This design comes from an exercise in tuning for small area, a short achievable clock period and few clock cycles per item on the open sky130 flow, not from production work. Where RTL was checked, it was by simulation tests only, not by an equivalence proof against the original. Not every run is shown, and edits may drop behaviour that the tests do not exercise. The RTL of runs 3, 5, 6, 8 and 13 was laid out without a check of its function.

Run 1, wires at chosen ports, followed through buffers:
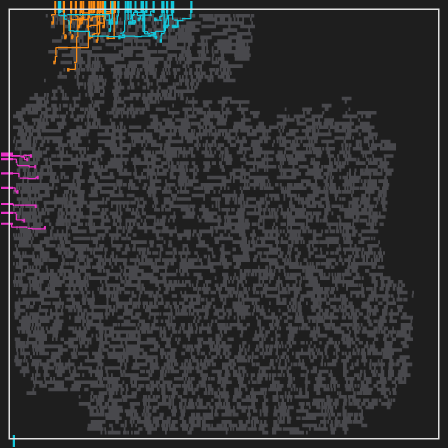
Run 1, signal metal coverage by tile:
Bar = 100 um. The die is cut into 32 by 32 equal tiles; dark blue is low, red is high, scaled to the fullest tile. Values are wire area over tile area, all layers added.
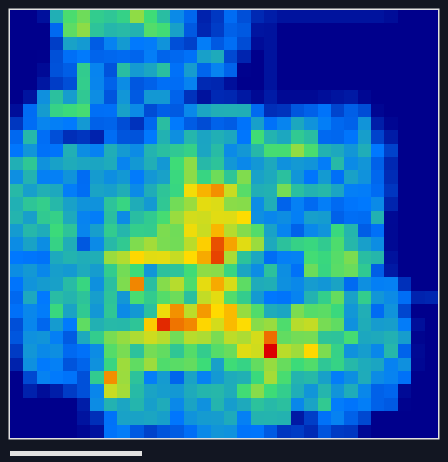
Run 1, supply network:
Pins as bars on the die edge. Tap cells in grey.
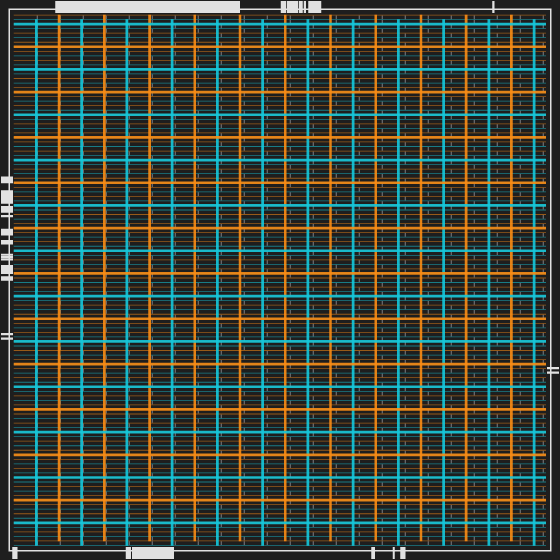
## flow/design.v in outline (module list and top-level ports)
// module RFILE: 2440 lines
module RFILE(clk, rst, A_x, A_y, B_x, B_y, C_x, C_y, rssiA, rssiB, rssiC,
             valueA, valueB, valueC, expA, expB, expC, busy, out_valid, xt, yt);
  // ...
==> flow/flow/run.sh <==
#!/bin/bash
# Standard layout (standard.sh) with two changes:
#  - synthesis script flow/syn.tcl (the standard flow's script, Yosys synth -noabc),
#  - port buffers are sky130_fd_sc_hd__buf_1 (every port still gets one).
set -euo pipefail
HERE=$(pwd)
sed -e "s#SYNTH_SCRIPT=[^ ]*#SYNTH_SCRIPT=$HERE/flow/syn.tcl#" \
    -e "s#make -C #make BUFFER_PORTS_ARGS='-buffer_cell sky130_fd_sc_hd__buf_1' -C #" \
    standard.sh > flow_standard.sh
grep -q "flow/syn.tcl" flow_standard.sh
grep -q "BUFFER_PORTS_ARGS" flow_standard.sh
bash flow_standard.sh finish > make.log 2>&1
==> flow/flow/syn.tcl <==
# The standard flow's synthesis script (synth_recipe.tcl) with one change: Yosys's generic
# synth runs without its early "abc -fast" pass (-noabc). That pass rewrites
# the XOR/majority logic so that extract_fa builds full adders with inverted
# pins and leaves inverters between them. Registers are unchanged.
proc synth {args} { yosys synth -nofsm -noshare -noabc {*}$args }
source $::env(SCRIPTS_DIR)/synth.tcl
# left out here: clear keep_hierarchy, flatten, clean up, hide names made inside functions, write 1_2_yosys.v
==> flow/standard.sh <==
#!/bin/bash
# synth_recipe.tcl (not shown) runs the flow's synth.tcl, then flattens the netlist and writes it again
# the make line also repeats each setting of config.mk as NAME=value (left out here)
make -C /OpenROAD-flow-scripts/flow DESIGN_CONFIG=/design/flow/config.mk WORK_HOME=/design/flow/orfs CLKGATE_MAP_FILE= SYNTH_SCRIPT=/design/flow/synth_recipe.tcl "${@:-finish}"
==> flow/config.mk <==
export PLATFORM = sky130hd
export DESIGN_NAME = RFILE
export DESIGN_NICKNAME = RFILE
export VERILOG_FILES = /design/flow/design.v
export SDC_FILE = /design/flow/constraint.sdc
export NUM_CORES = 8
export LEC_CHECK = 0
export ABC_AREA = 1
export CAP_MARGIN = 20
export CORE_MARGIN = 2
export CORE_UTILIZATION = 40
export SLEW_MARGIN = 20
==> flow/constraint.sdc <==
create_clock -name core_clock -period 115.0 [get_ports {clk}]
set_input_delay 23.0000 -clock core_clock [delete_from_list [all_inputs] [get_ports {clk}]]
set_output_delay 23.0000 -clock core_clock [all_outputs]
set_load 0.01 [all_outputs]
==> impl_metrics.env, run 1 <==
export IMPL_hold_path_class="reg -> reg"
export IMPL_cts_tree="yes"
export IMPL_slew_viol_final=0
export IMPL_finalHoldViolations=0
export IMPL_synth_main_ff_cell="edfxtp_1"
export IMPL_clock_skew_ps=57.7
export IMPL_layout_drive_gt1_share_pct=4.70
export IMPL_cts_root_buffer="clkbuf_16"
export IMPL_insertedDiodeCount=0
export IMPL_ys_types=69
export IMPL_cts_buffers=31
export IMPL_setup_viol=0
export IMPL_max_stage_delay_ps=800
export IMPL_period_share_pct=21.7
export IMPL_synth_top_area_share_pct=19.2
export IMPL_overflow=0
export IMPL_core_um2=102000
export IMPL_grt_max_degree=86
export IMPL_cts_max_level=1
export IMPL_synth_seq_area_share_pct=16.6
export IMPL_clock_path_buffers=3
export IMPL_vias_per_cell=5.42
export IMPL_status="complete, no violations"
export IMPL_postSynthAreaPerCell_um2=7.42
export IMPL_cp_arrival_ps=25340
export IMPL_rsz0062_at_grt="no"
export IMPL_cts_resized=0
export IMPL_grt_pass1_wl_um=219000
export IMPL_die_width_um=324
export IMPL_crit_fanout=50
export IMPL_cap_violations=0
export IMPL_path_clk_slew_ps=60
export IMPL_rows=117
export IMPL_fin_nets=6532
export IMPL_synthArstFlopShare_pct=3.85
export IMPL_max_freq_ghz=0.0401
export IMPL_cp_slowest_cell="dfrtp_4"
export IMPL_multiInputGateArea_um2=30400
export IMPL_critPathRequiredTime_ps=115370
export IMPL_synth_top_area_cell="fa_1"
export IMPL_place_hpwl_um=117000
export IMPL_area_delta_synth_final_pct=8.19
export IMPL_fin_crit_ps=24960
export IMPL_cpMostUsedCell="nand2_1"
export IMPL_syn_area_um2=41000
export IMPL_dieHeight_um=324
export IMPL_initial_core_util_pct=40.3
export IMPL_ys_top_cells_by_area="fa_1, edfxtp_1, ha_1, nand2_1, xor2_1"
export IMPL_crit_type="reg -> reg"
export IMPL_dr_pass1_iters=7
export IMPL_worst_setup_path_start_kind="flip-flop"
export IMPL_rr_worst_depth=112
export IMPL_ys_seq_elements=260
export IMPL_synthCells=5523
export IMPL_antenna_found_initial=5
export IMPL_final_common_cell="nand2_1"
export IMPL_clkSinkCount=260
export IMPL_rrSetupSlack_ps=90040
export IMPL_synth_edf_count=153
export IMPL_die_area_um2=105000
export IMPL_seq_area_um2=6800
export IMPL_mostFrequentLayoutCells="nand2_1, inv_1, nor2_1, fa_1, a21oi_1"
export IMPL_grt_pass1_vias=36935
export IMPL_max_slew_margin_pct=24.8
export IMPL_routabilityCongestion=0.995
export IMPL_placed_area_um2=43300
export IMPL_whs_path_depth=4
export IMPL_postRouteAntennaNets=0
export IMPL_num_fill_cells=10606
export IMPL_route_detailed_drc=0
export IMPL_critPathCaptureType="flip-flop"
export IMPL_drtIter0Drc=3480
export IMPL_postCtsSetupBuffers=0
export IMPL_tightest_slew_ps=1130
export IMPL_cts_hold_buffers=0
export IMPL_yosys_warnings=1
export IMPL_fin_setup_tns_ps=0
export IMPL_synth_nets=6416
export IMPL_insertion_delay_ps=650
export IMPL_finalInstanceArea_um2=44300
Testbench counts for the RTL of run 1, summed over its fixed seeds: cycles 4,791, items 512.
Notes on 'wires at chosen ports, followed through buffers' above:
| port | colour | direction | edge | end cells | buffers | wire |
|---|---|---|---|---|---|---|
| A_x | magenta | input | left | 8 | 8 | 148 um |
| valueB | orange | input | top | 16 | 16 | 403 um |
| rssiB | cyan | input | 19 top, 1 bottom | 19 | 19 | 465 um |
IO Port Bufs: 208
number of I/O pins: 212

Notes on 'signal metal coverage by tile' above:
mean over tiles: 0.23
emptiest ninth of the die: upper right
nearly empty tiles: 18%
tiles over half the peak: 17%
fullest tile: 0.76
Vias: 38145
GRT Util Overall: 27.3%
WL final: 145000 um
WL/cell: 20.6 um

Notes on 'supply network' above:
| net | colour |
|---|---|
| VDD | orange |
| VSS | cyan |
signal pins: 212
met1 rails: 118
met4 straps: 23

run 1: final cells by class:
type / count / area share (%)
Clock buffer: 40 / 1.94
Clock inverter: 18 / 0.339
Inverter: 807 / 6.84
Multi-Input combinational cell: 4255 / 68.6
Sequential cell: 260 / 15.3
Tap cell: 1368 / 3.86
Timing Repair Buffer: 284 / 3.05
run 1: per-layer routing:
| metal | track usage, % | vias up | part of all wire, % |
|---|---|---|---|
| li1 | - | 18134 | - |
| met1 | 35.6 | 18311 | 42 |
| met2 | 46.0 | 1389 | 47 |
| met3 | 4.08 | 309 | 7.2 |
| met4 | 9.59 | 2 | 3.9 |
| met5 | 0 | - | 0.0055 |
run 1: Yosys cell counts (all sizes together) (97+ instances only):
| library cell | number |
|---|---|
| a21oi | 357 |
| clkbuf | 163 |
| dfxtp | 97 |
| edfxtp | 153 |
| fa | 393 |
| ha | 342 |
| inv | 798 |
| nand2 | 1131 |
| nand3 | 221 |
| nor2 | 615 |
| o21ai | 346 |
| xor2 | 354 |
run 1: worst max-delay path: cells and delay by family, from the launching register on:
kind | cells | cell delay (ps)
AO/OA/AOI/OAI | 31 | 7110
flip-flops | 1 | 800
AND/OR/NAND/NOR | 47 | 6280
adder cells (fa/ha/maj) | 14 | 5100
buffers and inverters | 13 | 2850
XOR/XNOR | 7 | 2450
run 1: logic make-up (layout without fill, tap and decap cells):
group / count (synthesis) / count (layout) / share of synthesized area [%]
DFF: 260 / 260 / 16.6
adders and majority gates: 735 / 735 / 29.7
AOI/OAI and AO/OA: 1032 / 1032 / 14.8
buffers and inverters: 1008 / 1149 / 9.29
xor gates and xnor gates: 395 / 395 / 8.55
and+or+nand+nor: 2092 / 2092 / 21.1
muxes: 1 / 1 / 0.0244
run 1: per-stage QoR:
step | setup slack [ps] | cells | hold slack, ps | util [%]
5_1_grt | 87930 | 7032 | 647 | 43.6
3_5_place_dp | 90450 | 6974 | 568 | 42.6
3_3_place_gp | 90600 | 6974 | 555 | 42.6
6_report | 90040 | 7032 | 589 | 43.6
4_1_cts | 90420 | 7032 | 583 | 43.6
2_1_floorplan | 91510 | 5523 | 520 | -
==> run 1 -> run 2 <==
==> flow/run.sh (new file) <==
#!/bin/bash
# synth_recipe.tcl (not shown) runs the flow's synth.tcl, then flattens the netlist and writes it again
# the make line also repeats each setting of config.mk as NAME=value (left out here)
make -C /OpenROAD-flow-scripts/flow DESIGN_CONFIG=/design/flow/config.mk WORK_HOME=/design/flow/orfs CLKGATE_MAP_FILE= SYNTH_SCRIPT=/design/flow/synth_recipe.tcl finish
removed: flow/flow/run.sh
removed: flow/flow/syn.tcl
removed: flow/standard.sh
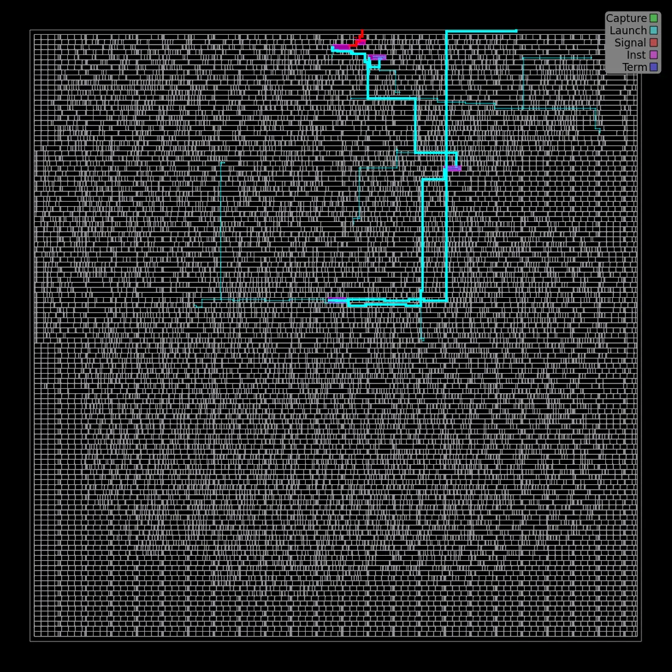
Run 2: the worst timing path
final core utilization: 44.8%
final setup margin: 90490 ps
final setup TNS: 0 ps

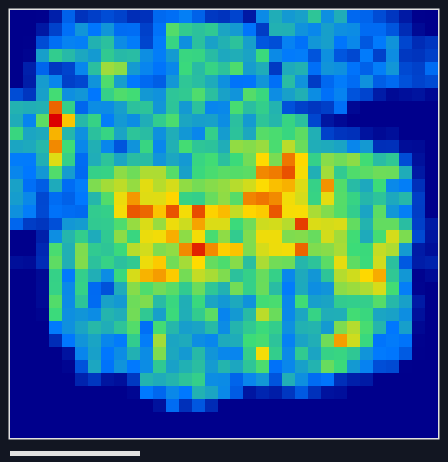
Run 2: signal metal coverage by tile
Bar = 100 um. The die is cut into 33 by 33 equal tiles; dark blue is low, red is high, scaled to the fullest tile. Values are wire area over tile area, all layers added.
densest ninth of the die: centre
mean over tiles: 0.23
fullest tile: 0.71
emptiest ninth of the die: lower left
tiles over half the peak: 22%
nearly empty tiles: 19%

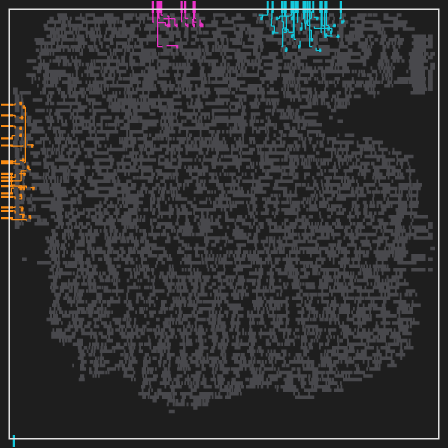
Run 2: wires at chosen ports, followed through buffers
| port | colour | direction | edge | end cells | buffers | wire |
|---|---|---|---|---|---|---|
| rssiB | cyan | input | 19 top, 1 bottom | 19 | 19 | 388 um |
| A_x | magenta | input | top | 8 | 8 | 146 um |
| valueB | orange | input | left | 16 | 16 | 229 um |

==> run 2 against run 1 <==
Compared with the run above:
- wire length rose by 1.7%
- setup slack improved by 450 ps
- hold slack got worse by 77 ps
- highest routed layer unchanged
- clock skew fell by 19 ps
- first-iteration DRC count rose by 6.8%
- die area rose by 3.0%
- still clean on timing, DRC and antenna
- register-to-register slack improved by 660 ps
- critical endpoint is now busy
- core utilization rose by 1.2 points
==> impl_metrics.env, run 2 <==
export IMPL_status="complete, no violations"
export IMPL_postSynthAreaPerCell_um2=7.13
export IMPL_grt_use_total_pct=26.8
export IMPL_vias=39860
export IMPL_synth_simple_gate_area_share_pct=20.8
export IMPL_final_common_cell="nand2_1"
export IMPL_postCtsSetupBuffers=0
export IMPL_finalInstanceArea_um2=47100
export IMPL_vias_per_cell=5.34
export IMPL_core_um2=105000
export IMPL_rrSetupSlack_ps=90700
export IMPL_cts_root_buffer="clkbuf_16"
export IMPL_setup_viol=0
export IMPL_mostFrequentLayoutCells="nand2_1, inv_1, nor2_1, a21oi_1, fa_1"
export IMPL_synthArstFlopShare_pct=3.85
export IMPL_synth_top_family_by_area="adder cells"
export IMPL_drtIter0Drc=3715
export IMPL_clock_skew_ps=38.2
export IMPL_slew_viol_final=0
export IMPL_initial_core_util_pct=40.2
export IMPL_cp_arrival_ps=1510
export IMPL_dieHeight_um=329
export IMPL_rr_worst_depth=119
export IMPL_ys_types=63
export IMPL_ys_top_cells_by_area="fa_1, edfxtp_1, nand2_1, inv_1, ha_1"
export IMPL_synth_seq_area_share_pct=16.1
export IMPL_rsz0062_at_grt="no"
export IMPL_totalWireLength_um=147000
export IMPL_max_freq_ghz=0.0408
export IMPL_grt_pass1_wl_um=222000
export IMPL_fin_nets=6911
export IMPL_num_fill_cells=10842
export IMPL_period_share_pct=21.3
export IMPL_ios=212
export IMPL_clock_path_buffers=3
export IMPL_synth_xor_area_share_pct=8.44
export IMPL_cts_buffers=36
export IMPL_area_delta_synth_final_pct=11.5
export IMPL_cts_resized=0
export IMPL_synth_top_area_share_pct=18.0
export IMPL_worst_setup_path_start_kind="flip-flop"
export IMPL_critPathRequiredTime_ps=92000
export IMPL_wl_per_cell_um=19.7
export IMPL_insertion_delay_ps=580
export IMPL_syn_area_um2=42200
export IMPL_ys_seq_elements=260
export IMPL_synthMuxAreaShare_pct=0
export IMPL_place_hpwl_um=117000
export IMPL_synth_most_common_cell="nand2_1"
export IMPL_critPathCaptureType="output pin"
export IMPL_synthTopCellsByCount="nand2_1, inv_1, nor2_1"
export IMPL_portBuffers=208
export IMPL_crit_type="reg -> out"
export IMPL_max_slew_margin_pct=20.0
export IMPL_synth_main_ff_cell="edfxtp_1"
export IMPL_synth_edf_count=153
export IMPL_placed_area_um2=45900
export IMPL_cts_tree="yes"
export IMPL_synth_nets=6787
export IMPL_synth_compound_area_share_pct=14.6
export IMPL_seq_area_um2=6800
export IMPL_multiInputGateArea_um2=30300
export IMPL_tightest_slew_ps=1190
export IMPL_cts_max_level=2
export IMPL_postRouteAntennaNets=0
export IMPL_synthCells=5919
export IMPL_route_detailed_drc=0
export IMPL_rows=119
export IMPL_clkSinkCount=260
export IMPL_overflow=0
export IMPL_grt_pass1_vias=37811
export IMPL_routabilityCongestion=0.998
export IMPL_die_width_um=329
export IMPL_layout_drive_gt1_share_pct=4.37
export IMPL_crit_fanout=2
export IMPL_antenna_found_initial=11
export IMPL_cap_violations=0
export IMPL_die_area_um2=108000
export IMPL_whs_path_depth=2
export IMPL_finalHoldViolations=0
export IMPL_synth_top_area_cell="fa_1"
export IMPL_dr_pass1_iters=6
export IMPL_synth_adder_area_share_pct=27.8
export IMPL_fin_crit_ps=24510
export IMPL_hold_path_class="reg -> reg"
export IMPL_path_clk_slew_ps=60
export IMPL_yosys_warnings=1
export IMPL_cts_hold_buffers=0
export IMPL_grt_max_degree=86
## run 2: changes by cell type after synthesis, sizes merged, moves of 21 or more
cell / change
inv: +364
nor2: -91
nand2: +63
xnor2: +51
xor2: -45
o21ai: +23
a21oi: +22
nor3: +21
## run 2: cell type report
class | count | share of cell area, %
multi-input cells | 4278 | 64.3
flip-flops and latches | 260 | 14.5
inverters | 1184 | 9.45
repair buffers | 283 | 5.64
well taps | 1391 | 3.70
clock buffers | 47 | 2.07
clock inverters | 18 | 0.378
diodes | 2 | 0.0106
## run 2: worst max-delay path: stages, from the launching register on
cell and delay (ps):
dfrtp_1 370, inv_1 50, clkdlybuf4s50_1 520
## run 2: logic make-up after synthesis
logic type,count (synthesis)
adders and majority gates,710
DFF,260
xor gates and xnor gates,402
and+or+nand+nor,2095
buffers and inverters,1381
AOI/OAI and AO/OA,1071
## run 2: routing by layer
metal	up-vias	global-route usage [%]	routed length [um]
met5	-	0	106
met4	16	8.05	4850
met3	300	4.79	14000
met2	1654	41.0	63400
met1	18871	38.2	64900
li1	19019	-	-
## run 2: per-stage QoR
stage	worst slack (ps)	std cells	hold slack (ps)	util [%]
after detailed placement	90890	7395	500	43.7
after floorplan	91510	5919	469	-
after global routing	88600	7463	541	44.8
after CTS	90460	7460	510	44.8
after global placement	90910	7395	488	43.7
final	90490	7463	512	44.8
## Run 3: large edit since run 2, in outline
flow/design.v: 2441 -> 2438 lines; modules unchanged: 0
  RFILE: edited, 2440 -> 2437 lines
==> flow/flow/run.sh (new file) <==
#!/bin/bash
# Standard layout (standard.sh) with two changes:
#  - synthesis script flow/syn.tcl (the standard flow's script, Yosys synth -noabc),
#  - port buffers are sky130_fd_sc_hd__buf_1 (every port still gets one).
set -euo pipefail
HERE=$(pwd)
sed -e "s#SYNTH_SCRIPT=[^ ]*#SYNTH_SCRIPT=$HERE/flow/syn.tcl#" \
    -e "s#make -C #make BUFFER_PORTS_ARGS='-buffer_cell sky130_fd_sc_hd__buf_1' -C #" \
    standard.sh > flow_standard.sh
grep -q "flow/syn.tcl" flow_standard.sh
grep -q "BUFFER_PORTS_ARGS" flow_standard.sh
bash flow_standard.sh finish > make.log 2>&1
==> flow/flow/syn.tcl (new file) <==
# The standard flow's synthesis script (synth_recipe.tcl) with one change: Yosys's generic
# synth runs without its early "abc -fast" pass (-noabc). That pass rewrites
# the XOR/majority logic so that extract_fa builds full adders with inverted
# pins and leaves inverters between them. Registers are unchanged.
proc synth {args} { yosys synth -nofsm -noshare -noabc {*}$args }
source $::env(SCRIPTS_DIR)/synth.tcl
# left out here: clear keep_hierarchy, flatten, clean up, hide names made inside functions, write 1_2_yosys.v
==> flow/standard.sh (new file) <==
#!/bin/bash
# synth_recipe.tcl (not shown) runs the flow's synth.tcl, then flattens the netlist and writes it again
# the make line also repeats each setting of config.mk as NAME=value (left out here)
make -C /OpenROAD-flow-scripts/flow DESIGN_CONFIG=/design/flow/config.mk WORK_HOME=/design/flow/orfs CLKGATE_MAP_FILE= SYNTH_SCRIPT=/design/flow/synth_recipe.tcl "${@:-finish}"
removed: flow/run.sh
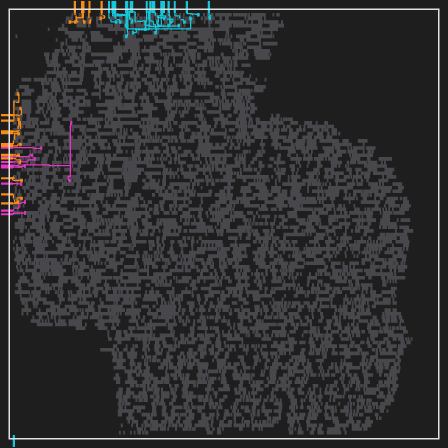
Run 3: wires at chosen ports, followed through buffers
| port | colour | direction | edge | end cells | buffers | wire |
|---|---|---|---|---|---|---|
| rssiB | cyan | input | 19 top, 1 bottom | 19 | 19 | 403 um |
| A_x | magenta | input | left | 9 | 8 | 197 um |
| valueB | orange | input | 11 left, 5 top | 16 | 16 | 195 um |

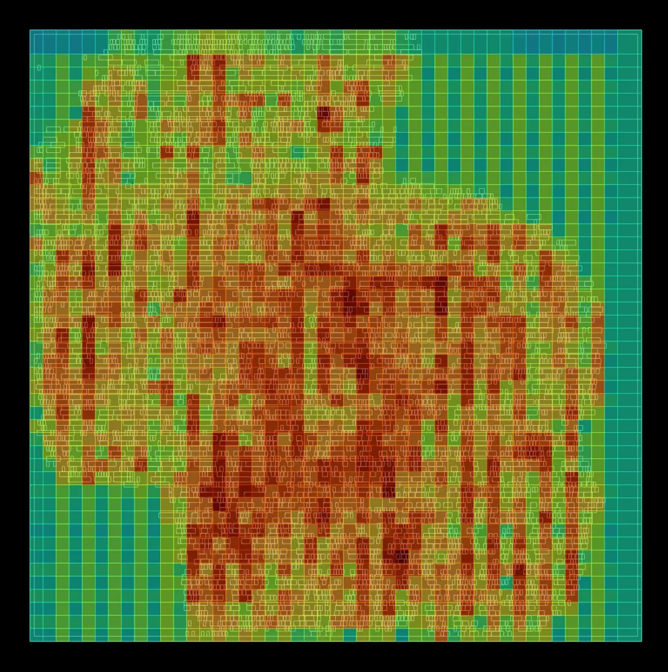
Run 3: routing congestion
grt met3 use: 4.18%
met1 GRT Util: 35.9%
WL/cell: 20.2 um
gr busiest metal: met2
GRT Util Overall: 26.9%

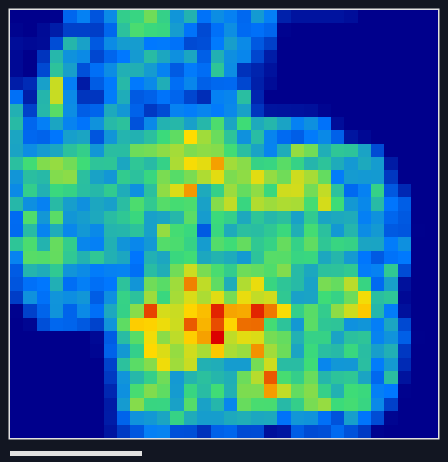
Run 3: signal metal coverage by tile
Bar = 100 um. The die is cut into 32 by 32 equal tiles; dark blue is low, red is high, scaled to the fullest tile. Values are wire area over tile area, all layers added.
fullest tile: 0.73
mean over tiles: 0.23
nearly empty tiles: 22%
emptiest ninth of the die: upper right
tiles over half the peak: 20%
WL final: 142000 um
Vias: 38011

==> run 3 against run 2 <==
Compared with the run above:
- core utilization fell by 1.2 points
- via count shrank 4.6%
- flip-flop and latch count down 5
- non-clock buffer count down 1
- final area is 6.0% lower
- clock-buffer cell count shrank 4
- largest cell class unchanged
==> impl_metrics.env, run 3 <==
export IMPL_synth_seq_area_share_pct=16.0
export IMPL_ys_seq_elements=255
export IMPL_clkSinkCount=255
export IMPL_cts_tree="yes"
export IMPL_cts_root_buffer="clkbuf_16"
export IMPL_place_ws_ps=91270
export IMPL_postCtsSetupBuffers=0
export IMPL_ios=212
export IMPL_mostFrequentLayoutCells="nand2_1, inv_1, nor2_1, fa_1"
export IMPL_cts_buffers=35
export IMPL_period_share_pct=21.0
export IMPL_grt_pass1_vias=36136
export IMPL_dieHeight_um=323
export IMPL_ys_types=77
export IMPL_die_area_um2=104000
export IMPL_synth_top_area_cell="fa_1"
export IMPL_rows=117
export IMPL_cts_hold_buffers=0
export IMPL_cp_arrival_ps=1180
export IMPL_crit_type="reg -> out"
export IMPL_synthCells=5492
export IMPL_finalHoldViolations=0
export IMPL_dpl_cell_count=6944
export IMPL_route_detailed_drc=0
export IMPL_area_delta_synth_final_pct=8.55
export IMPL_max_slew_margin_pct=33.3
export IMPL_whs_path_depth=3
export IMPL_clock_skew_ps=33.9
export IMPL_fin_setup_tns_ps=0
export IMPL_fin_crit_ps=24180
export IMPL_synthArstFlopShare_pct=3.92
export IMPL_grt_pass1_wl_um=216000
export IMPL_path_clk_slew_ps=60
export IMPL_initial_core_util_pct=40.2
export IMPL_fin_nets=6499
export IMPL_rsz0062_at_grt="no"
export IMPL_synth_most_common_cell="nand2_1"
export IMPL_synth_top_area_share_pct=19.3
export IMPL_grt_max_degree=79
export IMPL_status="complete, no violations"
export IMPL_rrSetupSlack_ps=91400
export IMPL_vias_per_cell=5.42
export IMPL_portBuffers=208
export IMPL_critPathCaptureType="output pin"
export IMPL_antenna_found_initial=1
export IMPL_dr_pass1_iters=9
export IMPL_overflow=0
export IMPL_die_width_um=323
export IMPL_place_hpwl_um=113000
export IMPL_layout_drive_gt1_share_pct=6.31
export IMPL_crit_fanout=2
export IMPL_slew_viol_final=0
export IMPL_clock_path_buffers=3
export IMPL_core_um2=101000
export IMPL_routabilityCongestion=0.982
export IMPL_placed_area_um2=43100
export IMPL_synth_nets=6378
export IMPL_synth_edf_count=135
export IMPL_critPathRequiredTime_ps=92000
export IMPL_finalInstanceArea_um2=44200
export IMPL_final_common_cell="nand2_1"
export IMPL_syn_area_um2=40800
export IMPL_insertion_delay_ps=580
export IMPL_cts_max_level=2
export IMPL_max_freq_ghz=0.0414
export IMPL_cts_resized=0
export IMPL_yosys_warnings=1
export IMPL_worst_slack_ps=90820
-- run 3: changes by cell type in the layout (fill, tap and decap cells not counted), sizes merged, moves of 53 or more --
cell           before   now
nand2            1194  1133
nor2              524   599
buf                75   282
clkdlybuf4s50     208     0
xnor2              91    38
inv              1164   810
-- run 3: cell type report --
class | instances | area, um2
well taps | 1368 | 1710
flip-flops and latches | 255 | 6520
clock buffers | 43 | 947
inverters | 811 | 3060
multi-input cells | 4228 | 30400
fillers | 10385 | 57200
clock inverters | 21 | 226
repair buffers | 282 | 1340
diodes | 2 | 5.00
-- run 3: cell families (layout without fill, tap and decap cells) --
kind of cell / Yosys count / in the layout / share of synthesized area (%)
AOI/OAI and AO/OA: 1022 / 1022 / 14.8
xor gates and xnor gates: 374 / 374 / 8.10
adders and majority gates: 728 / 728 / 29.6
buffers and inverters: 1009 / 1157 / 9.39
DFF: 255 / 255 / 16.0
muxes: 5 / 5 / 0.123
other: 0 / 2 / 0
and+or+nand+nor: 2099 / 2099 / 22.0
-- run 3: worst max-delay path, stage by stage (launching register included) --
cell	delay [ps]
dfrtp_1	400
inv_1	60
buf_1	150
-- run 3: per-layer routing --
| metal | GRT usage (%) | wire, um | vias up | part of all wire (%) |
|---|---|---|---|---|
| met3 | 4.18 | 11600 | 260 | 8.2 |
| li1 | - | - | 18060 | - |
| met1 | 35.9 | 58900 | 18139 | 42 |
| met2 | 43.8 | 65400 | 1552 | 46 |
| met4 | 10.3 | 6030 | 0 | 4.2 |
| met5 | 0 | 0 | - | 0 |
-- run 3: stage by stage --
step	util [%]	hold WS (ps)
floorplan	-	476
global placement	42.5	525
detailed placement	42.5	527
CTS	43.6	542
global route	43.6	566
finish	43.6	540
==> run 3 -> run 4 <==
--- a/flow/design.v
+++ b/flow/design.v
@@ -10,7 +10,6 @@
 output          busy;
 output reg      out_valid;
 output reg [7:0] xt, yt;
-reg  [4:0] t;
 reg  [8:0] ph;            
 reg  [2:0] k;             
 reg        knz;           
@@ -22,11 +21,9 @@
 wire       fe = (fc != 2'd0);
 always @(posedge clk or posedge rst) begin
     if (rst) begin
-        t <= 5'd0;
         ph <= 9'd1;
         out_valid <= 1'b0;
     end else begin
-        t <= fin ? 5'd0 : (t == 5'd8) ? t : t + 5'd1;
         ph <= fin ? 9'd1 : {ph[8] | ph[7], ph[6:0], 1'b0};
         out_valid <= fin;
     end
@@ -686,10 +683,10 @@
 always @(posedge clk) begin
     if (ph[0]) c0 <= {A_x, B_x};
     else if (ph[4]) c0 <= w;
-    else if (ph[5]) c0 <= c0 - w;
+    else c0 <= c0 - w;
     if (ph[0]) c1 <= {C_x, A_y};
     else if (ph[5]) c1 <= w;
-    else if (ph[6]) c1 <= c1 - w;
+    else c1 <= c1 - w;
 end
 wire signed [8:0] x0 = {1'b0, c0[7:0]} - {1'b0, c0[15:8]};
 wire signed [8:0] nx1 = {1'b0, c0[7:0]} - {1'b0, c1[15:8]};    
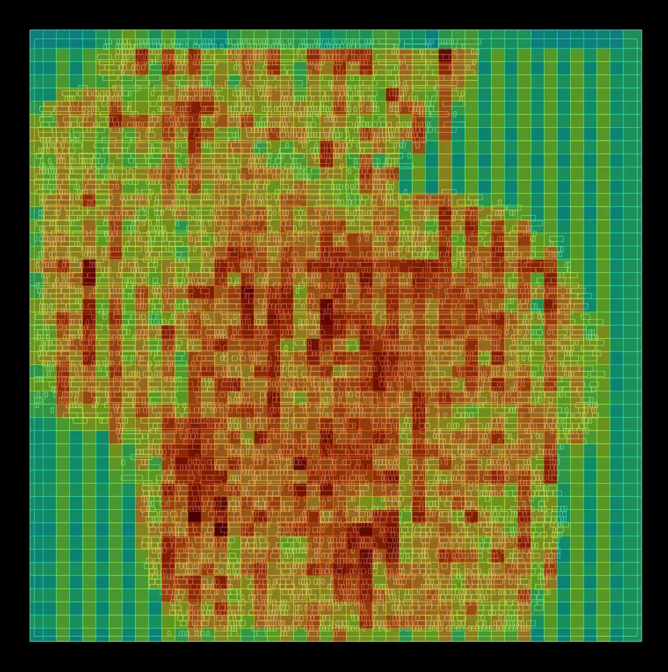
Run 4: routing congestion
grt met3 use: 3.45%
routing usage on met2: 42.3%
final core utilization: 43.9%
WL/cell: 20.0 um
met1 GRT Util: 36.3%

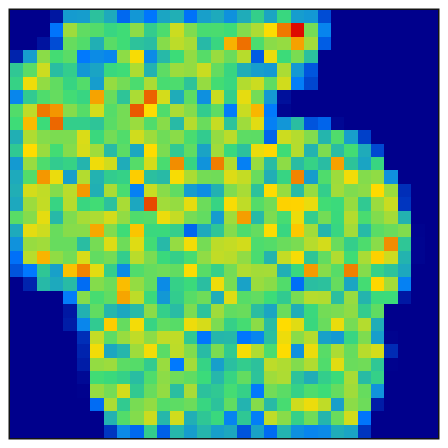
Run 4: placement density heat map
The die is cut into 32 by 32 equal tiles; dark blue is low, red is high, 0 to 100% covered.
tiles over 75% full: 3.9%
nearly empty tiles: 22%
emptiest ninth of the die: upper right
mean over tiles: 41%
fullest tile: 99%

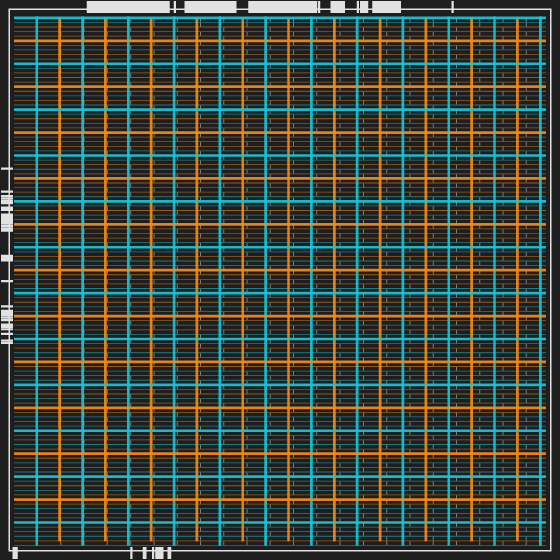
Run 4: supply network
Pins as bars on the die edge. Tap cells in grey.
| net | colour |
|---|---|
| VSS | cyan |
| VDD | orange |
tap cells: 1287
signal pins: 212
met1 rails: 116
rows: 115
met4 straps: 23

==> run 4 against run 3 <==
Compared with the run above:
- flip-flop and latch count is the same
- fmax is 2.7% lower
- synthesized area down 1.9%
- clock skew down 11 ps
- clock-buffer cell count is 7 higher
- core utilization rose by 0.24 points
- critical path depth grew 106
==> impl_metrics.env, run 4 <==
export IMPL_status="complete, no violations"
export IMPL_synth_top_area_cell="fa_1"
export IMPL_fin_setup_tns_ps=0
export IMPL_synthArstFlopShare_pct=3.92
export IMPL_mostFrequentLayoutCells="nand2_1, inv_1, nor2_1, fa_1, a21oi_1"
export IMPL_max_stage_delay_ps=700
export IMPL_insertion_delay_ps=550
export IMPL_ys_seq_elements=255
export IMPL_clkSinkCount=255
export IMPL_syn_area_um2=40000
export IMPL_cpMostUsedCell="nor2_1"
export IMPL_critPathCaptureType="flip-flop"
export IMPL_postRouteAntennaNets=0
export IMPL_critPathRequiredTime_ps=115420
export IMPL_top_layer="met4"
export IMPL_rsz0062_at_grt="no"
export IMPL_die_width_um=320
export IMPL_worst_setup_path_start_kind="flip-flop"
export IMPL_clock_path_buffers=3
export IMPL_antenna_found_initial=1
export IMPL_grt_pass1_vias=35792
export IMPL_rows=115
export IMPL_tightest_slew_ps=1110
export IMPL_cp_arrival_ps=25270
export IMPL_ios=212
export IMPL_final_common_cell="nand2_1"
export IMPL_met2_length_um=62500
export IMPL_finalHoldViolations=0
export IMPL_ys_types=68
export IMPL_grt_use_total_pct=26.5
export IMPL_core_um2=98700
export IMPL_wl_met1_um=59100
export IMPL_whs_path_depth=1
export IMPL_clock_skew_ps=22.6
export IMPL_area_delta_synth_final_pct=8.24
export IMPL_dpl_cell_count=6845
export IMPL_rr_worst_depth=108
export IMPL_period_share_pct=21.6
export IMPL_synth_most_common_cell="nand2_1"
export IMPL_portBuffers=208
export IMPL_num_fill_cells=10149
export IMPL_max_freq_ghz=0.0402
export IMPL_die_area_um2=103000
export IMPL_rrSetupSlack_ps=90150
export IMPL_crit_family="compound AO/OA/AOI/OAI gates"
export IMPL_grt_max_degree=78
export IMPL_ys_top_cells_by_area="fa_1, ha_1, nand2_1, edfxtp_1, xor2_1"
export IMPL_synth_nets=6372
export IMPL_overflow=0
export IMPL_slew_viol_final=0
export IMPL_fin_nets=6480
export IMPL_place_hpwl_um=111000
export IMPL_dr_pass1_iters=6
export IMPL_grt_pass1_wl_um=211000
export IMPL_cts_hold_buffers=0
export IMPL_max_slew_margin_pct=25.2
export IMPL_initial_core_util_pct=40.5
export IMPL_layout_drive_gt1_share_pct=4.59
export IMPL_crit_fanout=73
export IMPL_postCtsSetupBuffers=0
export IMPL_routabilityCongestion=0.978
export IMPL_crit_type="reg -> reg"
export IMPL_synth_edf_count=103
export IMPL_fin_crit_ps=24850
export IMPL_route_detailed_drc=0
export IMPL_path_clk_slew_ps=60
export IMPL_dieHeight_um=320
export IMPL_cts_resized=0
export IMPL_synthCells=5486
export IMPL_cts_tree="yes"
export IMPL_synth_seq_area_share_pct=15.5
export IMPL_yosys_warnings=1
export IMPL_vias_per_cell=5.44
export IMPL_cts_max_level=2
export IMPL_cts_buffers=34
export IMPL_cp_num_cells=108
export IMPL_path_buf_inv=8
export IMPL_synth_top_area_share_pct=19.7
export IMPL_cts_root_buffer="clkbuf_16"
export IMPL_vias=37611
export IMPL_totalWireLength_um=138000
Testbench counts for the RTL of run 4, summed over its fixed seeds: cycles 4,791, items 512.
==> run 4: cell count changes after synthesis, sizes merged, moves of 13 or more <==
cell / delta
dfxtp: +32
o21ai: +25
inv: -13
edfxtp: -32
nor2: +27
o211ai: -57
==> run 4: routing by layer <==
layer  global-route usage [%]  up-vias
met4                     10.4        0
met1                     36.3    17910
met5                        0        -
li1                         -    17974
met2                     42.3     1477
met3                     3.45      250
==> run 4: layout make-up <==
class | instances | area (um2) | share of cell area (%)
Multi-Input combinational cell | 4234 | 30000 | 69.4
Sequential cell | 255 | 6200 | 14.3
Inverter | 796 | 2990 | 6.91
Tap cell | 1287 | 1610 | 3.72
Timing Repair Buffer | 273 | 1270 | 2.93
Clock buffer | 50 | 1000 | 2.32
Clock inverter | 12 | 184 | 0.425
Antenna cell | 1 | 2.50 | 0.00578
==> run 4: metrics by stage <==
step	setup slack, ps	cell area [um2]	hold WS (ps)
after CTS	90770	43300	493
after global placement	90980	42100	483
final	90150	43300	491
after detailed placement	90830	42100	485
after global routing	88210	43300	510
after floorplan	91510	40000	443
==> run 4: cells by family (layout without fill, tap and decap cells) <==
logic type / after synthesis / count (layout) / synth area share [%]
compound gates: 1017 / 1017 / 14.8
other cells: 0 / 1 / 0
buf+inv: 997 / 1131 / 9.51
fa+ha+maj: 728 / 728 / 30.2
xor+xnor: 381 / 381 / 8.39
flops: 255 / 255 / 15.5
simple gates: 2108 / 2108 / 21.7
==> run 4: worst reg2reg max path: cells and delay by family (launching register included) <==
| family | cells | cell delay [ps] |
|---|---|---|
| and+or+nand+nor | 42 | 6930 |
| xor gates and xnor gates | 5 | 1780 |
| adders and majority gates | 10 | 3980 |
| AOI/OAI and AO/OA | 43 | 8860 |
| DFF | 1 | 660 |
| buffers and inverters | 8 | 2480 |
==> run 4 -> run 5 <==
--- a/flow/design.v
+++ b/flow/design.v
@@ -7,7 +7,7 @@
 input  [19:0]   rssiA, rssiB, rssiC;
 input  [15:0]   valueA, valueB, valueC;
 output reg [11:0] expA, expB, expC;
-output          busy;
+output reg      busy;
 output reg      out_valid;
 output reg [7:0] xt, yt;
 reg  [8:0] ph;            
@@ -23,12 +23,13 @@
     if (rst) begin
         ph <= 9'd1;
         out_valid <= 1'b0;
+        busy <= 1'b1;
     end else begin
         ph <= fin ? 9'd1 : {ph[8] | ph[7], ph[6:0], 1'b0};
         out_valid <= fin;
+        busy <= ~fin;
     end
 end
-assign busy = ~out_valid;
 always @(posedge clk) begin
     cnt <= cn;
     if (first) fc <= fs - 2'd1;
@@ -53,16 +54,16 @@
         f_exp = q[13:0];
     end
 endfunction
-reg  [19:0] rs;
+reg  [19:0] rs;            
 reg  [1:0]  iA, iB, iC;
 wire [13:0] e = f_exp(rs);
 always @(posedge clk) begin
-    rs <= ph[0] ? rssiA : ph[1] ? rssiB : rssiC;
+    rs <= ph[0] ? rssiA : ph[1] ? rssiB : ph[2] ? rssiC : ph[3] ? {4'd0, valueA} : ph[4] ? {4'd0, valueB} : {4'd0, valueC};
     if (ph[1]) {iA, expA} <= e;
     if (ph[2]) {iB, expB} <= e;
     if (ph[3]) {iC, expC} <= e;
 end
-reg  [15:0] vr;
+wire [15:0] vr = rs[15:0];
 reg  [7:0]  cx, cy;
 wire [1:0]  isel = ph[4] ? iA : ph[5] ? iB : iC;
 wire du_i0 = (isel == 2'd0), du_i1 = (isel == 2'd1), du_i2 = (isel == 2'd2), du_i3 = (isel == 2'd3);
@@ -676,7 +677,6 @@
 wire [15:0] sq_sum = {sq_407, sq_405, sq_403, sq_401, sq_399, sq_397, sq_395, sq_393, sq_391, sq_389, sq_387, sq_385, sq_383, sq_381, sq_379, sq_377};
 wire [15:0] w = sq_sum;
 always @(posedge clk) begin
-    vr <= ph[3] ? valueA : ph[4] ? valueB : valueC;
     {cx, cy} <= ph[3] ? {A_x, A_y} : ph[4] ? {B_x, B_y} : {C_x, C_y};
 end
 reg  [15:0] c0, c1;
==> flow/flow/run.sh (replaced) <==
#!/bin/bash
# Standard layout (standard.sh) with two changes:
#  - synthesis script flow/syn.tcl (the standard flow's script with Yosys synth -noabc and
#    the final ABC mapping done by flow/abc_map.script),
#  - port buffers are sky130_fd_sc_hd__buf_1 (every port still gets one).
set -euo pipefail
HERE=$(pwd)
export FLOW_ABC_SCRIPT=$HERE/flow/abc_map.script
sed -e "s#SYNTH_SCRIPT=[^ ]*#SYNTH_SCRIPT=$HERE/flow/syn.tcl#" \
    -e "s#make -C #make BUFFER_PORTS_ARGS='-buffer_cell sky130_fd_sc_hd__buf_1' -C #" \
    standard.sh > flow_standard.sh
grep -q "flow/syn.tcl" flow_standard.sh
grep -q "BUFFER_PORTS_ARGS" flow_standard.sh
bash flow_standard.sh finish > make.log 2>&1
==> flow/flow/abc_map.script (new file) <==
strash
dch -f
map -D 18000
topo
stime -c
buffer -c
upsize -c
dnsize -c
==> flow/flow/syn.tcl (replaced) <==
# The standard flow's synthesis script (synth_recipe.tcl) with two changes to the
# combinational mapping only; registers are unchanged:
#  - Yosys's generic synth runs without its early "abc -fast" pass (-noabc).
#    That pass rewrites XOR/majority logic so that extract_fa builds full
#    adders with inverted pins and leaves inverters between them.
#  - The final ABC mapping uses flow/abc_map.script (delay-targeted mapping
#    with area recovery, then the usual buffering and sizing) in place of the
#    ORFS script, whose delay target of 115 ps makes it map for speed only.
proc synth {args} { yosys synth -nofsm -noshare -noabc {*}$args }
proc abc {args} {
  set i [lsearch -exact $args -script]
  if {$i >= 0 && [info exists ::env(FLOW_ABC_SCRIPT)]} {
    lset args [expr {$i + 1}] $::env(FLOW_ABC_SCRIPT)
  }
  puts "abc mapping script: [lindex $args [expr {$i + 1}]]"
  yosys abc {*}$args
}
source $::env(SCRIPTS_DIR)/synth.tcl
# left out here: clear keep_hierarchy, flatten, clean up, hide names made inside functions, write 1_2_yosys.v
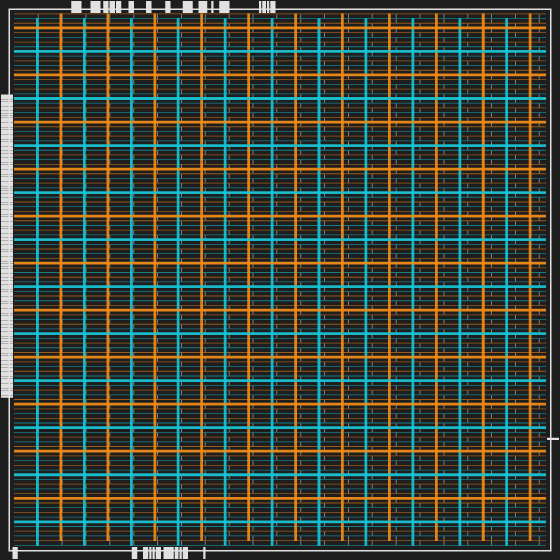
Run 5: supply network
Pins as bars on the die edge. Tap cells in grey.
| net | colour |
|---|---|
| VSS | cyan |
| VDD | orange |
met5 straps: 22
rows: 113
die height: 312 um
Die Span X: 312 um

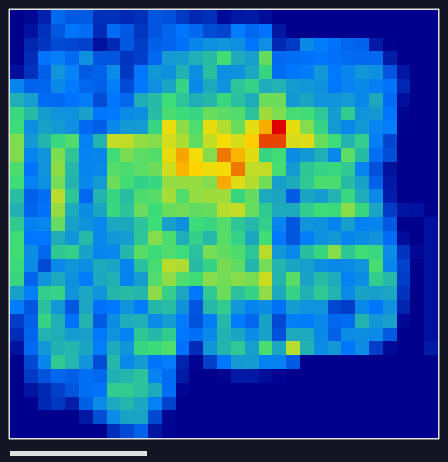
Run 5: signal metal coverage by tile
Bar = 100 um. The die is cut into 31 by 31 equal tiles; dark blue is low, red is high, scaled to the fullest tile. Values are wire area over tile area, all layers added.
densest ninth of the die: centre
fullest tile: 0.83
nearly empty tiles: 21%

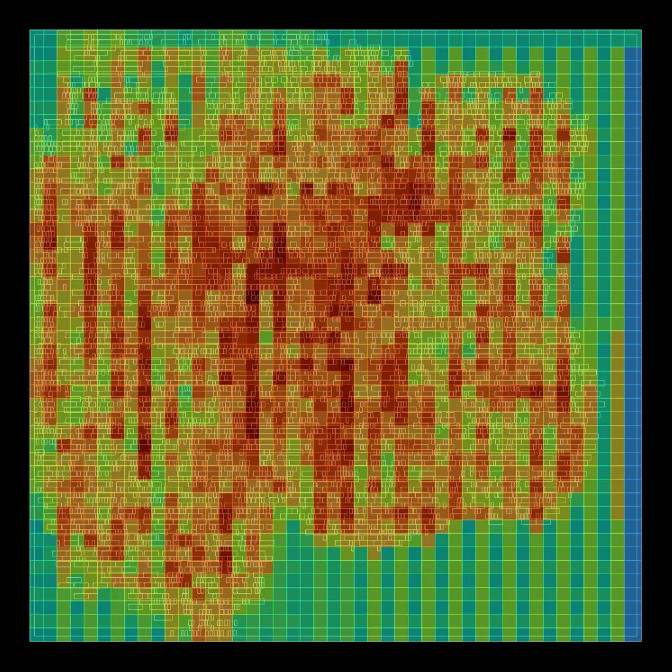
Run 5: routing congestion
routing usage on met2: 46.7%
grt met3 use: 4.53%
met1 GRT Util: 34.7%
WL/cell: 21.2 um
final core utilization: 43.6%

==> run 5 against run 4 <==
Compared with the run above:
- critical path depth is 107 lower
- non-clock buffer count is 7 lower
- hold slack worse by 6.0 ps
- wire length is 2.0% lower
- core utilization is 0.29 points lower
- clock-buffer cell count is 7 lower
- fmax is 2.3% higher
- clock skew is 17 ps higher
- die area is 4.9% lower
==> impl_metrics.env, run 5 <==
export IMPL_ys_seq_elements=240
export IMPL_synth_seq_area_share_pct=15.5
export IMPL_totalWireLength_um=135000
export IMPL_cts_root_buffer="clkbuf_16"
export IMPL_fin_setup_tns_ps=0
export IMPL_num_fill_cells=9708
export IMPL_grt_max_degree=70
export IMPL_synth_top_area_cell="fa_1"
export IMPL_clkSinkCount=240
export IMPL_vias=35154
export IMPL_synth_top_area_share_pct=20.7
export IMPL_core_um2=94600
export IMPL_ys_types=73
export IMPL_critPathRequiredTime_ps=92000
export IMPL_grt_pass1_wl_um=206000
export IMPL_whs_path_depth=1
export IMPL_mostFrequentLayoutCells="nor2_1, inv_1, nand2_1, fa_1, xor2_1"
export IMPL_tightest_slew_ps=1110
export IMPL_rsz0062_at_grt="no"
export IMPL_grt_use_total_pct=27.4
export IMPL_area_delta_synth_final_pct=8.37
export IMPL_cp_num_cells=1
export IMPL_dr_pass1_iters=6
export IMPL_status="complete, no violations"
export IMPL_max_slew_margin_pct=25.3
export IMPL_rr_worst_depth=112
export IMPL_crit_family="flip-flops"
export IMPL_cts_hold_buffers=0
export IMPL_overflow=0
export IMPL_synthCells=4981
export IMPL_vias_per_cell=5.51
export IMPL_routabilityCongestion=0.984
export IMPL_insertion_delay_ps=640
export IMPL_cts_tree="yes"
export IMPL_yosys_warnings=1
export IMPL_synthArstFlopShare_pct=4.58
export IMPL_path_clk_slew_ps=70
export IMPL_clock_skew_ps=40.0
export IMPL_fin_crit_ps=24290
export IMPL_ios=212
export IMPL_postCtsSetupBuffers=0
export IMPL_synth_nets=5867
export IMPL_postRouteAntennaNets=0
export IMPL_rows=113
export IMPL_critPathCaptureType="output pin"
export IMPL_die_area_um2=97500
run 5: cell types whose count changed in the layout (fill, tap and decap cells not counted), moves of 15 or more:
cell	change
nand2_1	-467
o211ai_1	+44
a21o_1	-15
a31oi_1	+16
a22oi_1	+25
nor3_1	+36
dfxtp_1	-16
xor2_1	+30
nor2_1	+106
nand2_2	-28
inv_1	-82
a21oi_1	-59
nand3_1	-135
run 5: metal layers:
metal | track usage (%) | wire length [um] | vias up
met5 | 0 | 24 | -
met1 | 34.7 | 54400 | 16823
li1 | - | - | 16590
met3 | 4.53 | 10500 | 308
met4 | 10.7 | 6210 | 4
met2 | 46.7 | 64200 | 1429
run 5: area by class of cell:
type / count / area (um2) / share of cell area, %
flip-flops and latches: 240 / 5910 / 14.3
repair buffers: 266 / 1220 / 2.97
clock buffers: 43 / 862 / 2.09
clock inverters: 15 / 160 / 0.389
inverters: 733 / 2760 / 6.69
multi-input cells: 3817 / 28700 / 69.7
well taps: 1265 / 1580 / 3.84
run 5: cell families (layout without fill, tap and decap cells):
logic type,Yosys count,after routing,synth area share (%)
XOR/XNOR,414,414,9.54
multiplexers,1,1,0.0263
AO/OA/AOI/OAI,1067,1067,16.9
flip-flops,240,240,15.5
adder cells (fa/ha/maj),728,728,31.7
AND/OR/NAND/NOR,1607,1607,17.2
buffers and inverters,924,1057,9.14
run 5: stage by stage:
stage	setup slack (ps)	util [%]	instances	instance area, um2	hold slack [ps]
3_3_place_gp	90830	42.5	6320	40200	473
5_1_grt	89360	43.6	6379	41200	536
3_5_place_dp	90600	42.5	6320	40200	481
4_1_cts	90480	43.5	6378	41200	490
2_1_floorplan	91420	-	4981	38000	442
6_report	90710	43.6	6379	41200	485
==> run 5 -> run 6 <==
--- a/flow/design.v
+++ b/flow/design.v
@@ -23,13 +23,12 @@
     if (rst) begin
         ph <= 9'd1;
         out_valid <= 1'b0;
-        busy <= 1'b1;
     end else begin
         ph <= fin ? 9'd1 : {ph[8] | ph[7], ph[6:0], 1'b0};
         out_valid <= fin;
-        busy <= ~fin;
     end
 end
+always @(posedge clk) busy <= ~fin;
 always @(posedge clk) begin
     cnt <= cn;
     if (first) fc <= fs - 2'd1;
@@ -1578,17 +1577,17 @@
     end
 end
 wire [24:0] nx = mxo;
-wire f4x = knz & ((gb17 & (&nx[24:21] | ~|nx[24:21])) | (gb16 & (&nx[24:20] | ~|nx[24:20])) | (gb15 & (&nx[24:19] | ~|nx[24:19])) | (gb14 & (&nx[24:18] | ~|nx[24:18])));
-wire f8x = (gb17) | (gb16) | (gb15 & (&nx[24:23] | ~|nx[24:23])) | (gb14 & (&nx[24:22] | ~|nx[24:22]));
+wire f4x = knz & ((gb17 & (&nx[24:20] | ~|nx[24:20])) | (gb16 & (&nx[24:19] | ~|nx[24:19])) | (gb15 & (&nx[24:18] | ~|nx[24:18])) | (gb14 & (&nx[24:17] | ~|nx[24:17])));
+wire f8x = (gb17) | (gb16 & (&nx[24:23] | ~|nx[24:23])) | (gb15 & (&nx[24:22] | ~|nx[24:22])) | (gb14 & (&nx[24:21] | ~|nx[24:21]));
 wire [24:0] ny = myo;
-wire f4y = knz & ((gb17 & (&ny[24:21] | ~|ny[24:21])) | (gb16 & (&ny[24:20] | ~|ny[24:20])) | (gb15 & (&ny[24:19] | ~|ny[24:19])) | (gb14 & (&ny[24:18] | ~|ny[24:18])));
-wire f8y = (gb17) | (gb16) | (gb15 & (&ny[24:23] | ~|ny[24:23])) | (gb14 & (&ny[24:22] | ~|ny[24:22]));
+wire f4y = knz & ((gb17 & (&ny[24:20] | ~|ny[24:20])) | (gb16 & (&ny[24:19] | ~|ny[24:19])) | (gb15 & (&ny[24:18] | ~|ny[24:18])) | (gb14 & (&ny[24:17] | ~|ny[24:17])));
+wire f8y = (gb17) | (gb16 & (&ny[24:23] | ~|ny[24:23])) | (gb15 & (&ny[24:22] | ~|ny[24:22])) | (gb14 & (&ny[24:21] | ~|ny[24:21]));
 wire f4 = f4x & f4y;
 wire f8 = f8x & f8y;
 wire [1:0] fs = f4 ? 2'd1 : f8 ? 2'd2 : 2'd3;    
-wire [18:0] rix = f4 ? {nx[24], nx[21:4]} : f8 ? {{2{nx[24]}}, nx[24:8]} : {{6{nx[24]}}, nx[24:12]};
-wire [3:0] fix = f4 ? nx[3:0] : f8 ? nx[7:4] : nx[11:8];
-wire [17:0] ffx = f4 ? 18'd0 : f8 ? {nx[3:0], 14'd0} : {nx[7:0], 10'd0};
+wire [18:0] rix = f4 ? {nx[24], nx[20:3]} : f8 ? {nx[24], nx[24:7]} : {{5{nx[24]}}, nx[24:11]};
+wire [3:0] fix = f4 ? {nx[2:0], 1'b0} : f8 ? nx[6:3] : nx[10:7];
+wire [17:0] ffx = f4 ? {18{nx[24]}} : f8 ? {nx[2:0], 1'b0, {14{nx[24]}}} : {nx[6:0], 1'b0, {10{nx[24]}}};
 reg  [18:0] rx;
 reg  [17:0] fx;
 reg         negx;
@@ -1990,17 +1989,17 @@
 wire [18:0] rrx4 = {ax3_s18, ax3_s17, ax3_s16, ax3_s15, ax3_s14, ax3_s13, ax3_s12, ax3_s11, ax3_s10, ax3_s9, ax3_s8, ax3_s7, ax3_s6, ax3_s5, ax3_s4, ax3_s3, ax3_s2, ax3_s1, ax3_s0};
 wire qx3 = ~ax3_s19;
 wire [3:0] qx = {qx0, qx1, qx2, qx3};
-wire [7:0]  qqx = {fx[3:0], qx};
-wire        nzx = rrx4[18] ? (rrx4 != negg) : (rrx4 != 19'd0);
+wire [7:0]  qqx = {fx[4:0], qx[3:1]};
+wire        nzx = rrx3[18] ? (rrx3 != negg) : (rrx3 != 19'd0);
 wire [7:0]  bqx = qqx ^ {8{sgnd}};
 wire [7:0]  bix = bqx + 8'd1;
 wire [7:0]  resx = (sgnd ^ (negx & nzx)) ? bix : bqx;
 always @(posedge clk) begin
     if (first) negx <= nx[24];
 end
-wire [18:0] riy = f4 ? {ny[24], ny[21:4]} : f8 ? {{2{ny[24]}}, ny[24:8]} : {{6{ny[24]}}, ny[24:12]};
-wire [3:0] fiy = f4 ? ny[3:0] : f8 ? ny[7:4] : ny[11:8];
-wire [17:0] ffy = f4 ? 18'd0 : f8 ? {ny[3:0], 14'd0} : {ny[7:0], 10'd0};
+wire [18:0] riy = f4 ? {ny[24], ny[20:3]} : f8 ? {ny[24], ny[24:7]} : {{5{ny[24]}}, ny[24:11]};
+wire [3:0] fiy = f4 ? {ny[2:0], 1'b0} : f8 ? ny[6:3] : ny[10:7];
+wire [17:0] ffy = f4 ? {18{ny[24]}} : f8 ? {ny[2:0], 1'b0, {14{ny[24]}}} : {ny[6:0], 1'b0, {10{ny[24]}}};
 reg  [18:0] ry;
 reg  [17:0] fy;
 reg         negy;
@@ -2402,8 +2401,8 @@
 wire [18:0] rry4 = {ay3_s18, ay3_s17, ay3_s16, ay3_s15, ay3_s14, ay3_s13, ay3_s12, ay3_s11, ay3_s10, ay3_s9, ay3_s8, ay3_s7, ay3_s6, ay3_s5, ay3_s4, ay3_s3, ay3_s2, ay3_s1, ay3_s0};
 wire qy3 = ~ay3_s19;
 wire [3:0] qy = {qy0, qy1, qy2, qy3};
-wire [7:0]  qqy = {fy[3:0], qy};
-wire        nzy = rry4[18] ? (rry4 != negg) : (rry4 != 19'd0);
+wire [7:0]  qqy = {fy[4:0], qy[3:1]};
+wire        nzy = rry3[18] ? (rry3 != negg) : (rry3 != 19'd0);
 wire [7:0]  bqy = qqy ^ {8{sgnd}};
 wire [7:0]  biy = bqy + 8'd1;
 wire [7:0]  resy = (sgnd ^ (negy & nzy)) ? biy : bqy;
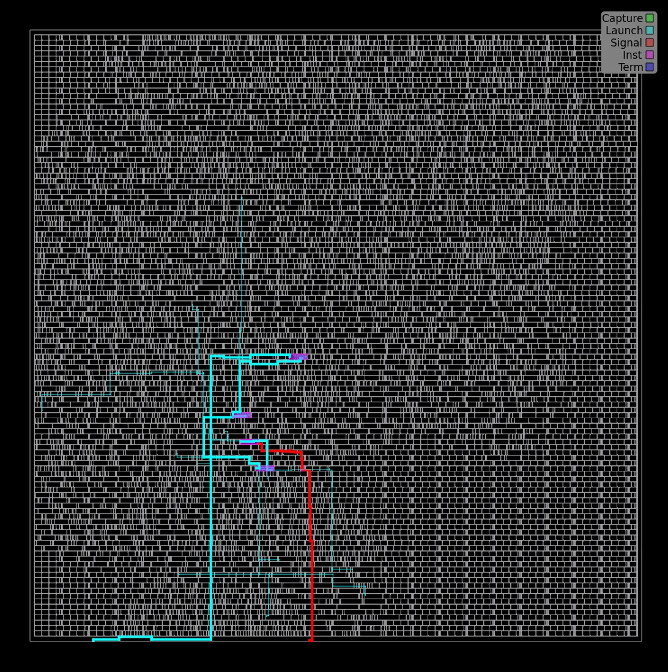
Run 6: the worst timing path
final core utilization: 43.6%
final setup margin: 90780 ps
Tmin final: 24220 ps
final non-filler cell total: 6425

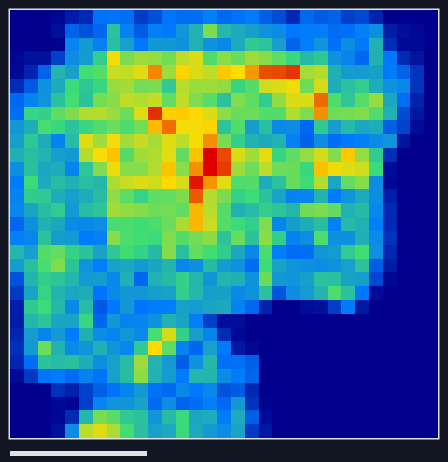
Run 6: signal metal coverage by tile
Bar = 100 um. The die is cut into 31 by 31 equal tiles; dark blue is low, red is high, scaled to the fullest tile. Values are wire area over tile area, all layers added.
fullest tile: 0.74
nearly empty tiles: 22%
mean over tiles: 0.24
tiles over half the peak: 24%
emptiest ninth of the die: lower right

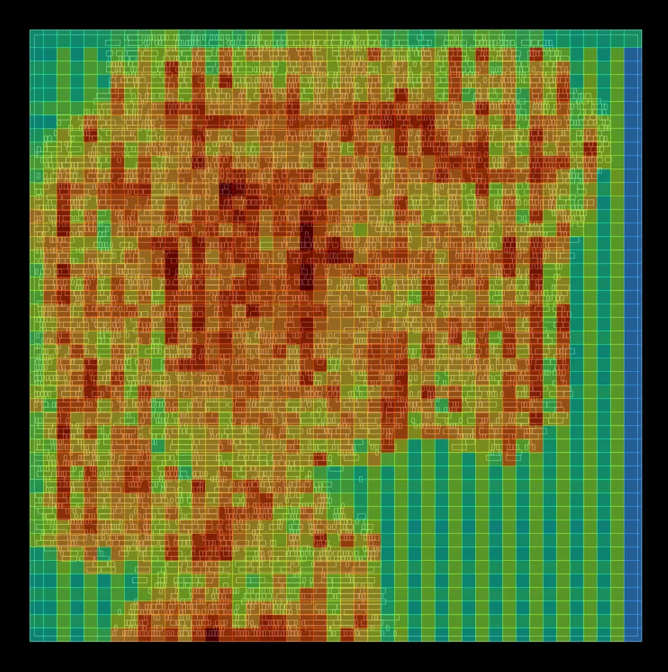
Run 6: routing congestion
routing usage on met2: 44.8%
WL/cell: 21.6 um

==> run 6 against run 5 <==
Compared with the run above:
- still clean on timing, DRC and antenna
- core utilization barely moved
- non-clock buffer count rose by 9
- cell count is 0.72% higher
- critical path depth is the same
- global-route usage rose by 0.48 points
==> impl_metrics.env, run 6 <==
export IMPL_status="complete, no violations"
export IMPL_insertion_delay_ps=630
export IMPL_place_hpwl_um=111000
export IMPL_core_um2=94700
export IMPL_num_fill_cells=9795
export IMPL_ys_types=64
export IMPL_synth_edf_count=103
export IMPL_mostFrequentLayoutCells="nor2_1, inv_1, nand2_1, fa_1, xor2_1"
export IMPL_postSynthAreaPerCell_um2=7.60
export IMPL_grt_use_total_pct=27.9
export IMPL_cp_arrival_ps=1220
export IMPL_initial_core_util_pct=40.2
export IMPL_synthCells=5014
export IMPL_vias_per_cell=5.56
export IMPL_setup_viol=0
export IMPL_finalHoldViolations=0
export IMPL_vias=35754
export IMPL_synth_top_area_cell="fa_1"
export IMPL_critPathRequiredTime_ps=92000
export IMPL_synthArstFlopShare_pct=4.17
export IMPL_ios=212
export IMPL_grt_pass1_wl_um=210000
export IMPL_synth_top_area_share_pct=20.7
export IMPL_crit_type="reg -> out"
export IMPL_synth_seq_area_share_pct=15.5
export IMPL_synth_simple_gate_area_share_pct=17.2
export IMPL_crit_fanout=1
export IMPL_synthMuxAreaShare_pct=0.0526
export IMPL_worst_setup_path_start_kind="flip-flop"
export IMPL_ys_seq_elements=240
export IMPL_critPathCaptureType="output pin"
export IMPL_cap_violations=0
export IMPL_cts_hold_buffers=0
export IMPL_cts_root_buffer="clkbuf_16"
export IMPL_holdWs_ps=495
export IMPL_synth_nets=5900
export IMPL_clkSinkCount=240
export IMPL_route_detailed_drc=0
export IMPL_fin_setup_tns_ps=0
export IMPL_rows=113
export IMPL_dieHeight_um=313
export IMPL_cts_tree="yes"
export IMPL_cp_num_cells=1
export IMPL_crit_chain="buf_1"
export IMPL_synth_compound_area_share_pct=17.1
export IMPL_cts_max_level=1
export IMPL_postRouteAntennaNets=0
export IMPL_die_width_um=313
export IMPL_postCtsSetupBuffers=0
export IMPL_synth_adder_area_share_pct=31.7
export IMPL_tightest_slew_ps=1330
export IMPL_grt_max_degree=70
export IMPL_drtIter0Drc=3271
export IMPL_routabilityCongestion=1.01
export IMPL_cts_resized=0
export IMPL_max_slew_margin_pct=9.85
export IMPL_overflow=0
export IMPL_totalWireLength_um=139000
export IMPL_yosys_warnings=1
export IMPL_rrSetupSlack_ps=92430
export IMPL_path_buf_inv=1
export IMPL_area_delta_synth_final_pct=8.32
export IMPL_rr_worst_depth=109
export IMPL_synth_top_family_by_area="adder cells"
export IMPL_slew_viol_final=0
export IMPL_clock_skew_ps=41.2
export IMPL_die_area_um2=97700
export IMPL_synth_xor_area_share_pct=9.20
export IMPL_dr_pass1_iters=6
export IMPL_synthTopCellsByCount="nor2_1, inv_1, nand2_1"
export IMPL_path_clk_slew_ps=70
export IMPL_grt_pass1_vias=34899
export IMPL_crit_family="flip-flops"
export IMPL_syn_area_um2=38100
export IMPL_cp_slowest_cell="dfrtp_1"
export IMPL_whs_path_depth=1
export IMPL_place_ws_ps=90920
export IMPL_rsz0062_at_grt="no"
[run 6: logic make-up (layout without fill, tap and decap cells)]
logic type	Yosys count	count (layout)
muxes	2	2
adders and majority gates	728	728
other	0	2
xor gates and xnor gates	399	399
buffers and inverters	952	1096
DFF	240	240
and+or+nand+nor	1601	1601
AOI/OAI and AO/OA	1092	1092
[run 6: per-stage QoR]
stage	instance area (um2)	std cells
global route	41300	6424
CTS	41200	6423
finish	41300	6425
detailed placement	40300	6367
floorplan	38100	5014
global placement	40300	6367
[run 6: worst reg2reg max path, delay by kind of cell, from the launching register on]
| kind | cells | cell delay [ps] |
|---|---|---|
| compound gates | 37 | 8040 |
| xor+xnor | 3 | 600 |
| fa+ha+maj | 8 | 2840 |
| buf+inv | 22 | 4390 |
| flops | 1 | 950 |
| simple gates | 39 | 5440 |
[run 6: layer usage]
layer	GRT usage, %	wire, um	part of all wire (%)
met5	0	0	0
met4	8.76	4680	3.4
met3	6.42	13100	9.5
met2	44.8	63000	45
met1	37.2	57900	42
[run 6: layout make-up]
cell class	instances	area [um2]	share of cell area, %
clock inverters	9	87.6	0.212
repair buffers	275	1280	3.11
clock buffers	47	876	2.12
multi-input cells	3822	28600	69.4
flip-flops and latches	240	5900	14.3
inverters	765	2870	6.96
well taps	1265	1580	3.84
diodes	2	5.00	0.0121
==> run 6 -> run 7 <==
--- a/flow/design.v
+++ b/flow/design.v
@@ -23,12 +23,13 @@
     if (rst) begin
         ph <= 9'd1;
         out_valid <= 1'b0;
+        busy <= 1'b1;
     end else begin
         ph <= fin ? 9'd1 : {ph[8] | ph[7], ph[6:0], 1'b0};
         out_valid <= fin;
+        busy <= ~fin;
     end
 end
-always @(posedge clk) busy <= ~fin;
 always @(posedge clk) begin
     cnt <= cn;
     if (first) fc <= fs - 2'd1;
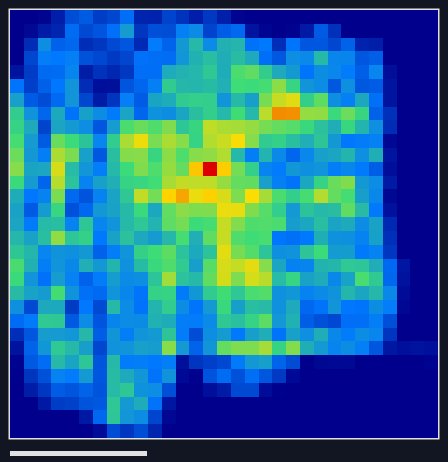
Run 7: signal metal coverage by tile
Bar = 100 um. The die is cut into 31 by 31 equal tiles; dark blue is low, red is high, scaled to the fullest tile. Values are wire area over tile area, all layers added.
densest ninth of the die: centre
nearly empty tiles: 22%
mean over tiles: 0.24
fullest tile: 0.87
tiles over half the peak: 14%

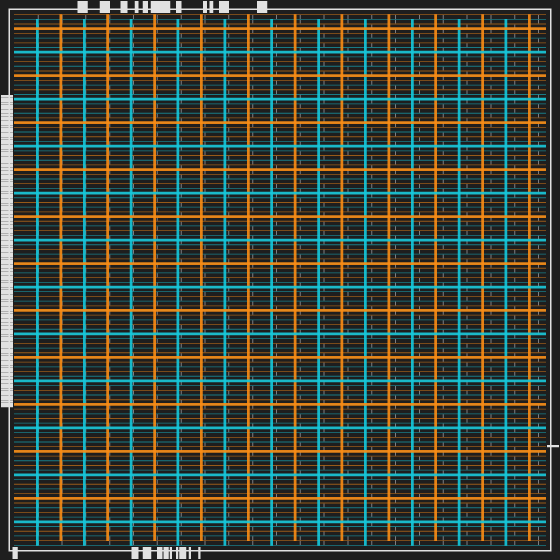
Run 7: supply network
Pins as bars on the die edge. Tap cells in grey.
| net | colour |
|---|---|
| VDD | orange |
| VSS | cyan |
met4 straps: 22
rows: 113
die height: 313 um
Die Span X: 313 um
core area: 94700 um2

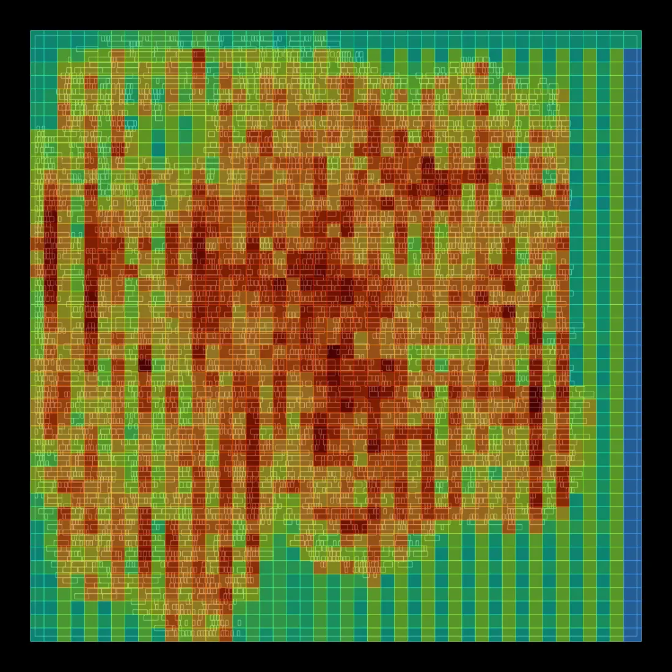
Run 7: routing congestion
WL/cell: 21.2 um
routing usage on met2: 45.8%
met1 GRT Util: 34.5%

==> run 7 against run 6 <==
Compared with the run above:
- die area rose by 0.12%
- wire length fell by 1.7%
- synthesized area rose by 0.12%
- setup slack got worse by 130 ps
- sequential share of layout area fell by 0.063 points
- cell count rose by 0.19%
- final area rose by 0.55%
- first-iteration DRC count fell by 2.2%
==> impl_metrics.env, run 7 <==
export IMPL_vias=35645
export IMPL_synth_top_area_cell="fa_1"
export IMPL_insertion_delay_ps=610
export IMPL_synth_top_area_share_pct=20.6
export IMPL_ios=212
export IMPL_mostFrequentLayoutCells="nor2_1, inv_1, nand2_1, fa_1, xor2_1"
export IMPL_syn_area_um2=38100
export IMPL_area_delta_synth_final_pct=8.78
export IMPL_yosys_warnings=1
export IMPL_cp_num_cells=1
export IMPL_clkSinkCount=240
export IMPL_postCtsSetupBuffers=0
export IMPL_num_fill_cells=9876
export IMPL_cp_slowest_cell="dfstp_2"
export IMPL_cts_hold_buffers=0
export IMPL_vias_per_cell=5.54
export IMPL_ys_top_cells_by_area="fa_1, ha_1, xor2_1, edfxtp_1, nor2_1"
export IMPL_grt_pass1_vias=34863
export IMPL_cap_violations=0
export IMPL_hold_path_class="reg -> reg"
export IMPL_rows=113
export IMPL_whs_path_depth=1
export IMPL_crit_type="reg -> out"
export IMPL_period_share_pct=21.2
export IMPL_ys_types=63
export IMPL_cts_root_buffer="clkbuf_16"
export IMPL_grt_max_degree=74
export IMPL_synth_main_ff_cell="dfxtp_1"
export IMPL_portBuffers=208
export IMPL_path_clk_slew_ps=60
export IMPL_fin_crit_ps=24360
export IMPL_cts_resized=0
export IMPL_setup_viol=0
export IMPL_rrSetupSlack_ps=91780
export IMPL_worst_setup_path_start_kind="flip-flop"
export IMPL_drtIter0Drc=3198
export IMPL_path_buf_inv=1
export IMPL_clock_path_buffers=3
export IMPL_cp_arrival_ps=1360
export IMPL_ys_seq_elements=240
export IMPL_antenna_found_initial=3
export IMPL_worst_slack_ps=90640
export IMPL_postRouteAntennaNets=0
export IMPL_initial_core_util_pct=40.3
export IMPL_place_ws_ps=90740
export IMPL_cts_max_level=2
export IMPL_fin_setup_tns_ps=0
export IMPL_max_slew_margin_pct=26.0
export IMPL_final_common_cell="nor2_1"
export IMPL_crit_chain="buf_1"
export IMPL_slew_viol_final=0
export IMPL_synth_edf_count=103
export IMPL_cts_buffers=34
export IMPL_cts_tree="yes"
export IMPL_place_hpwl_um=109000
export IMPL_overflow=0
export IMPL_dr_pass1_iters=6
export IMPL_tightest_slew_ps=1110
export IMPL_synthArstFlopShare_pct=4.58
export IMPL_die_area_um2=97800
export IMPL_clock_skew_ps=35.7
export IMPL_synth_nets=5916
export IMPL_finalHoldViolations=0
export IMPL_max_freq_ghz=0.0411
export IMPL_synthCells=5030
export IMPL_totalWireLength_um=136000
export IMPL_max_stage_delay_ps=520
export IMPL_synth_seq_area_share_pct=15.5
export IMPL_status="complete, no violations"
export IMPL_route_detailed_drc=0
export IMPL_crit_family="flip-flops"
export IMPL_rr_worst_depth=98
export IMPL_fin_nets=6031
export IMPL_crit_fanout=1
export IMPL_grt_use_total_pct=27.6
export IMPL_synthTopCellsByCount="nor2_1, inv_1, nand2_1"
export IMPL_critPathRequiredTime_ps=92000
export IMPL_layout_drive_gt1_share_pct=4.74
export IMPL_grt_pass1_wl_um=208000
export IMPL_synth_most_common_cell="nor2_1"
export IMPL_routabilityCongestion=1.00
export IMPL_rsz0062_at_grt="no"
export IMPL_postSynthAreaPerCell_um2=7.58
export IMPL_critPathCaptureType="output pin"
Testbench counts for the RTL of run 7, summed over its fixed seeds: cycles 4,835, items 512.
[run 7: per-layer routing]
metal	up-vias	GRT usage [%]	share of wire (%)
met5	-	0	0.020
met3	320	5.03	8.5
met4	4	13.8	5.6
met2	1588	45.8	46
met1	17012	34.5	39
li1	16721	-	-
[run 7: kinds of logic (layout without fill, tap and decap cells)]
family	after synthesis	count (layout)	share of synthesized area, %
adder cells (fa/ha/maj)	728	728	31.6
multiplexers	1	1	0.0263
other	0	1	0
flip-flops	240	240	15.5
buffers and inverters	949	1090	9.34
AND/OR/NAND/NOR	1619	1619	17.4
XOR/XNOR	403	403	9.28
AO/OA/AOI/OAI	1090	1090	16.9
[run 7: metrics by stage]
stage | hold WS (ps) | utilization, % | cell area [um2] | cells
6_report | 512 | 43.8 | 41500 | 6437
3_5_place_dp | 491 | 42.5 | 40300 | 6374
4_1_cts | 501 | 43.8 | 41500 | 6436
3_3_place_gp | 472 | 42.5 | 40300 | 6374
2_1_floorplan | 441 | - | 38100 | 5030
5_1_grt | 544 | 43.8 | 41500 | 6436
[run 7: area by class of cell]
| cell class | instances | area, um2 | area share, % |
|---|---|---|---|
| multi-input cells | 3841 | 28700 | 69.2 |
| flip-flops and latches | 240 | 5910 | 14.2 |
| inverters | 759 | 2850 | 6.87 |
| well taps | 1265 | 1580 | 3.82 |
| repair buffers | 269 | 1240 | 2.99 |
| clock buffers | 40 | 895 | 2.16 |
| clock inverters | 22 | 307 | 0.739 |
| diodes | 1 | 2.50 | 0.00603 |
==> run 7 -> run 8 <==
--- a/flow/design.v
+++ b/flow/design.v
@@ -22,15 +22,15 @@
 always @(posedge clk or posedge rst) begin
     if (rst) begin
         ph <= 9'd1;
-        out_valid <= 1'b0;
-        busy <= 1'b1;
     end else begin
         ph <= fin ? 9'd1 : {ph[8] | ph[7], ph[6:0], 1'b0};
-        out_valid <= fin;
-        busy <= ~fin;
     end
 end
 always @(posedge clk) begin
+    out_valid <= fin;
+    busy <= ~fin;
+end
+always @(posedge clk) begin
     cnt <= cn;
     if (first) fc <= fs - 2'd1;
     else if (fc != 2'd0) fc <= fc - 2'd1;
--- a/flow/config.mk
+++ b/flow/config.mk
@@ -9,4 +9,7 @@
 export CAP_MARGIN = 20
 export CORE_MARGIN = 2
 export CORE_UTILIZATION = 40
+export CTS_BUF_LIST = sky130_fd_sc_hd__clkbuf_8 sky130_fd_sc_hd__clkbuf_16
+export CTS_CLUSTER_DIAMETER = 100
+export CTS_CLUSTER_SIZE = 40
 export SLEW_MARGIN = 20
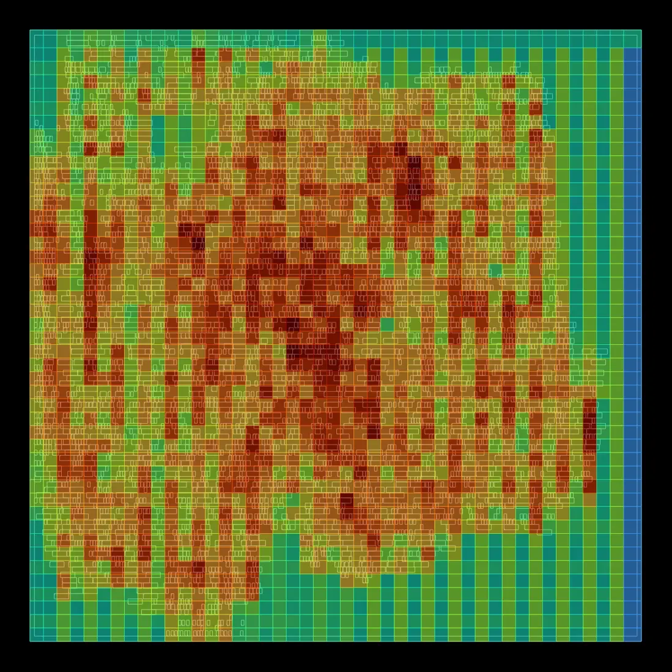
Run 8: routing congestion
GRT Util Overall: 27.7%
WL/cell: 21.3 um
met1 GRT Util: 35.7%
final core utilization: 43.3%

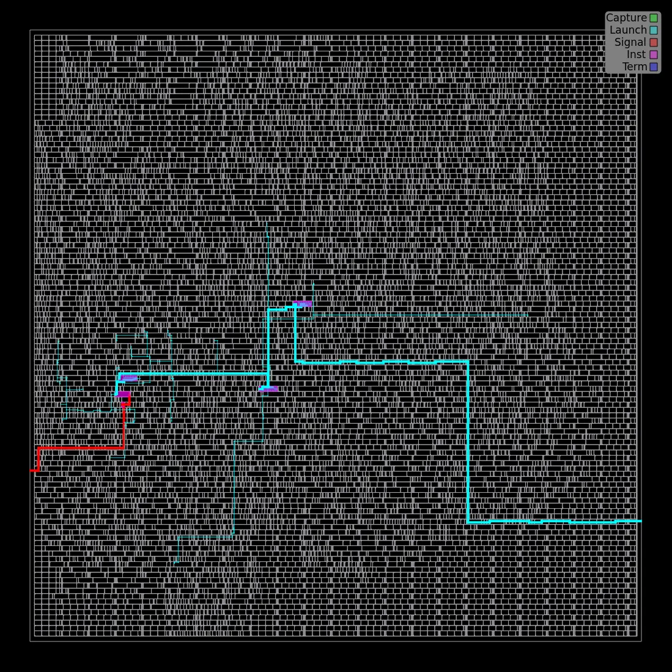
Run 8: the worst timing path
final setup margin: 90830 ps
Tmin final: 24170 ps

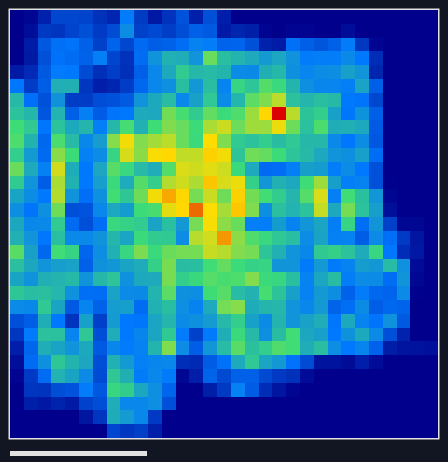
Run 8: signal metal coverage by tile
Bar = 100 um. The die is cut into 31 by 31 equal tiles; dark blue is low, red is high, scaled to the fullest tile. Values are wire area over tile area, all layers added.
nearly empty tiles: 21%
densest ninth of the die: centre
tiles over half the peak: 13%
fullest tile: 0.86
emptiest ninth of the die: lower right
mean over tiles: 0.23
Vias: 35319
WL final: 137000 um

==> run 8 against run 7 <==
Compared with the run above:
- critical path type unchanged
- fmax is 0.78% higher
- non-clock buffer count shrank 1
- clock skew up 9.3 ps
- largest cell class unchanged
- register-to-register slack improved by 670 ps
- still clean
- sequential share of layout area rose by 0.12 points
- die area hardly changed
==> impl_metrics.env, run 8 <==
export IMPL_status="complete, no violations"
export IMPL_fin_nets=6015
export IMPL_cp_arrival_ps=1170
export IMPL_clock_path_buffers=3
export IMPL_crit_fanout=1
export IMPL_synth_main_ff_cell="dfxtp_1"
export IMPL_antenna_found_initial=1
export IMPL_grt_pass1_vias=35162
export IMPL_cp_num_cells=1
export IMPL_ys_seq_elements=240
export IMPL_drtIter0Drc=3393
export IMPL_ys_top_cells_by_area="fa_1, ha_1, xor2_1, edfxtp_1, nor2_1"
export IMPL_tightest_slew_ps=1080
export IMPL_period_share_pct=21.0
export IMPL_rows=113
export IMPL_cts_tree="yes"
export IMPL_path_clk_slew_ps=120
export IMPL_worst_setup_path_start_kind="flip-flop"
export IMPL_cts_root_buffer="clkbuf_16"
export IMPL_syn_area_um2=38100
export IMPL_hold_path_class="reg -> reg"
export IMPL_synth_seq_area_share_pct=15.4
export IMPL_max_freq_ghz=0.0414
export IMPL_cts_hold_buffers=0
export IMPL_synthCells=5030
export IMPL_dieHeight_um=313
export IMPL_max_slew_margin_pct=27.6
export IMPL_insertedDiodeCount=0
export IMPL_num_fill_cells=9899
export IMPL_cts_buffers=19
export IMPL_die_width_um=313
export IMPL_postRouteAntennaNets=0
export IMPL_crit_chain="buf_1"
export IMPL_clkSinkCount=240
export IMPL_die_area_um2=97800
export IMPL_rsz0062_at_grt="no"
export IMPL_slew_viol_final=0
export IMPL_cts_max_level=1
export IMPL_cts_resized=0
export IMPL_path_buf_inv=1
export IMPL_synth_most_common_cell="nor2_1"
export IMPL_setup_viol=0
export IMPL_place_hpwl_um=110000
export IMPL_crit_type="reg -> out"
export IMPL_overflow=0
export IMPL_fin_setup_tns_ps=0
export IMPL_synth_nets=5916
export IMPL_final_common_cell="nor2_1"
export IMPL_max_stage_delay_ps=330
export IMPL_postSynthAreaPerCell_um2=7.58
export IMPL_area_delta_synth_final_pct=7.67
export IMPL_seq_area_um2=5890
export IMPL_rrSetupSlack_ps=92450
export IMPL_ys_types=63
export IMPL_synth_edf_count=103
export IMPL_postCtsSetupBuffers=0
export IMPL_synth_top_area_cell="fa_1"
export IMPL_clock_skew_ps=45.0
export IMPL_vias_per_cell=5.51
export IMPL_route_detailed_drc=0
export IMPL_critPathCaptureType="output pin"
export IMPL_finalHoldViolations=0
export IMPL_grt_pass1_wl_um=209000
export IMPL_yosys_warnings=1
export IMPL_multiInputGateArea_um2=28700
export IMPL_synthTopCellsByCount="nor2_1, inv_1, nand2_1"
export IMPL_grt_max_degree=74
export IMPL_core_um2=94700
export IMPL_rr_worst_depth=107
run 8: cell count changes after synthesis:
cell     delta
dfstp_2     -1
dfxtp_1     +2
dfrtp_1     -1
run 8: routing by layer:
layer,global-route usage (%),routed length (um)
met1,35.7,54700
met2,46.1,63600
met3,3.88,10800
met4,12.8,7460
met5,0,13
run 8: cell families after synthesis:
| group | after synthesis | share of synthesized area, % |
|---|---|---|
| buffers and inverters | 949 | 9.34 |
| adder cells (fa/ha/maj) | 728 | 31.6 |
| XOR/XNOR | 403 | 9.28 |
| AND/OR/NAND/NOR | 1619 | 17.4 |
| AO/OA/AOI/OAI | 1090 | 16.9 |
| multiplexers | 1 | 0.0263 |
| flip-flops | 240 | 15.4 |
run 8: metrics by stage:
step | area [um2] | setup slack (ps) | std cells
floorplan | 38100 | 91410 | 5030
global placement | 40300 | 90880 | 6372
detailed placement | 40300 | 90870 | 6372
CTS | 41000 | 90810 | 6406
global route | 41000 | 90800 | 6407
finish | 41000 | 90830 | 6407
run 8: area by class of cell:
| cell class | instances | share of cell area [%] |
|---|---|---|
| inverters | 759 | 6.94 |
| repair buffers | 268 | 3.02 |
| multi-input cells | 3841 | 69.9 |
| clock inverters | 15 | 0.738 |
| well taps | 1265 | 3.86 |
| flip-flops and latches | 240 | 14.4 |
| clock buffers | 19 | 1.16 |
run 8: worst reg2reg max path, delay by kind of cell, from the launching register on:
family                   cells  cell delay, ps
buffers and inverters       22            4560
XOR/XNOR                     4            1050
AND/OR/NAND/NOR             41            5770
adder cells (fa/ha/maj)     10            3980
AO/OA/AOI/OAI               30            6160
flip-flops                   1             740
## Run 9: large edit since run 8, in outline
flow/design.v: 2435 -> 2413 lines; modules unchanged: 0
  RFILE: edited, 2434 -> 2412 lines
--- a/flow/config.mk
+++ b/flow/config.mk
@@ -10,6 +10,3 @@
 export CORE_MARGIN = 2
 export CORE_UTILIZATION = 40
-export CTS_BUF_LIST = sky130_fd_sc_hd__clkbuf_8 sky130_fd_sc_hd__clkbuf_16
-export CTS_CLUSTER_DIAMETER = 100
-export CTS_CLUSTER_SIZE = 40
 export SLEW_MARGIN = 20
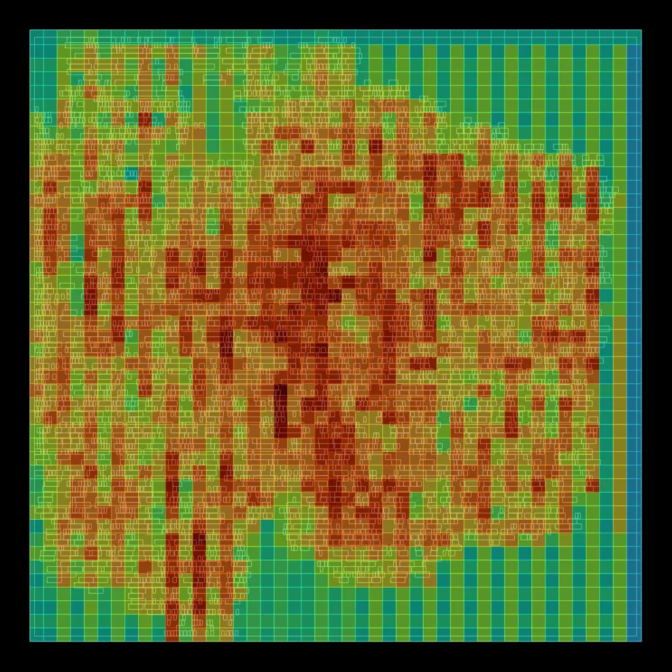
Run 9: routing congestion
final core utilization: 44.0%
met1 GRT Util: 34.6%
grt met3 use: 4.04%
routing usage on met2: 45.8%

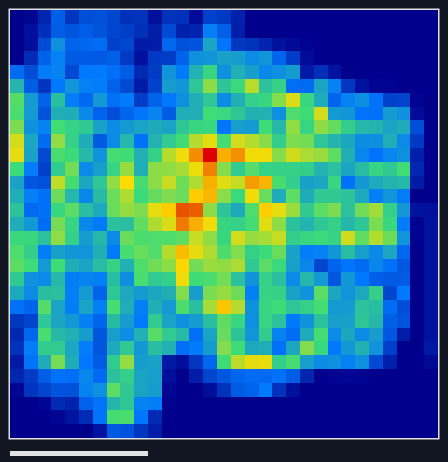
Run 9: signal metal coverage by tile
Bar = 100 um. The die is cut into 31 by 31 equal tiles; dark blue is low, red is high, scaled to the fullest tile. Values are wire area over tile area, all layers added.
mean over tiles: 0.23
densest ninth of the die: centre
nearly empty tiles: 19%
fullest tile: 0.77
tiles over half the peak: 19%

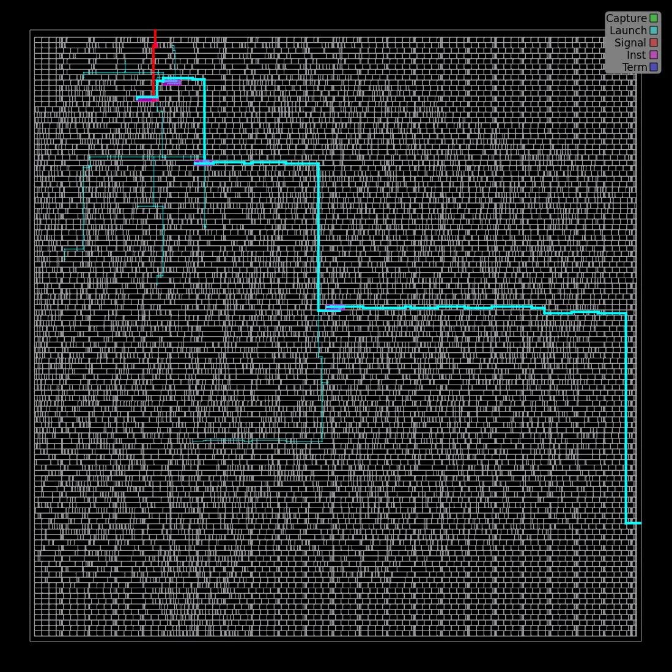
Run 9: the worst timing path
final non-filler cell total: 6355
Tmin final: 24080 ps
final setup margin: 90920 ps

==> run 9 against run 8 <==
Compared with the run above:
- still clean on timing, DRC and antenna
- hold slack better by 6.0 ps
- register-to-register slack worse by 740 ps
- sequential share of layout area about the same
- via count about the same
==> impl_metrics.env, run 9 <==
export IMPL_place_ws_ps=90860
export IMPL_clock_path_buffers=3
export IMPL_synth_nets=5803
export IMPL_synth_top_family_by_area="adder cells"
export IMPL_period_share_pct=20.9
export IMPL_dieHeight_um=311
export IMPL_worst_setup_path_start_kind="flip-flop"
export IMPL_fin_setup_tns_ps=0
export IMPL_syn_area_um2=37700
export IMPL_antenna_found_initial=0
export IMPL_synthMuxAreaShare_pct=0.0265
export IMPL_finalHoldViolations=0
export IMPL_path_buf_inv=1
export IMPL_max_slew_margin_pct=16.0
export IMPL_postSynthAreaPerCell_um2=7.59
export IMPL_cp_arrival_ps=1080
export IMPL_fin_nets=5907
export IMPL_grt_use_total_pct=27.1
export IMPL_wl_per_cell_um=21.0
export IMPL_synth_main_ff_cell="dfxtp_1"
export IMPL_rsz0062_at_grt="no"
export IMPL_insertedDiodeCount=0
export IMPL_synth_edf_count=103
export IMPL_cts_max_level=2
export IMPL_slew_viol_final=0
export IMPL_cts_root_buffer="clkbuf_16"
export IMPL_synth_simple_gate_area_share_pct=14.5
export IMPL_status="complete, no violations"
export IMPL_synth_most_common_cell="inv_1"
export IMPL_cts_hold_buffers=0
export IMPL_final_common_cell="inv_1"
export IMPL_vias=35304
export IMPL_area_delta_synth_final_pct=8.77
export IMPL_ys_types=66
export IMPL_cts_resized=0
export IMPL_crit_fanout=1
export IMPL_cts_buffers=35
export IMPL_rrSetupSlack_ps=91710
export IMPL_die_width_um=311
export IMPL_route_detailed_drc=0
export IMPL_synth_seq_area_share_pct=15.6
export IMPL_cp_num_cells=1
export IMPL_rr_worst_depth=103
export IMPL_insertion_delay_ps=560
export IMPL_crit_type="reg -> out"
export IMPL_cts_tree="yes"
export IMPL_yosys_warnings=1
export IMPL_path_clk_slew_ps=60
export IMPL_vias_per_cell=5.56
export IMPL_setup_viol=0
export IMPL_synth_xor_area_share_pct=12.3
export IMPL_max_stage_delay_ps=390
export IMPL_grt_pass1_vias=34240
export IMPL_core_um2=93300
export IMPL_overflow=0
export IMPL_synth_top_area_cell="fa_1"
export IMPL_postRouteAntennaNets=0
export IMPL_die_area_um2=96800
export IMPL_ys_seq_elements=240
export IMPL_critPathCaptureType="output pin"
export IMPL_synthCells=4971
export IMPL_place_hpwl_um=106000
export IMPL_grt_pass1_wl_um=204000
export IMPL_clock_skew_ps=23.6
export IMPL_rows=112
export IMPL_crit_chain="buf_1"
export IMPL_synthTopCellsByCount="inv_1, nand2_1, nor2_1"
export IMPL_clkSinkCount=240
export IMPL_tightest_slew_ps=1260
export IMPL_ys_top_cells_by_area="fa_1, ha_1, xor2_1, edfxtp_1, inv_1"
export IMPL_postCtsSetupBuffers=0
export IMPL_synth_compound_area_share_pct=19.5
export IMPL_grt_max_degree=82
Testbench counts for the RTL of run 9, summed over its fixed seeds: cycles 4,835, items 512.
## run 9: per-stage QoR
| stage | instance area, um2 | hold slack, ps | std cells |
|---|---|---|---|
| after floorplan | 37700 | 441 | 4971 |
| after global placement | 39800 | 477 | 6290 |
| after detailed placement | 39800 | 482 | 6291 |
| after CTS | 41000 | 489 | 6354 |
| after global routing | 41000 | 516 | 6355 |
| final | 41000 | 495 | 6355 |
## run 9: worst register-to-register path: cells and delay by family (launching register included)
kind | cells | cell delay [ps]
AND/OR/NAND/NOR | 30 | 5200
XOR/XNOR | 4 | 950
buffers and inverters | 18 | 3770
flip-flops | 1 | 380
adder cells (fa/ha/maj) | 10 | 3980
AO/OA/AOI/OAI | 41 | 8700
## run 9: logic make-up (layout without fill, tap and decap cells)
logic type / Yosys count / in the layout
buffers and inverters: 969 / 1099
AND/OR/NAND/NOR: 1333 / 1333
multiplexers: 1 / 1
adder cells (fa/ha/maj): 674 / 674
flip-flops: 240 / 240
AO/OA/AOI/OAI: 1225 / 1225
XOR/XNOR: 529 / 529
## run 9: area by class of cell
class	count	area (um2)
multi-input cells	3762	28200
flip-flops and latches	240	5890
repair buffers	271	1270
clock inverters	16	201
fillers	9600	52300
well taps	1254	1570
inverters	765	2870
clock buffers	47	973
## run 9: routing by layer
layer  track usage [%]  share of wire, %  vias to the layer above
li1                  -                 -                    16790
met1              34.6                41                    16818
met2              45.8                47                     1440
met3              4.04               7.4                      256
met4              10.8               4.5                        0
met5                 0                 0                        -
==> run 9 -> run 10 <==
--- a/flow/design.v
+++ b/flow/design.v
@@ -680,13 +680,14 @@
     {cx, cy} <= ph[3] ? {A_x, A_y} : ph[4] ? {B_x, B_y} : {C_x, C_y};
 end
 reg  [15:0] c0, c1;
+wire [15:0] cw = (ph[5] ? c0 : c1) - w;    
 always @(posedge clk) begin
     if (ph[0]) c0 <= {A_x, B_x};
     else if (ph[4]) c0 <= w;
-    else c0 <= c0 - w;
+    else c0 <= cw;
     if (ph[0]) c1 <= {C_x, A_y};
     else if (ph[5]) c1 <= w;
-    else c1 <= c1 - w;
+    else c1 <= cw;
 end
 wire signed [8:0] x0 = {1'b0, c0[7:0]} - {1'b0, c0[15:8]};
 wire signed [8:0] nx1 = {1'b0, c0[7:0]} - {1'b0, c1[15:8]};    
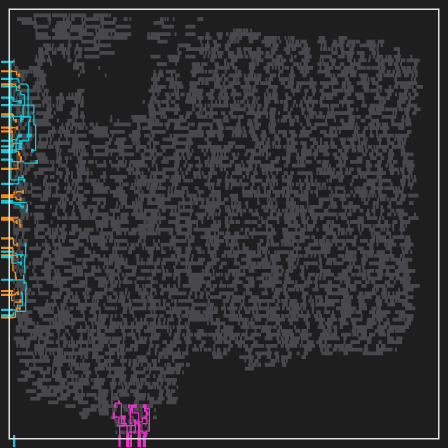
Run 10: wires at chosen ports, followed through buffers
| port | colour | direction | edge | end cells | buffers | wire |
|---|---|---|---|---|---|---|
| A_x | magenta | input | bottom | 16 | 8 | 246 um |
| valueB | orange | input | left | 16 | 16 | 167 um |
| rssiB | cyan | input | 19 left, 1 bottom | 19 | 19 | 506 um |

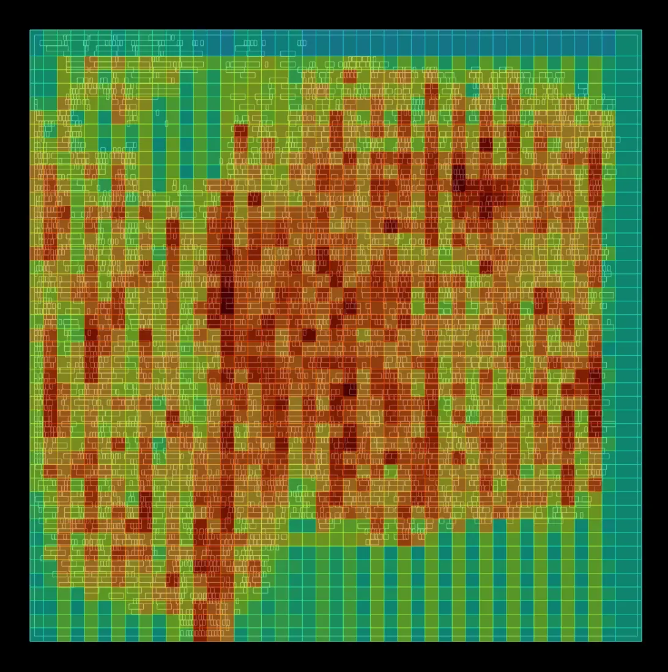
Run 10: routing congestion
WL/cell: 20.9 um
grt met3 use: 3.68%
final core utilization: 43.5%

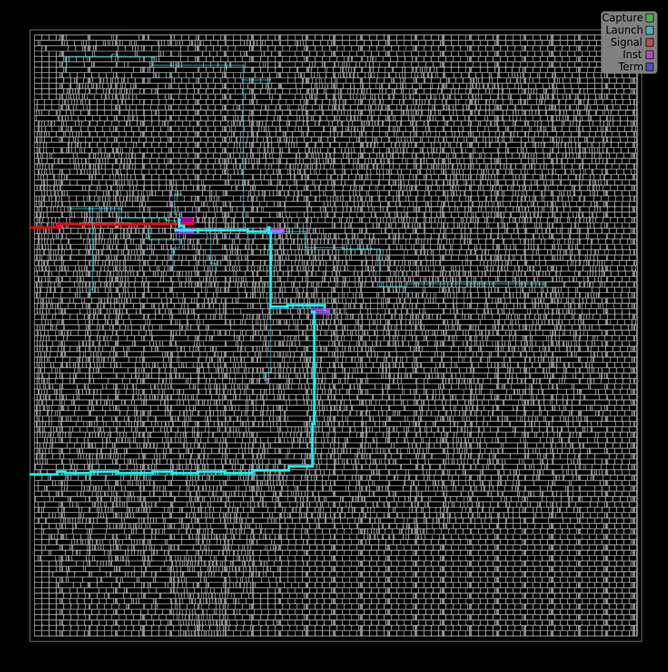
Run 10: the worst timing path
final setup margin: 90840 ps
Tmin final: 24160 ps
final non-filler cell total: 6321

==> run 10 against run 9 <==
Compared with the run above:
- register-to-register slack improved by 880 ps
- highest routed layer is now met5
- clock-buffer cell count decreased by 12
- via count shrank 0.13%
- cell count shrank 0.54%
- core utilization down 0.46 points
- global-route usage increased by 0.077 points
- still clean on timing, DRC and antenna
- fmax fell by 0.32%
- critical path depth unchanged
- sequential share of layout area increased by 0.20 points
- final area is 1.4% lower
==> impl_metrics.env, run 10 <==
export IMPL_finalHoldViolations=0
export IMPL_cts_buffers=31
export IMPL_rrSetupSlack_ps=92590
export IMPL_postSynthAreaPerCell_um2=7.54
export IMPL_cp_num_cells=1
export IMPL_die_area_um2=96000
export IMPL_path_buf_inv=1
export IMPL_synth_most_common_cell="inv_1"
export IMPL_critPathCaptureType="output pin"
export IMPL_cts_resized=0
export IMPL_synthCells=4963
export IMPL_mostFrequentLayoutCells="inv_1, nand2_1, nor2_1, xor2_1, ha_1"
export IMPL_postRouteAntennaNets=0
export IMPL_routabilityCongestion=0.964
export IMPL_synth_nets=5778
export IMPL_rr_worst_depth=103
export IMPL_cts_tree="yes"
export IMPL_rsz0062_at_grt="no"
export IMPL_synthTopCellsByCount="inv_1, nand2_1, nor2_1"
export IMPL_ios=212
export IMPL_tightest_slew_ps=1210
export IMPL_clkSinkCount=240
export IMPL_die_width_um=310
export IMPL_synth_main_ff_cell="dfxtp_1"
export IMPL_holdWs_ps=481
export IMPL_grt_max_degree=75
export IMPL_placed_area_um2=39400
export IMPL_clock_skew_ps=26.2
export IMPL_crit_type="reg -> out"
export IMPL_place_hpwl_um=105000
export IMPL_overflow=0
export IMPL_max_stage_delay_ps=380
export IMPL_vias=35259
export IMPL_final_common_cell="inv_1"
export IMPL_syn_area_um2=37400
export IMPL_period_share_pct=21.0
export IMPL_insertion_delay_ps=620
export IMPL_setup_viol=0
export IMPL_dieHeight_um=310
export IMPL_postCtsSetupBuffers=0
export IMPL_yosys_warnings=1
export IMPL_synth_edf_count=103
export IMPL_cts_hold_buffers=0
export IMPL_ys_top_cells_by_area="fa_1, ha_1, xor2_1, edfxtp_1, dfxtp_1"
export IMPL_slew_viol_final=0
export IMPL_clock_path_buffers=3
export IMPL_cts_max_level=1
export IMPL_dpl_cell_count=6262
export IMPL_area_delta_synth_final_pct=8.13
export IMPL_max_slew_margin_pct=18.1
export IMPL_ys_seq_elements=240
export IMPL_synth_top_area_cell="fa_1"
export IMPL_path_clk_slew_ps=60
export IMPL_num_fill_cells=9670
export IMPL_route_detailed_drc=0
export IMPL_synth_seq_area_share_pct=15.7
export IMPL_fin_setup_tns_ps=0
export IMPL_grt_pass1_wl_um=200000
export IMPL_fin_nets=5856
export IMPL_crit_fanout=1
export IMPL_status="complete, no violations"
export IMPL_vias_per_cell=5.58
export IMPL_worst_setup_path_start_kind="flip-flop"
export IMPL_ys_types=73
export IMPL_cp_arrival_ps=1160
export IMPL_grt_pass1_vias=33957
export IMPL_cts_root_buffer="clkbuf_16"
export IMPL_grt_use_total_pct=27.2
export IMPL_crit_chain="buf_1"
export IMPL_core_um2=93000
export IMPL_rows=112
Testbench counts for the RTL of run 10, summed over its fixed seeds: cycles 4,835, items 512.
## run 10: changes by cell type after synthesis, sizes merged, moves of 9 or more
cell	previous run	this run
a21oi	339	360
a22oi	33	77
buf	31	40
ha	369	353
inv	743	734
nand2	573	587
nand3	85	63
nor2	554	570
nor3	61	73
o211ai	63	52
o21ai	374	364
o221ai	39	9
o31ai	23	10
## run 10: kinds of logic after synthesis
group | synth area share (%)
flip-flops | 15.7
multiplexers | 0.0267
adder cells (fa/ha/maj) | 28.1
AO/OA/AOI/OAI | 19.5
buffers and inverters | 9.74
XOR/XNOR | 12.1
AND/OR/NAND/NOR | 14.9
## run 10: worst reg2reg max path: cells and delay by family (launching register included)
family / cells / cell delay, ps
fa+ha+maj: 11 / 4240
simple gates: 31 / 5580
xor+xnor: 5 / 1210
compound gates: 37 / 7670
buf+inv: 19 / 3030
flops: 1 / 360
## run 10: layout make-up
cell class | count | area [um2] | share of cell area, %
Timing Repair Buffer | 263 | 1190 | 2.95
Clock buffer | 35 | 822 | 2.03
Inverter | 751 | 2820 | 6.97
Sequential cell | 240 | 5890 | 14.6
Antenna cell | 1 | 2.50 | 0.00618
Multi-Input combinational cell | 3754 | 27900 | 69.0
Clock inverter | 23 | 226 | 0.560
Tap cell | 1254 | 1570 | 3.88
## run 10: per-stage QoR
step                      worst slack, ps
after floorplan                     91420
after detailed placement            90610
after global routing                90800
after CTS                           90820
final                               90840
after global placement              90630
## run 10: metal layers
| metal | GRT usage [%] | routed length (um) |
|---|---|---|
| met5 | 0 | 69 |
| met4 | 11.4 | 6580 |
| met3 | 3.68 | 10400 |
| met2 | 45.7 | 61600 |
| met1 | 34.9 | 53600 |
==> run 10 -> run 11 <==
--- a/flow/config.mk
+++ b/flow/config.mk
@@ -8,5 +8,5 @@
 export ABC_AREA = 1
 export CAP_MARGIN = 20
 export CORE_MARGIN = 2
-export CORE_UTILIZATION = 40
+export CORE_UTILIZATION = 55
 export SLEW_MARGIN = 20
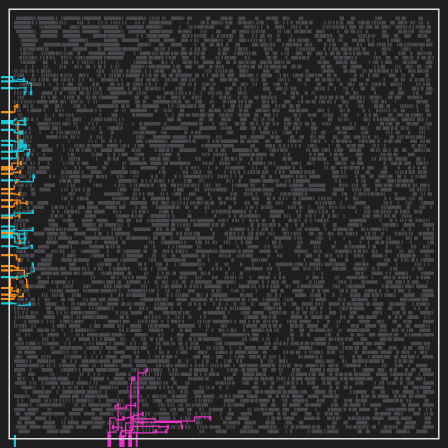
Run 11: wires at chosen ports, followed through buffers
| port | colour | direction | edge | end cells | buffers | wire |
|---|---|---|---|---|---|---|
| rssiB | cyan | input | 19 left, 1 bottom | 19 | 19 | 258 um |
| valueB | orange | input | left | 16 | 16 | 163 um |
| A_x | magenta | input | bottom | 16 | 8 | 350 um |

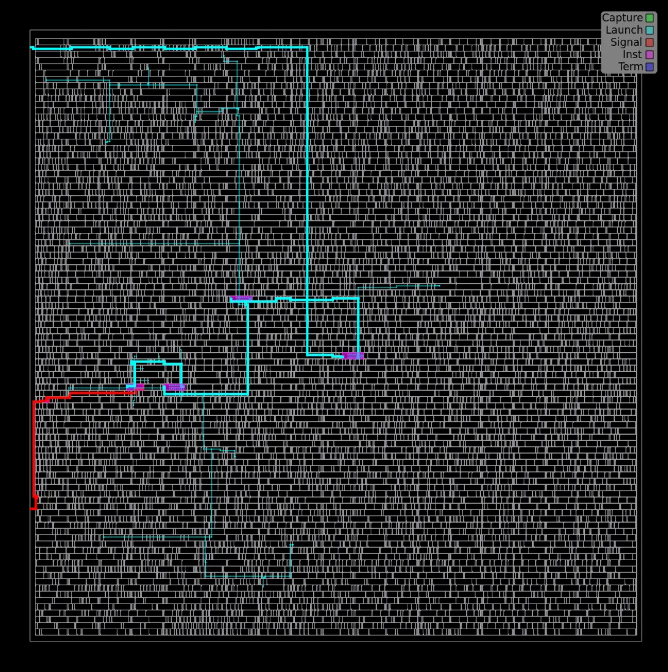
Run 11: the worst timing path
final non-filler cell total: 5932
final setup margin: 90800 ps

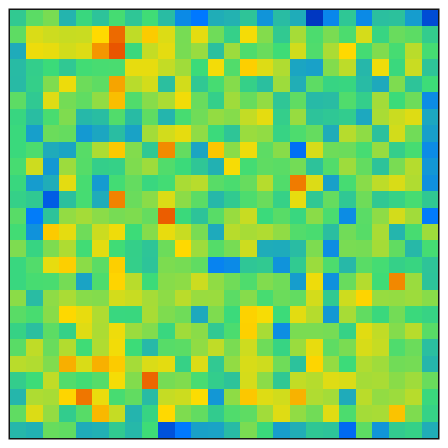
Run 11: placement density heat map
The die is cut into 26 by 26 equal tiles; dark blue is low, red is high, 0 to 100% covered.
fullest tile: 90%
tiles over 75% full: 5.5%
mean over tiles: 55%

==> run 11 against run 10 <==
Compared with the run above:
- cell count fell by 6.2%
- synthesized area is the same
- clock-buffer cell count rose by 2
- final area decreased by 1.4%
- flip-flop and latch count unchanged
- critical path type unchanged
==> impl_metrics.env, run 11 <==
export IMPL_synth_xor_area_share_pct=12.1
export IMPL_max_stage_delay_ps=350
export IMPL_grt_use_total_pct=36.8
export IMPL_rrSetupSlack_ps=93150
export IMPL_synthMuxAreaShare_pct=0.0267
export IMPL_cts_hold_buffers=0
export IMPL_critPathCaptureType="output pin"
export IMPL_finalHoldViolations=0
export IMPL_fin_setup_tns_ps=0
export IMPL_fin_crit_ps=24200
export IMPL_yosys_warnings=1
export IMPL_synth_top_family_by_area="adder cells"
export IMPL_clock_path_buffers=3
export IMPL_path_clk_slew_ps=60
export IMPL_synth_most_common_cell="inv_1"
export IMPL_clkSinkCount=240
export IMPL_crit_fanout=1
export IMPL_wl_per_cell_um=22.1
export IMPL_rr_worst_depth=105
export IMPL_worst_setup_path_start_kind="flip-flop"
export IMPL_max_slew_margin_pct=23.2
export IMPL_path_buf_inv=1
export IMPL_status="complete, no violations"
export IMPL_grt_pass1_wl_um=198000
export IMPL_cts_max_level=1
export IMPL_period_share_pct=21.0
export IMPL_ys_top_cells_by_area="fa_1, ha_1, xor2_1, edfxtp_1, dfxtp_1"
export IMPL_cts_buffers=31
export IMPL_ys_seq_elements=240
export IMPL_synth_compound_area_share_pct=19.5
export IMPL_place_hpwl_um=103000
export IMPL_synth_nets=5778
export IMPL_die_width_um=265
export IMPL_mostFrequentLayoutCells="inv_1, nand2_1, nor2_1, xor2_1, ha_1"
export IMPL_vias=34980
export IMPL_cts_root_buffer="clkbuf_16"
export IMPL_cp_arrival_ps=1200
export IMPL_cts_resized=0
export IMPL_synth_seq_area_share_pct=15.7
export IMPL_tightest_slew_ps=1150
export IMPL_area_delta_synth_final_pct=6.64
export IMPL_insertion_delay_ps=630
export IMPL_grt_max_degree=85
export IMPL_placed_area_um2=38900
export IMPL_num_fill_cells=6493
export IMPL_setup_viol=0
export IMPL_rsz0062_at_grt="no"
export IMPL_crit_chain="buf_1"
export IMPL_route_detailed_drc=0
export IMPL_cp_num_cells=1
export IMPL_synthCells=4963
export IMPL_postRouteAntennaNets=0
export IMPL_postSynthAreaPerCell_um2=7.54
export IMPL_ys_types=73
export IMPL_die_area_um2=70200
export IMPL_crit_type="reg -> out"
export IMPL_fin_nets=5849
export IMPL_clock_skew_ps=40.1
export IMPL_rows=95
export IMPL_ios=212
export IMPL_grt_pass1_vias=33723
export IMPL_critPathRequiredTime_ps=92000
export IMPL_synth_edf_count=103
export IMPL_insertedDiodeCount=0
export IMPL_dieHeight_um=265
export IMPL_synth_simple_gate_area_share_pct=14.9
export IMPL_place_ws_ps=90780
==> run 11: cell counts after synthesis <==
Identical to the previous run, type by type.
==> run 11: final cells by class <==
class	count	area (um2)	share of cell area, %
clock buffer	37	840	2.10
sequential	240	5890	14.8
inverter	751	2820	7.07
timing repair buffer	256	1150	2.88
clock inverter	21	173	0.433
tap	873	1090	2.74
multi-input combinational	3754	27900	70.0
==> run 11: per-layer routing <==
metal,GRT usage [%],vias up,wire (um)
met3,4.38,293,9830
li1,-,16658,-
met1,47.3,16596,52500
met2,62.2,1433,61500
met4,16.9,0,7040
met5,0,-,0
==> run 11: logic make-up (layout without fill, tap and decap cells) <==
logic type / Yosys count / count (layout)
AOI/OAI and AO/OA: 1222 / 1222
xor gates and xnor gates: 515 / 515
adders and majority gates: 657 / 657
buffers and inverters: 969 / 1065
DFF: 240 / 240
muxes: 1 / 1
and+or+nand+nor: 1359 / 1359
==> run 11: through the flow <==
step | std cells | hold slack [ps]
2_1_floorplan | 4963 | 443
3_3_place_gp | 5873 | 483
3_5_place_dp | 5873 | 497
4_1_cts | 5931 | 505
5_1_grt | 5932 | 530
6_report | 5932 | 492
==> run 11 -> run 12 <==
--- a/flow/design.v
+++ b/flow/design.v
@@ -685,14 +685,14 @@
     if (ph[0]) c0 <= {A_x, B_x};
     else if (ph[4]) c0 <= w;
     else c0 <= cw;
-    if (ph[0]) c1 <= {C_x, A_y};
+    if (ph[0]) c1 <= {A_y, B_y};
     else if (ph[5]) c1 <= w;
     else c1 <= cw;
 end
 wire signed [8:0] x0 = {1'b0, c0[7:0]} - {1'b0, c0[15:8]};
-wire signed [8:0] nx1 = {1'b0, c0[7:0]} - {1'b0, c1[15:8]};    
-wire signed [8:0] ny0 = {1'b0, c1[7:0]} - {1'b0, g[15:8]};     
-wire signed [8:0] y1 = {1'b0, g[7:0]} - {1'b0, g[15:8]};
+wire signed [8:0] nx1 = {1'b0, c0[7:0]} - {1'b0, cx};          
+wire signed [8:0] ny0 = {1'b0, c1[15:8]} - {1'b0, c1[7:0]};    
+wire signed [8:0] y1 = {1'b0, cy} - {1'b0, c1[7:0]};
 wire [15:0] ma = ph[6] ? c0 : first ? c1 : ph[2] ? {{7{fx[17]}}, fx[17:9]} : {{7{fx[8]}}, fx[8:0]};
 wire [8:0]  mpx = ph[2] ? fy[17:9] : ph[3] ? fy[8:0] : ph[6] ? fx[17:9] : fx[8:0];
 wire [8:0]  mpy = ph[6] ? fy[8:0] : fy[17:9];
@@ -1545,8 +1545,7 @@
 wire gb17 = g[17], gb16 = ~g[17] & g[16], gb15 = ~g[17] & ~g[16] & g[15], gb14 = ~g[17] & ~g[16] & ~g[15];
 wire [18:0] negg = 19'd0 - {1'b0, g};
 always @(posedge clk) begin
-    if (ph[0]) g <= {2'b00, B_y, C_y};
-    else if (ph[3]) begin
+    if (ph[3]) begin
         sgnd <= ~dl[17];
         g <= {adl, 1'b0};
         k <= 3'd0;
--- a/flow/config.mk
+++ b/flow/config.mk
@@ -8,5 +8,5 @@
 export ABC_AREA = 1
 export CAP_MARGIN = 20
 export CORE_MARGIN = 2
-export CORE_UTILIZATION = 55
+export CORE_UTILIZATION = 40
 export SLEW_MARGIN = 20
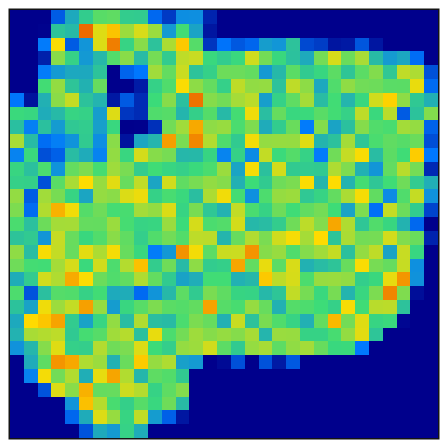
Run 12: placement density heat map
The die is cut into 31 by 31 equal tiles; dark blue is low, red is high, 0 to 100% covered.
mean over tiles: 41%
tiles over 75% full: 3.4%
fullest tile: 88%
nearly empty tiles: 21%
core area: 91700 um2
Starting Density: 40.4%
final core utilization: 43.6%

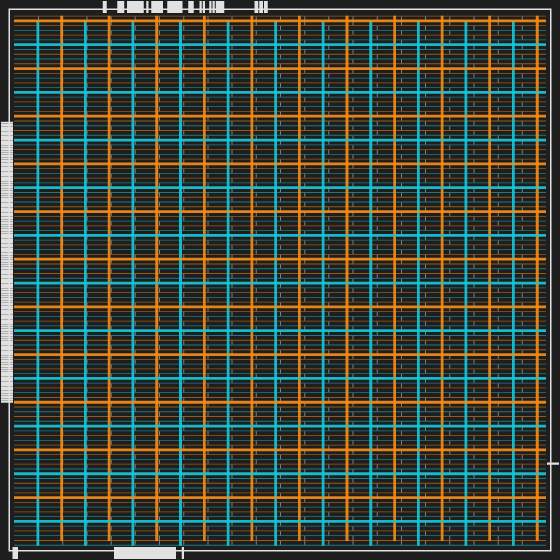
Run 12: supply network
Pins as bars on the die edge. Tap cells in grey.
| net | colour |
|---|---|
| VDD | orange |
| VSS | cyan |
signal pins: 212
met4 straps: 22
tap cells: 1186
met5 straps: 22
rows: 111

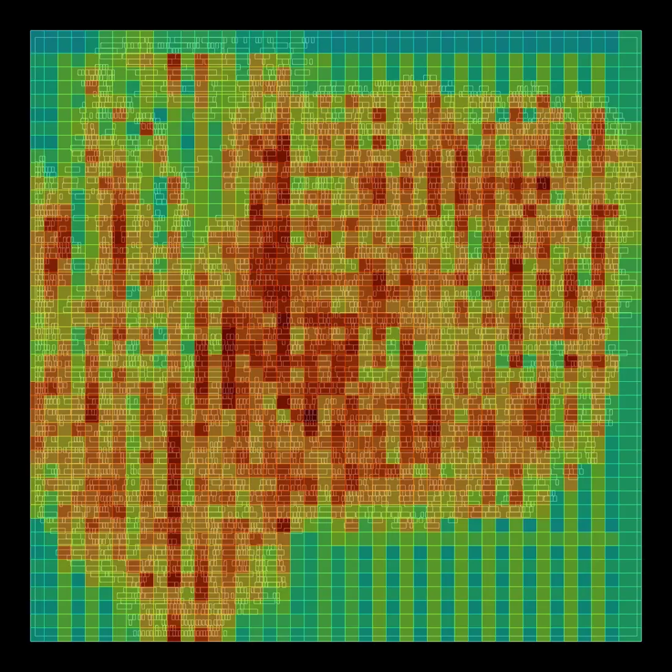
Run 12: routing congestion
GRT Util Overall: 26.5%
grt met3 use: 3.24%
routing usage on met2: 45.3%
met1 GRT Util: 34.4%
WL/cell: 20.5 um

==> run 12 against run 11 <==
Compared with the run above:
- sequential share of layout area down 0.14 points
- setup slack better by 0.70 ps
- fmax about the same
- critical path depth unchanged
- synthesized area down 1.2%
- register-to-register slack worse by 1300 ps
- final area up 0.12%
- critical path type unchanged
==> impl_metrics.env, run 12 <==
export IMPL_status="complete, no violations"
export IMPL_max_freq_ghz=0.0413
export IMPL_multiInputGateArea_um2=27700
export IMPL_worst_setup_path_start_kind="flip-flop"
export IMPL_synth_most_common_cell="inv_1"
export IMPL_cts_hold_buffers=0
export IMPL_cts_root_buffer="clkbuf_16"
export IMPL_synth_top_area_share_pct=16.0
export IMPL_busiest_layer="met2"
export IMPL_ys_seq_elements=239
export IMPL_cts_resized=0
export IMPL_postSynthAreaPerCell_um2=7.58
export IMPL_cap_violations=0
export IMPL_final_common_cell="inv_1"
export IMPL_clock_skew_ps=15.2
export IMPL_placed_area_um2=38900
export IMPL_postRouteAntennaNets=0
export IMPL_dieHeight_um=308
export IMPL_num_fill_cells=9423
export IMPL_rsz0062_at_grt="no"
export IMPL_rows=111
export IMPL_vias_per_cell=5.55
export IMPL_slew_viol_final=0
export IMPL_tightest_slew_ps=1140
export IMPL_grt_pass1_vias=33448
export IMPL_synthArstFlopShare_pct=3.77
export IMPL_synth_nets=5704
export IMPL_route_detailed_drc=0
export IMPL_ys_types=67
export IMPL_critPathRequiredTime_ps=92000
export IMPL_grt_max_degree=74
export IMPL_path_clk_slew_ps=60
export IMPL_crit_type="reg -> out"
export IMPL_critPathCaptureType="output pin"
export IMPL_crit_fanout=1
export IMPL_yosys_warnings=1
export IMPL_die_area_um2=94900
export IMPL_fin_nets=5791
export IMPL_setup_viol=0
export IMPL_crit_family="flip-flops"
export IMPL_seq_area_um2=5850
export IMPL_synthTopCellsByCount="inv_1, nand2_1, nor2_1"
export IMPL_die_width_um=308
export IMPL_finalHoldViolations=0
export IMPL_vias=34308
export IMPL_whs_path_depth=1
export IMPL_routabilityCongestion=0.931
export IMPL_cp_num_cells=1
export IMPL_grt_pass1_wl_um=195000
export IMPL_period_share_pct=21.0
export IMPL_synth_seq_area_share_pct=15.8
export IMPL_dr_pass1_iters=8
export IMPL_fin_setup_tns_ps=0
export IMPL_fin_crit_ps=24200
export IMPL_clock_path_buffers=3
export IMPL_cts_buffers=31
export IMPL_drtIter0Drc=3188
export IMPL_max_stage_delay_ps=390
export IMPL_postCtsSetupBuffers=0
export IMPL_synth_top_area_cell="fa_1"
export IMPL_rrSetupSlack_ps=91810
export IMPL_path_buf_inv=1
export IMPL_finalInstanceArea_um2=40000
export IMPL_totalWireLength_um=127000
export IMPL_cp_arrival_ps=1200
export IMPL_insertion_delay_ps=610
export IMPL_mostFrequentLayoutCells="inv_1, nand2_1, nor2_1, xor2_1, ha_1"
export IMPL_ios=212
export IMPL_synthCells=4879
export IMPL_rr_worst_depth=111
export IMPL_max_slew_margin_pct=23.8
export IMPL_holdWs_ps=490
export IMPL_ys_top_cells_by_area="fa_1, ha_1, xor2_1, edfxtp_1, dfxtp_1"
export IMPL_crit_chain="buf_1"
export IMPL_cts_max_level=1
export IMPL_area_delta_synth_final_pct=8.02
export IMPL_place_hpwl_um=102000
export IMPL_antenna_found_initial=1
export IMPL_synth_edf_count=100
export IMPL_overflow=0
export IMPL_clkSinkCount=239
Testbench counts for the RTL of run 12, summed over its fixed seeds: cycles 4,835, items 512.
run 12: cell types whose count changed in the layout (fill, tap and decap cells not counted), sizes merged, moves of 6 or more:
| cell | before | now |
|---|---|---|
| nand4 | 23 | 17 |
| a221oi | 13 | 19 |
| xnor2 | 63 | 84 |
| a21oi | 360 | 323 |
| xor2 | 452 | 421 |
| o21ai | 364 | 336 |
| ha | 353 | 371 |
| inv | 738 | 712 |
| o211ai | 52 | 58 |
| nor3 | 73 | 59 |
| o21a | 5 | 14 |
| nand3 | 63 | 70 |
| fa | 304 | 296 |
run 12: per-layer routing:
metal,wire [um],part of all wire [%],vias up
met4,4900,3.9,0
met5,0,0,-
li1,-,-,16426
met2,60200,47,1328
met1,53200,42,16346
met3,8610,6.8,208
run 12: metrics by stage:
step	util, %	worst slack (ps)	instances
global route	43.6	89780	6176
detailed placement	42.4	90960	6119
global placement	42.4	91000	6119
CTS	43.6	90740	6176
finish	43.6	90800	6177
floorplan	-	91410	4879
run 12: cell families (layout without fill, tap and decap cells):
group           count (synthesis)  after routing  share of synthesized area [%]
compound gates               1185           1185                           19.4
xor+xnor                      505            505                           12.0
fa+ha+maj                     667            667                           28.6
buf+inv                       930           1041                           9.44
flops                         239            239                           15.8
other cells                     0              1                              0
simple gates                 1353           1353                           14.9
run 12: area by class of cell:
cell class                 instances  share of cell area (%)
multi-input combinational       3710                    69.3
sequential                       239                    14.6
inverter                         727                    6.83
tap                             1186                    3.71
timing repair buffer             257                    2.87
clock buffer                      38                    2.16
clock inverter                    19                   0.473
antenna                            1                 0.00626
--- run 13: outline of the changes from run 12 ---
flow/design.v: 2413 -> 2422 lines; modules unchanged: 0
  RFILE: edited, 2412 -> 2421 lines
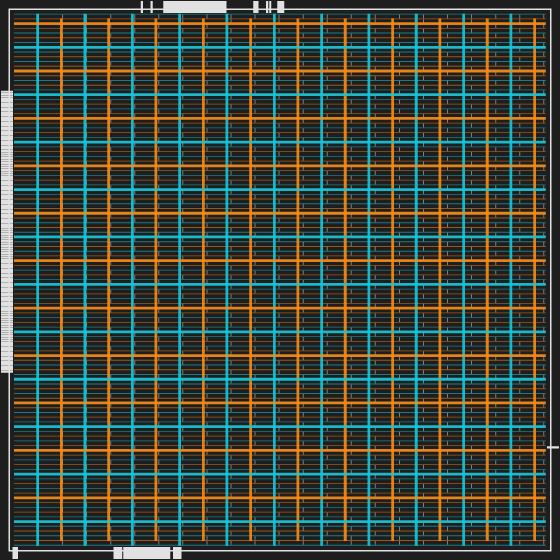
Run 13: supply network
Pins as bars on the die edge. Tap cells in grey.
| net | colour |
|---|---|
| VSS | cyan |
| VDD | orange |
met4 straps: 22
signal pins: 212
met5 straps: 22
die height: 310 um

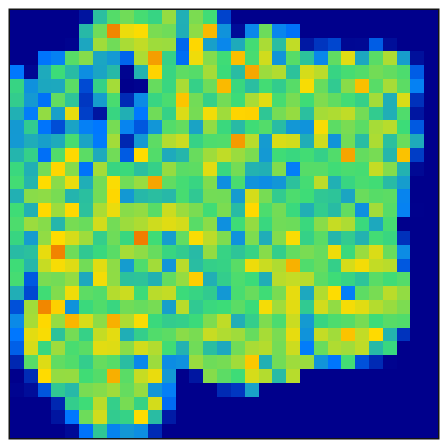
Run 13: placement density heat map
The die is cut into 31 by 31 equal tiles; dark blue is low, red is high, 0 to 100% covered.
fullest tile: 86%
emptiest ninth of the die: lower right
tiles over 75% full: 3.7%
nearly empty tiles: 20%
mean over tiles: 41%
final core utilization: 43.8%
Starting Density: 40.2%
core area: 92900 um2

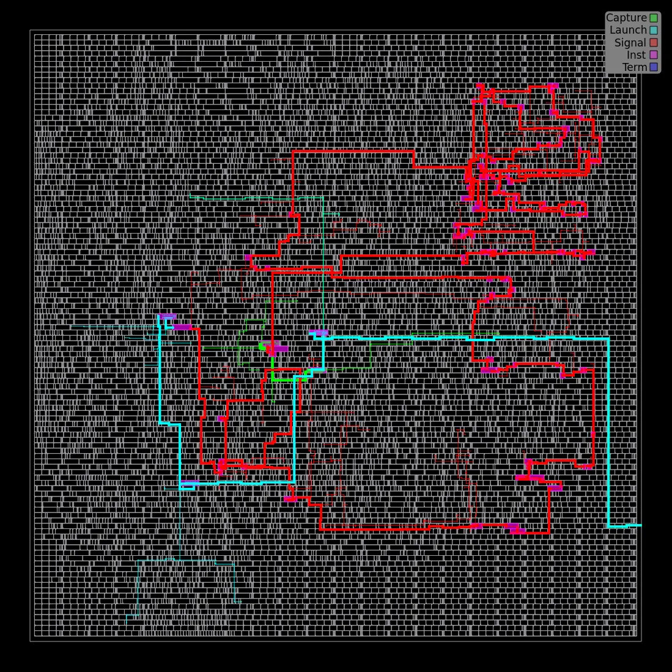
Run 13: the worst timing path
Tmin final: 24670 ps
final setup margin: 90330 ps

==> run 13 against run 12 <==
Compared with the run above:
- first-iteration DRC count decreased by 6.0%
- fmax decreased by 1.9%
- core utilization increased by 0.18 points
- synthesized cell count increased by 0.49%
- final area increased by 1.8%
- flip-flop and latch count increased by 2
- die area increased by 1.0%
- sequential share of layout area decreased by 0.16 points
- non-clock buffer count increased by 21
- synthesized area increased by 1.0%
- cell count increased by 1.9%
- largest cell class unchanged
==> impl_metrics.env, run 13 <==
export IMPL_insertion_delay_ps=560
export IMPL_clock_skew_ps=19.2
export IMPL_mostFrequentLayoutCells="inv_1, nand2_1, nor2_1, xor2_1, ha_1"
export IMPL_critPathCaptureType="flip-flop"
export IMPL_slew_viol_final=0
export IMPL_wl_per_cell_um=20.6
export IMPL_rrSetupSlack_ps=90330
export IMPL_max_stage_delay_ps=880
export IMPL_synth_top_area_cell="fa_1"
export IMPL_overflow=0
export IMPL_crit_type="reg -> reg"
export IMPL_dpl_cell_count=6230
export IMPL_rows=112
export IMPL_postCtsSetupBuffers=0
export IMPL_synth_seq_area_share_pct=15.7
export IMPL_finalHoldViolations=0
export IMPL_cts_hold_buffers=0
export IMPL_worst_setup_path_start_kind="flip-flop"
export IMPL_fin_nets=5831
export IMPL_synth_edf_count=100
export IMPL_grt_pass1_vias=34468
export IMPL_area_delta_synth_final_pct=8.80
export IMPL_ys_types=68
export IMPL_clock_path_buffers=3
export IMPL_max_freq_ghz=0.0405
export IMPL_die_width_um=310
export IMPL_placed_area_um2=39500
export IMPL_yosys_warnings=1
export IMPL_cap_violations=0
export IMPL_grt_use_total_pct=27.0
export IMPL_max_slew_margin_pct=26.3
export IMPL_use_met3_pct=3.10
export IMPL_fin_cells=6292
export IMPL_cp_arrival_ps=24940
export IMPL_drtIter0Drc=2998
export IMPL_vias=34890
export IMPL_route_detailed_drc=0
export IMPL_synthCells=4903
export IMPL_cts_root_buffer="clkbuf_16"
export IMPL_insertedDiodeCount=0
export IMPL_ys_top_cells_by_area="fa_1, ha_1, xor2_1, edfxtp_1, dfxtp_1"
export IMPL_tightest_slew_ps=1110
export IMPL_cts_resized=0
export IMPL_die_area_um2=95900
export IMPL_ys_seq_elements=241
export IMPL_status="complete, no violations"
export IMPL_totalWireLength_um=130000
export IMPL_clkSinkCount=241
export IMPL_cts_max_level=2
export IMPL_synth_top_area_share_pct=16.3
export IMPL_rsz0062_at_grt="no"
export IMPL_met2_usage_pct=46.1
export IMPL_setup_viol=0
export IMPL_place_hpwl_um=103000
export IMPL_grt_use_met1_pct=34.4
export IMPL_period_share_pct=21.5
export IMPL_critPathRequiredTime_ps=115270
export IMPL_grt_pass1_wl_um=200000
export IMPL_postRouteAntennaNets=0
export IMPL_whs_path_depth=1
export IMPL_vias_per_cell=5.55
export IMPL_busiest_layer="met2"
export IMPL_dr_pass1_iters=6
export IMPL_synthTopCellsByCount="inv_1, nand2_1, nor2_1"
export IMPL_synth_nets=5722
export IMPL_synthArstFlopShare_pct=3.73
export IMPL_cts_buffers=34
export IMPL_synth_main_ff_cell="dfxtp_1"
export IMPL_postSynthAreaPerCell_um2=7.62
export IMPL_routabilityCongestion=0.951
export IMPL_finalInstanceArea_um2=40700
[run 13: changes by cell type after synthesis, sizes merged, moves of 8 or more]
cell,previous run,this run
xor2,421,449
ha,371,357
o21a,14,6
clkbuf,164,154
inv,707,684
o21ai,336,346
nor3,59,84
buf,39,51
fa,296,304
a21oi,323,314
nand2,592,566
[run 13: area by class of cell]
type	count	area, um2
fillers	9593	52200
multi-input cells	3750	28100
flip-flops and latches	241	5880
inverters	707	2660
well taps	1254	1570
repair buffers	278	1310
clock buffers	52	1010
clock inverters	10	123
[run 13: logic make-up (layout without fill, tap and decap cells)]
logic type                 count (synthesis)  after routing  share of synthesized area (%)
adders and majority gates                661            661                           28.2
buffers and inverters                    912           1047                           9.18
xor gates and xnor gates                 539            539                           12.6
and+or+nand+nor                         1373           1373                           15.3
DFF                                      241            241                           15.7
muxes                                      2              2                         0.0536
AOI/OAI and AO/OA                       1175           1175                           18.9
[run 13: metal layers]
layer  wire length, um  vias up  share of wire, %
met5                 0        -                 0
met4              6110        0               4.7
met3              8110      252               6.3
met2             61900     1319                48
met1             53500    16708                41
li1                  -    16611                 -
[run 13: per-stage QoR]
step / worst slack, ps / hold WS (ps)
floorplan: 91410 / 432
global placement: 90610 / 469
detailed placement: 90550 / 480
CTS: 90800 / 494
global route: 88490 / 520
finish: 90330 / 484
[run 13: worst max-delay path, delay by kind of cell (launching register included)]
family	cells	cell delay (ps)
and+or+nand+nor	29	4350
xor gates and xnor gates	6	1840
buffers and inverters	19	3420
adders and majority gates	11	4130
DFF	1	880
AOI/OAI and AO/OA	42	9620

-- what the ideal ports hide --
In the flow no input, the clock included, has a driving cell. The finished layouts below were timed again as built, in two steps.
Step 1: set_driving_cell puts a clkbuf_16 on clk and a buf_2 on each other input, an assumption about the parent block.
Step 2 adds t to the input delays and takes it off the output delays; t is the mean of the earliest and latest rising clock arrival at the registers after step 1. Input paths then give back, and output paths get back, about the clock's delay inside the block.
a / b / c = no drivers / after step 1 / after step 2; a / b = the first two.
| run | t (ns) | setup slack, ns | latest minus earliest clock arrival (ns) | worst register clock-pin slew, ns | worst slew at a driven data input, ns |
|---|---|---|---|---|---|
| run 1 | 0.684 | 90.038 / 90.038 / 90.038 | 0.057 / 0.058 | 0.07 / 0.07 | 0.07 |
| run 2 | 0.633 | 90.485 / 90.417 / 90.704 | 0.039 / 0.038 | 0.07 / 0.07 | 0.09 |
| run 3 | 0.624 | 90.820 / 90.757 / 91.256 | 0.034 / 0.034 | 0.06 / 0.06 | 0.07 |
| run 4 | 0.603 | 90.150 / 90.150 / 90.150 | 0.023 / 0.023 | 0.07 / 0.07 | 0.10 |
| run 5 | 0.693 | 90.707 / 90.637 / 90.952 | 0.041 / 0.040 | 0.07 / 0.07 | 0.07 |
| run 6 | 0.675 | 90.777 / 90.712 / 90.858 | 0.044 / 0.044 | 0.07 / 0.07 | 0.11 |
| run 7 | 0.661 | 90.644 / 90.573 / 90.745 | 0.036 / 0.036 | 0.07 / 0.07 | 0.07 |
| run 8 | 0.647 | 90.832 / 90.758 / 90.910 | 0.045 / 0.045 | 0.12 / 0.12 | 0.07 |
| run 9 | 0.613 | 90.916 / 90.848 / 90.821 | 0.023 / 0.024 | 0.06 / 0.06 | 0.06 |
| run 10 | 0.673 | 90.838 / 90.772 / 90.627 | 0.027 / 0.026 | 0.07 / 0.07 | 0.08 |
| run 11 | 0.679 | 90.800 / 90.731 / 90.777 | 0.047 / 0.047 | 0.07 / 0.07 | 0.10 |
| run 12 | 0.667 | 90.801 / 90.738 / 90.997 | 0.015 / 0.015 | 0.07 / 0.07 | 0.05 |
| run 13 | 0.619 | 90.330 / 90.330 / 90.330 | 0.019 / 0.019 | 0.07 / 0.07 | 0.05 |
After both steps every run listed still meets setup and hold. For run 10, which loses most, drivers alone change the setup slack by -0.066 ns; drivers and shift together by -0.211 ns.
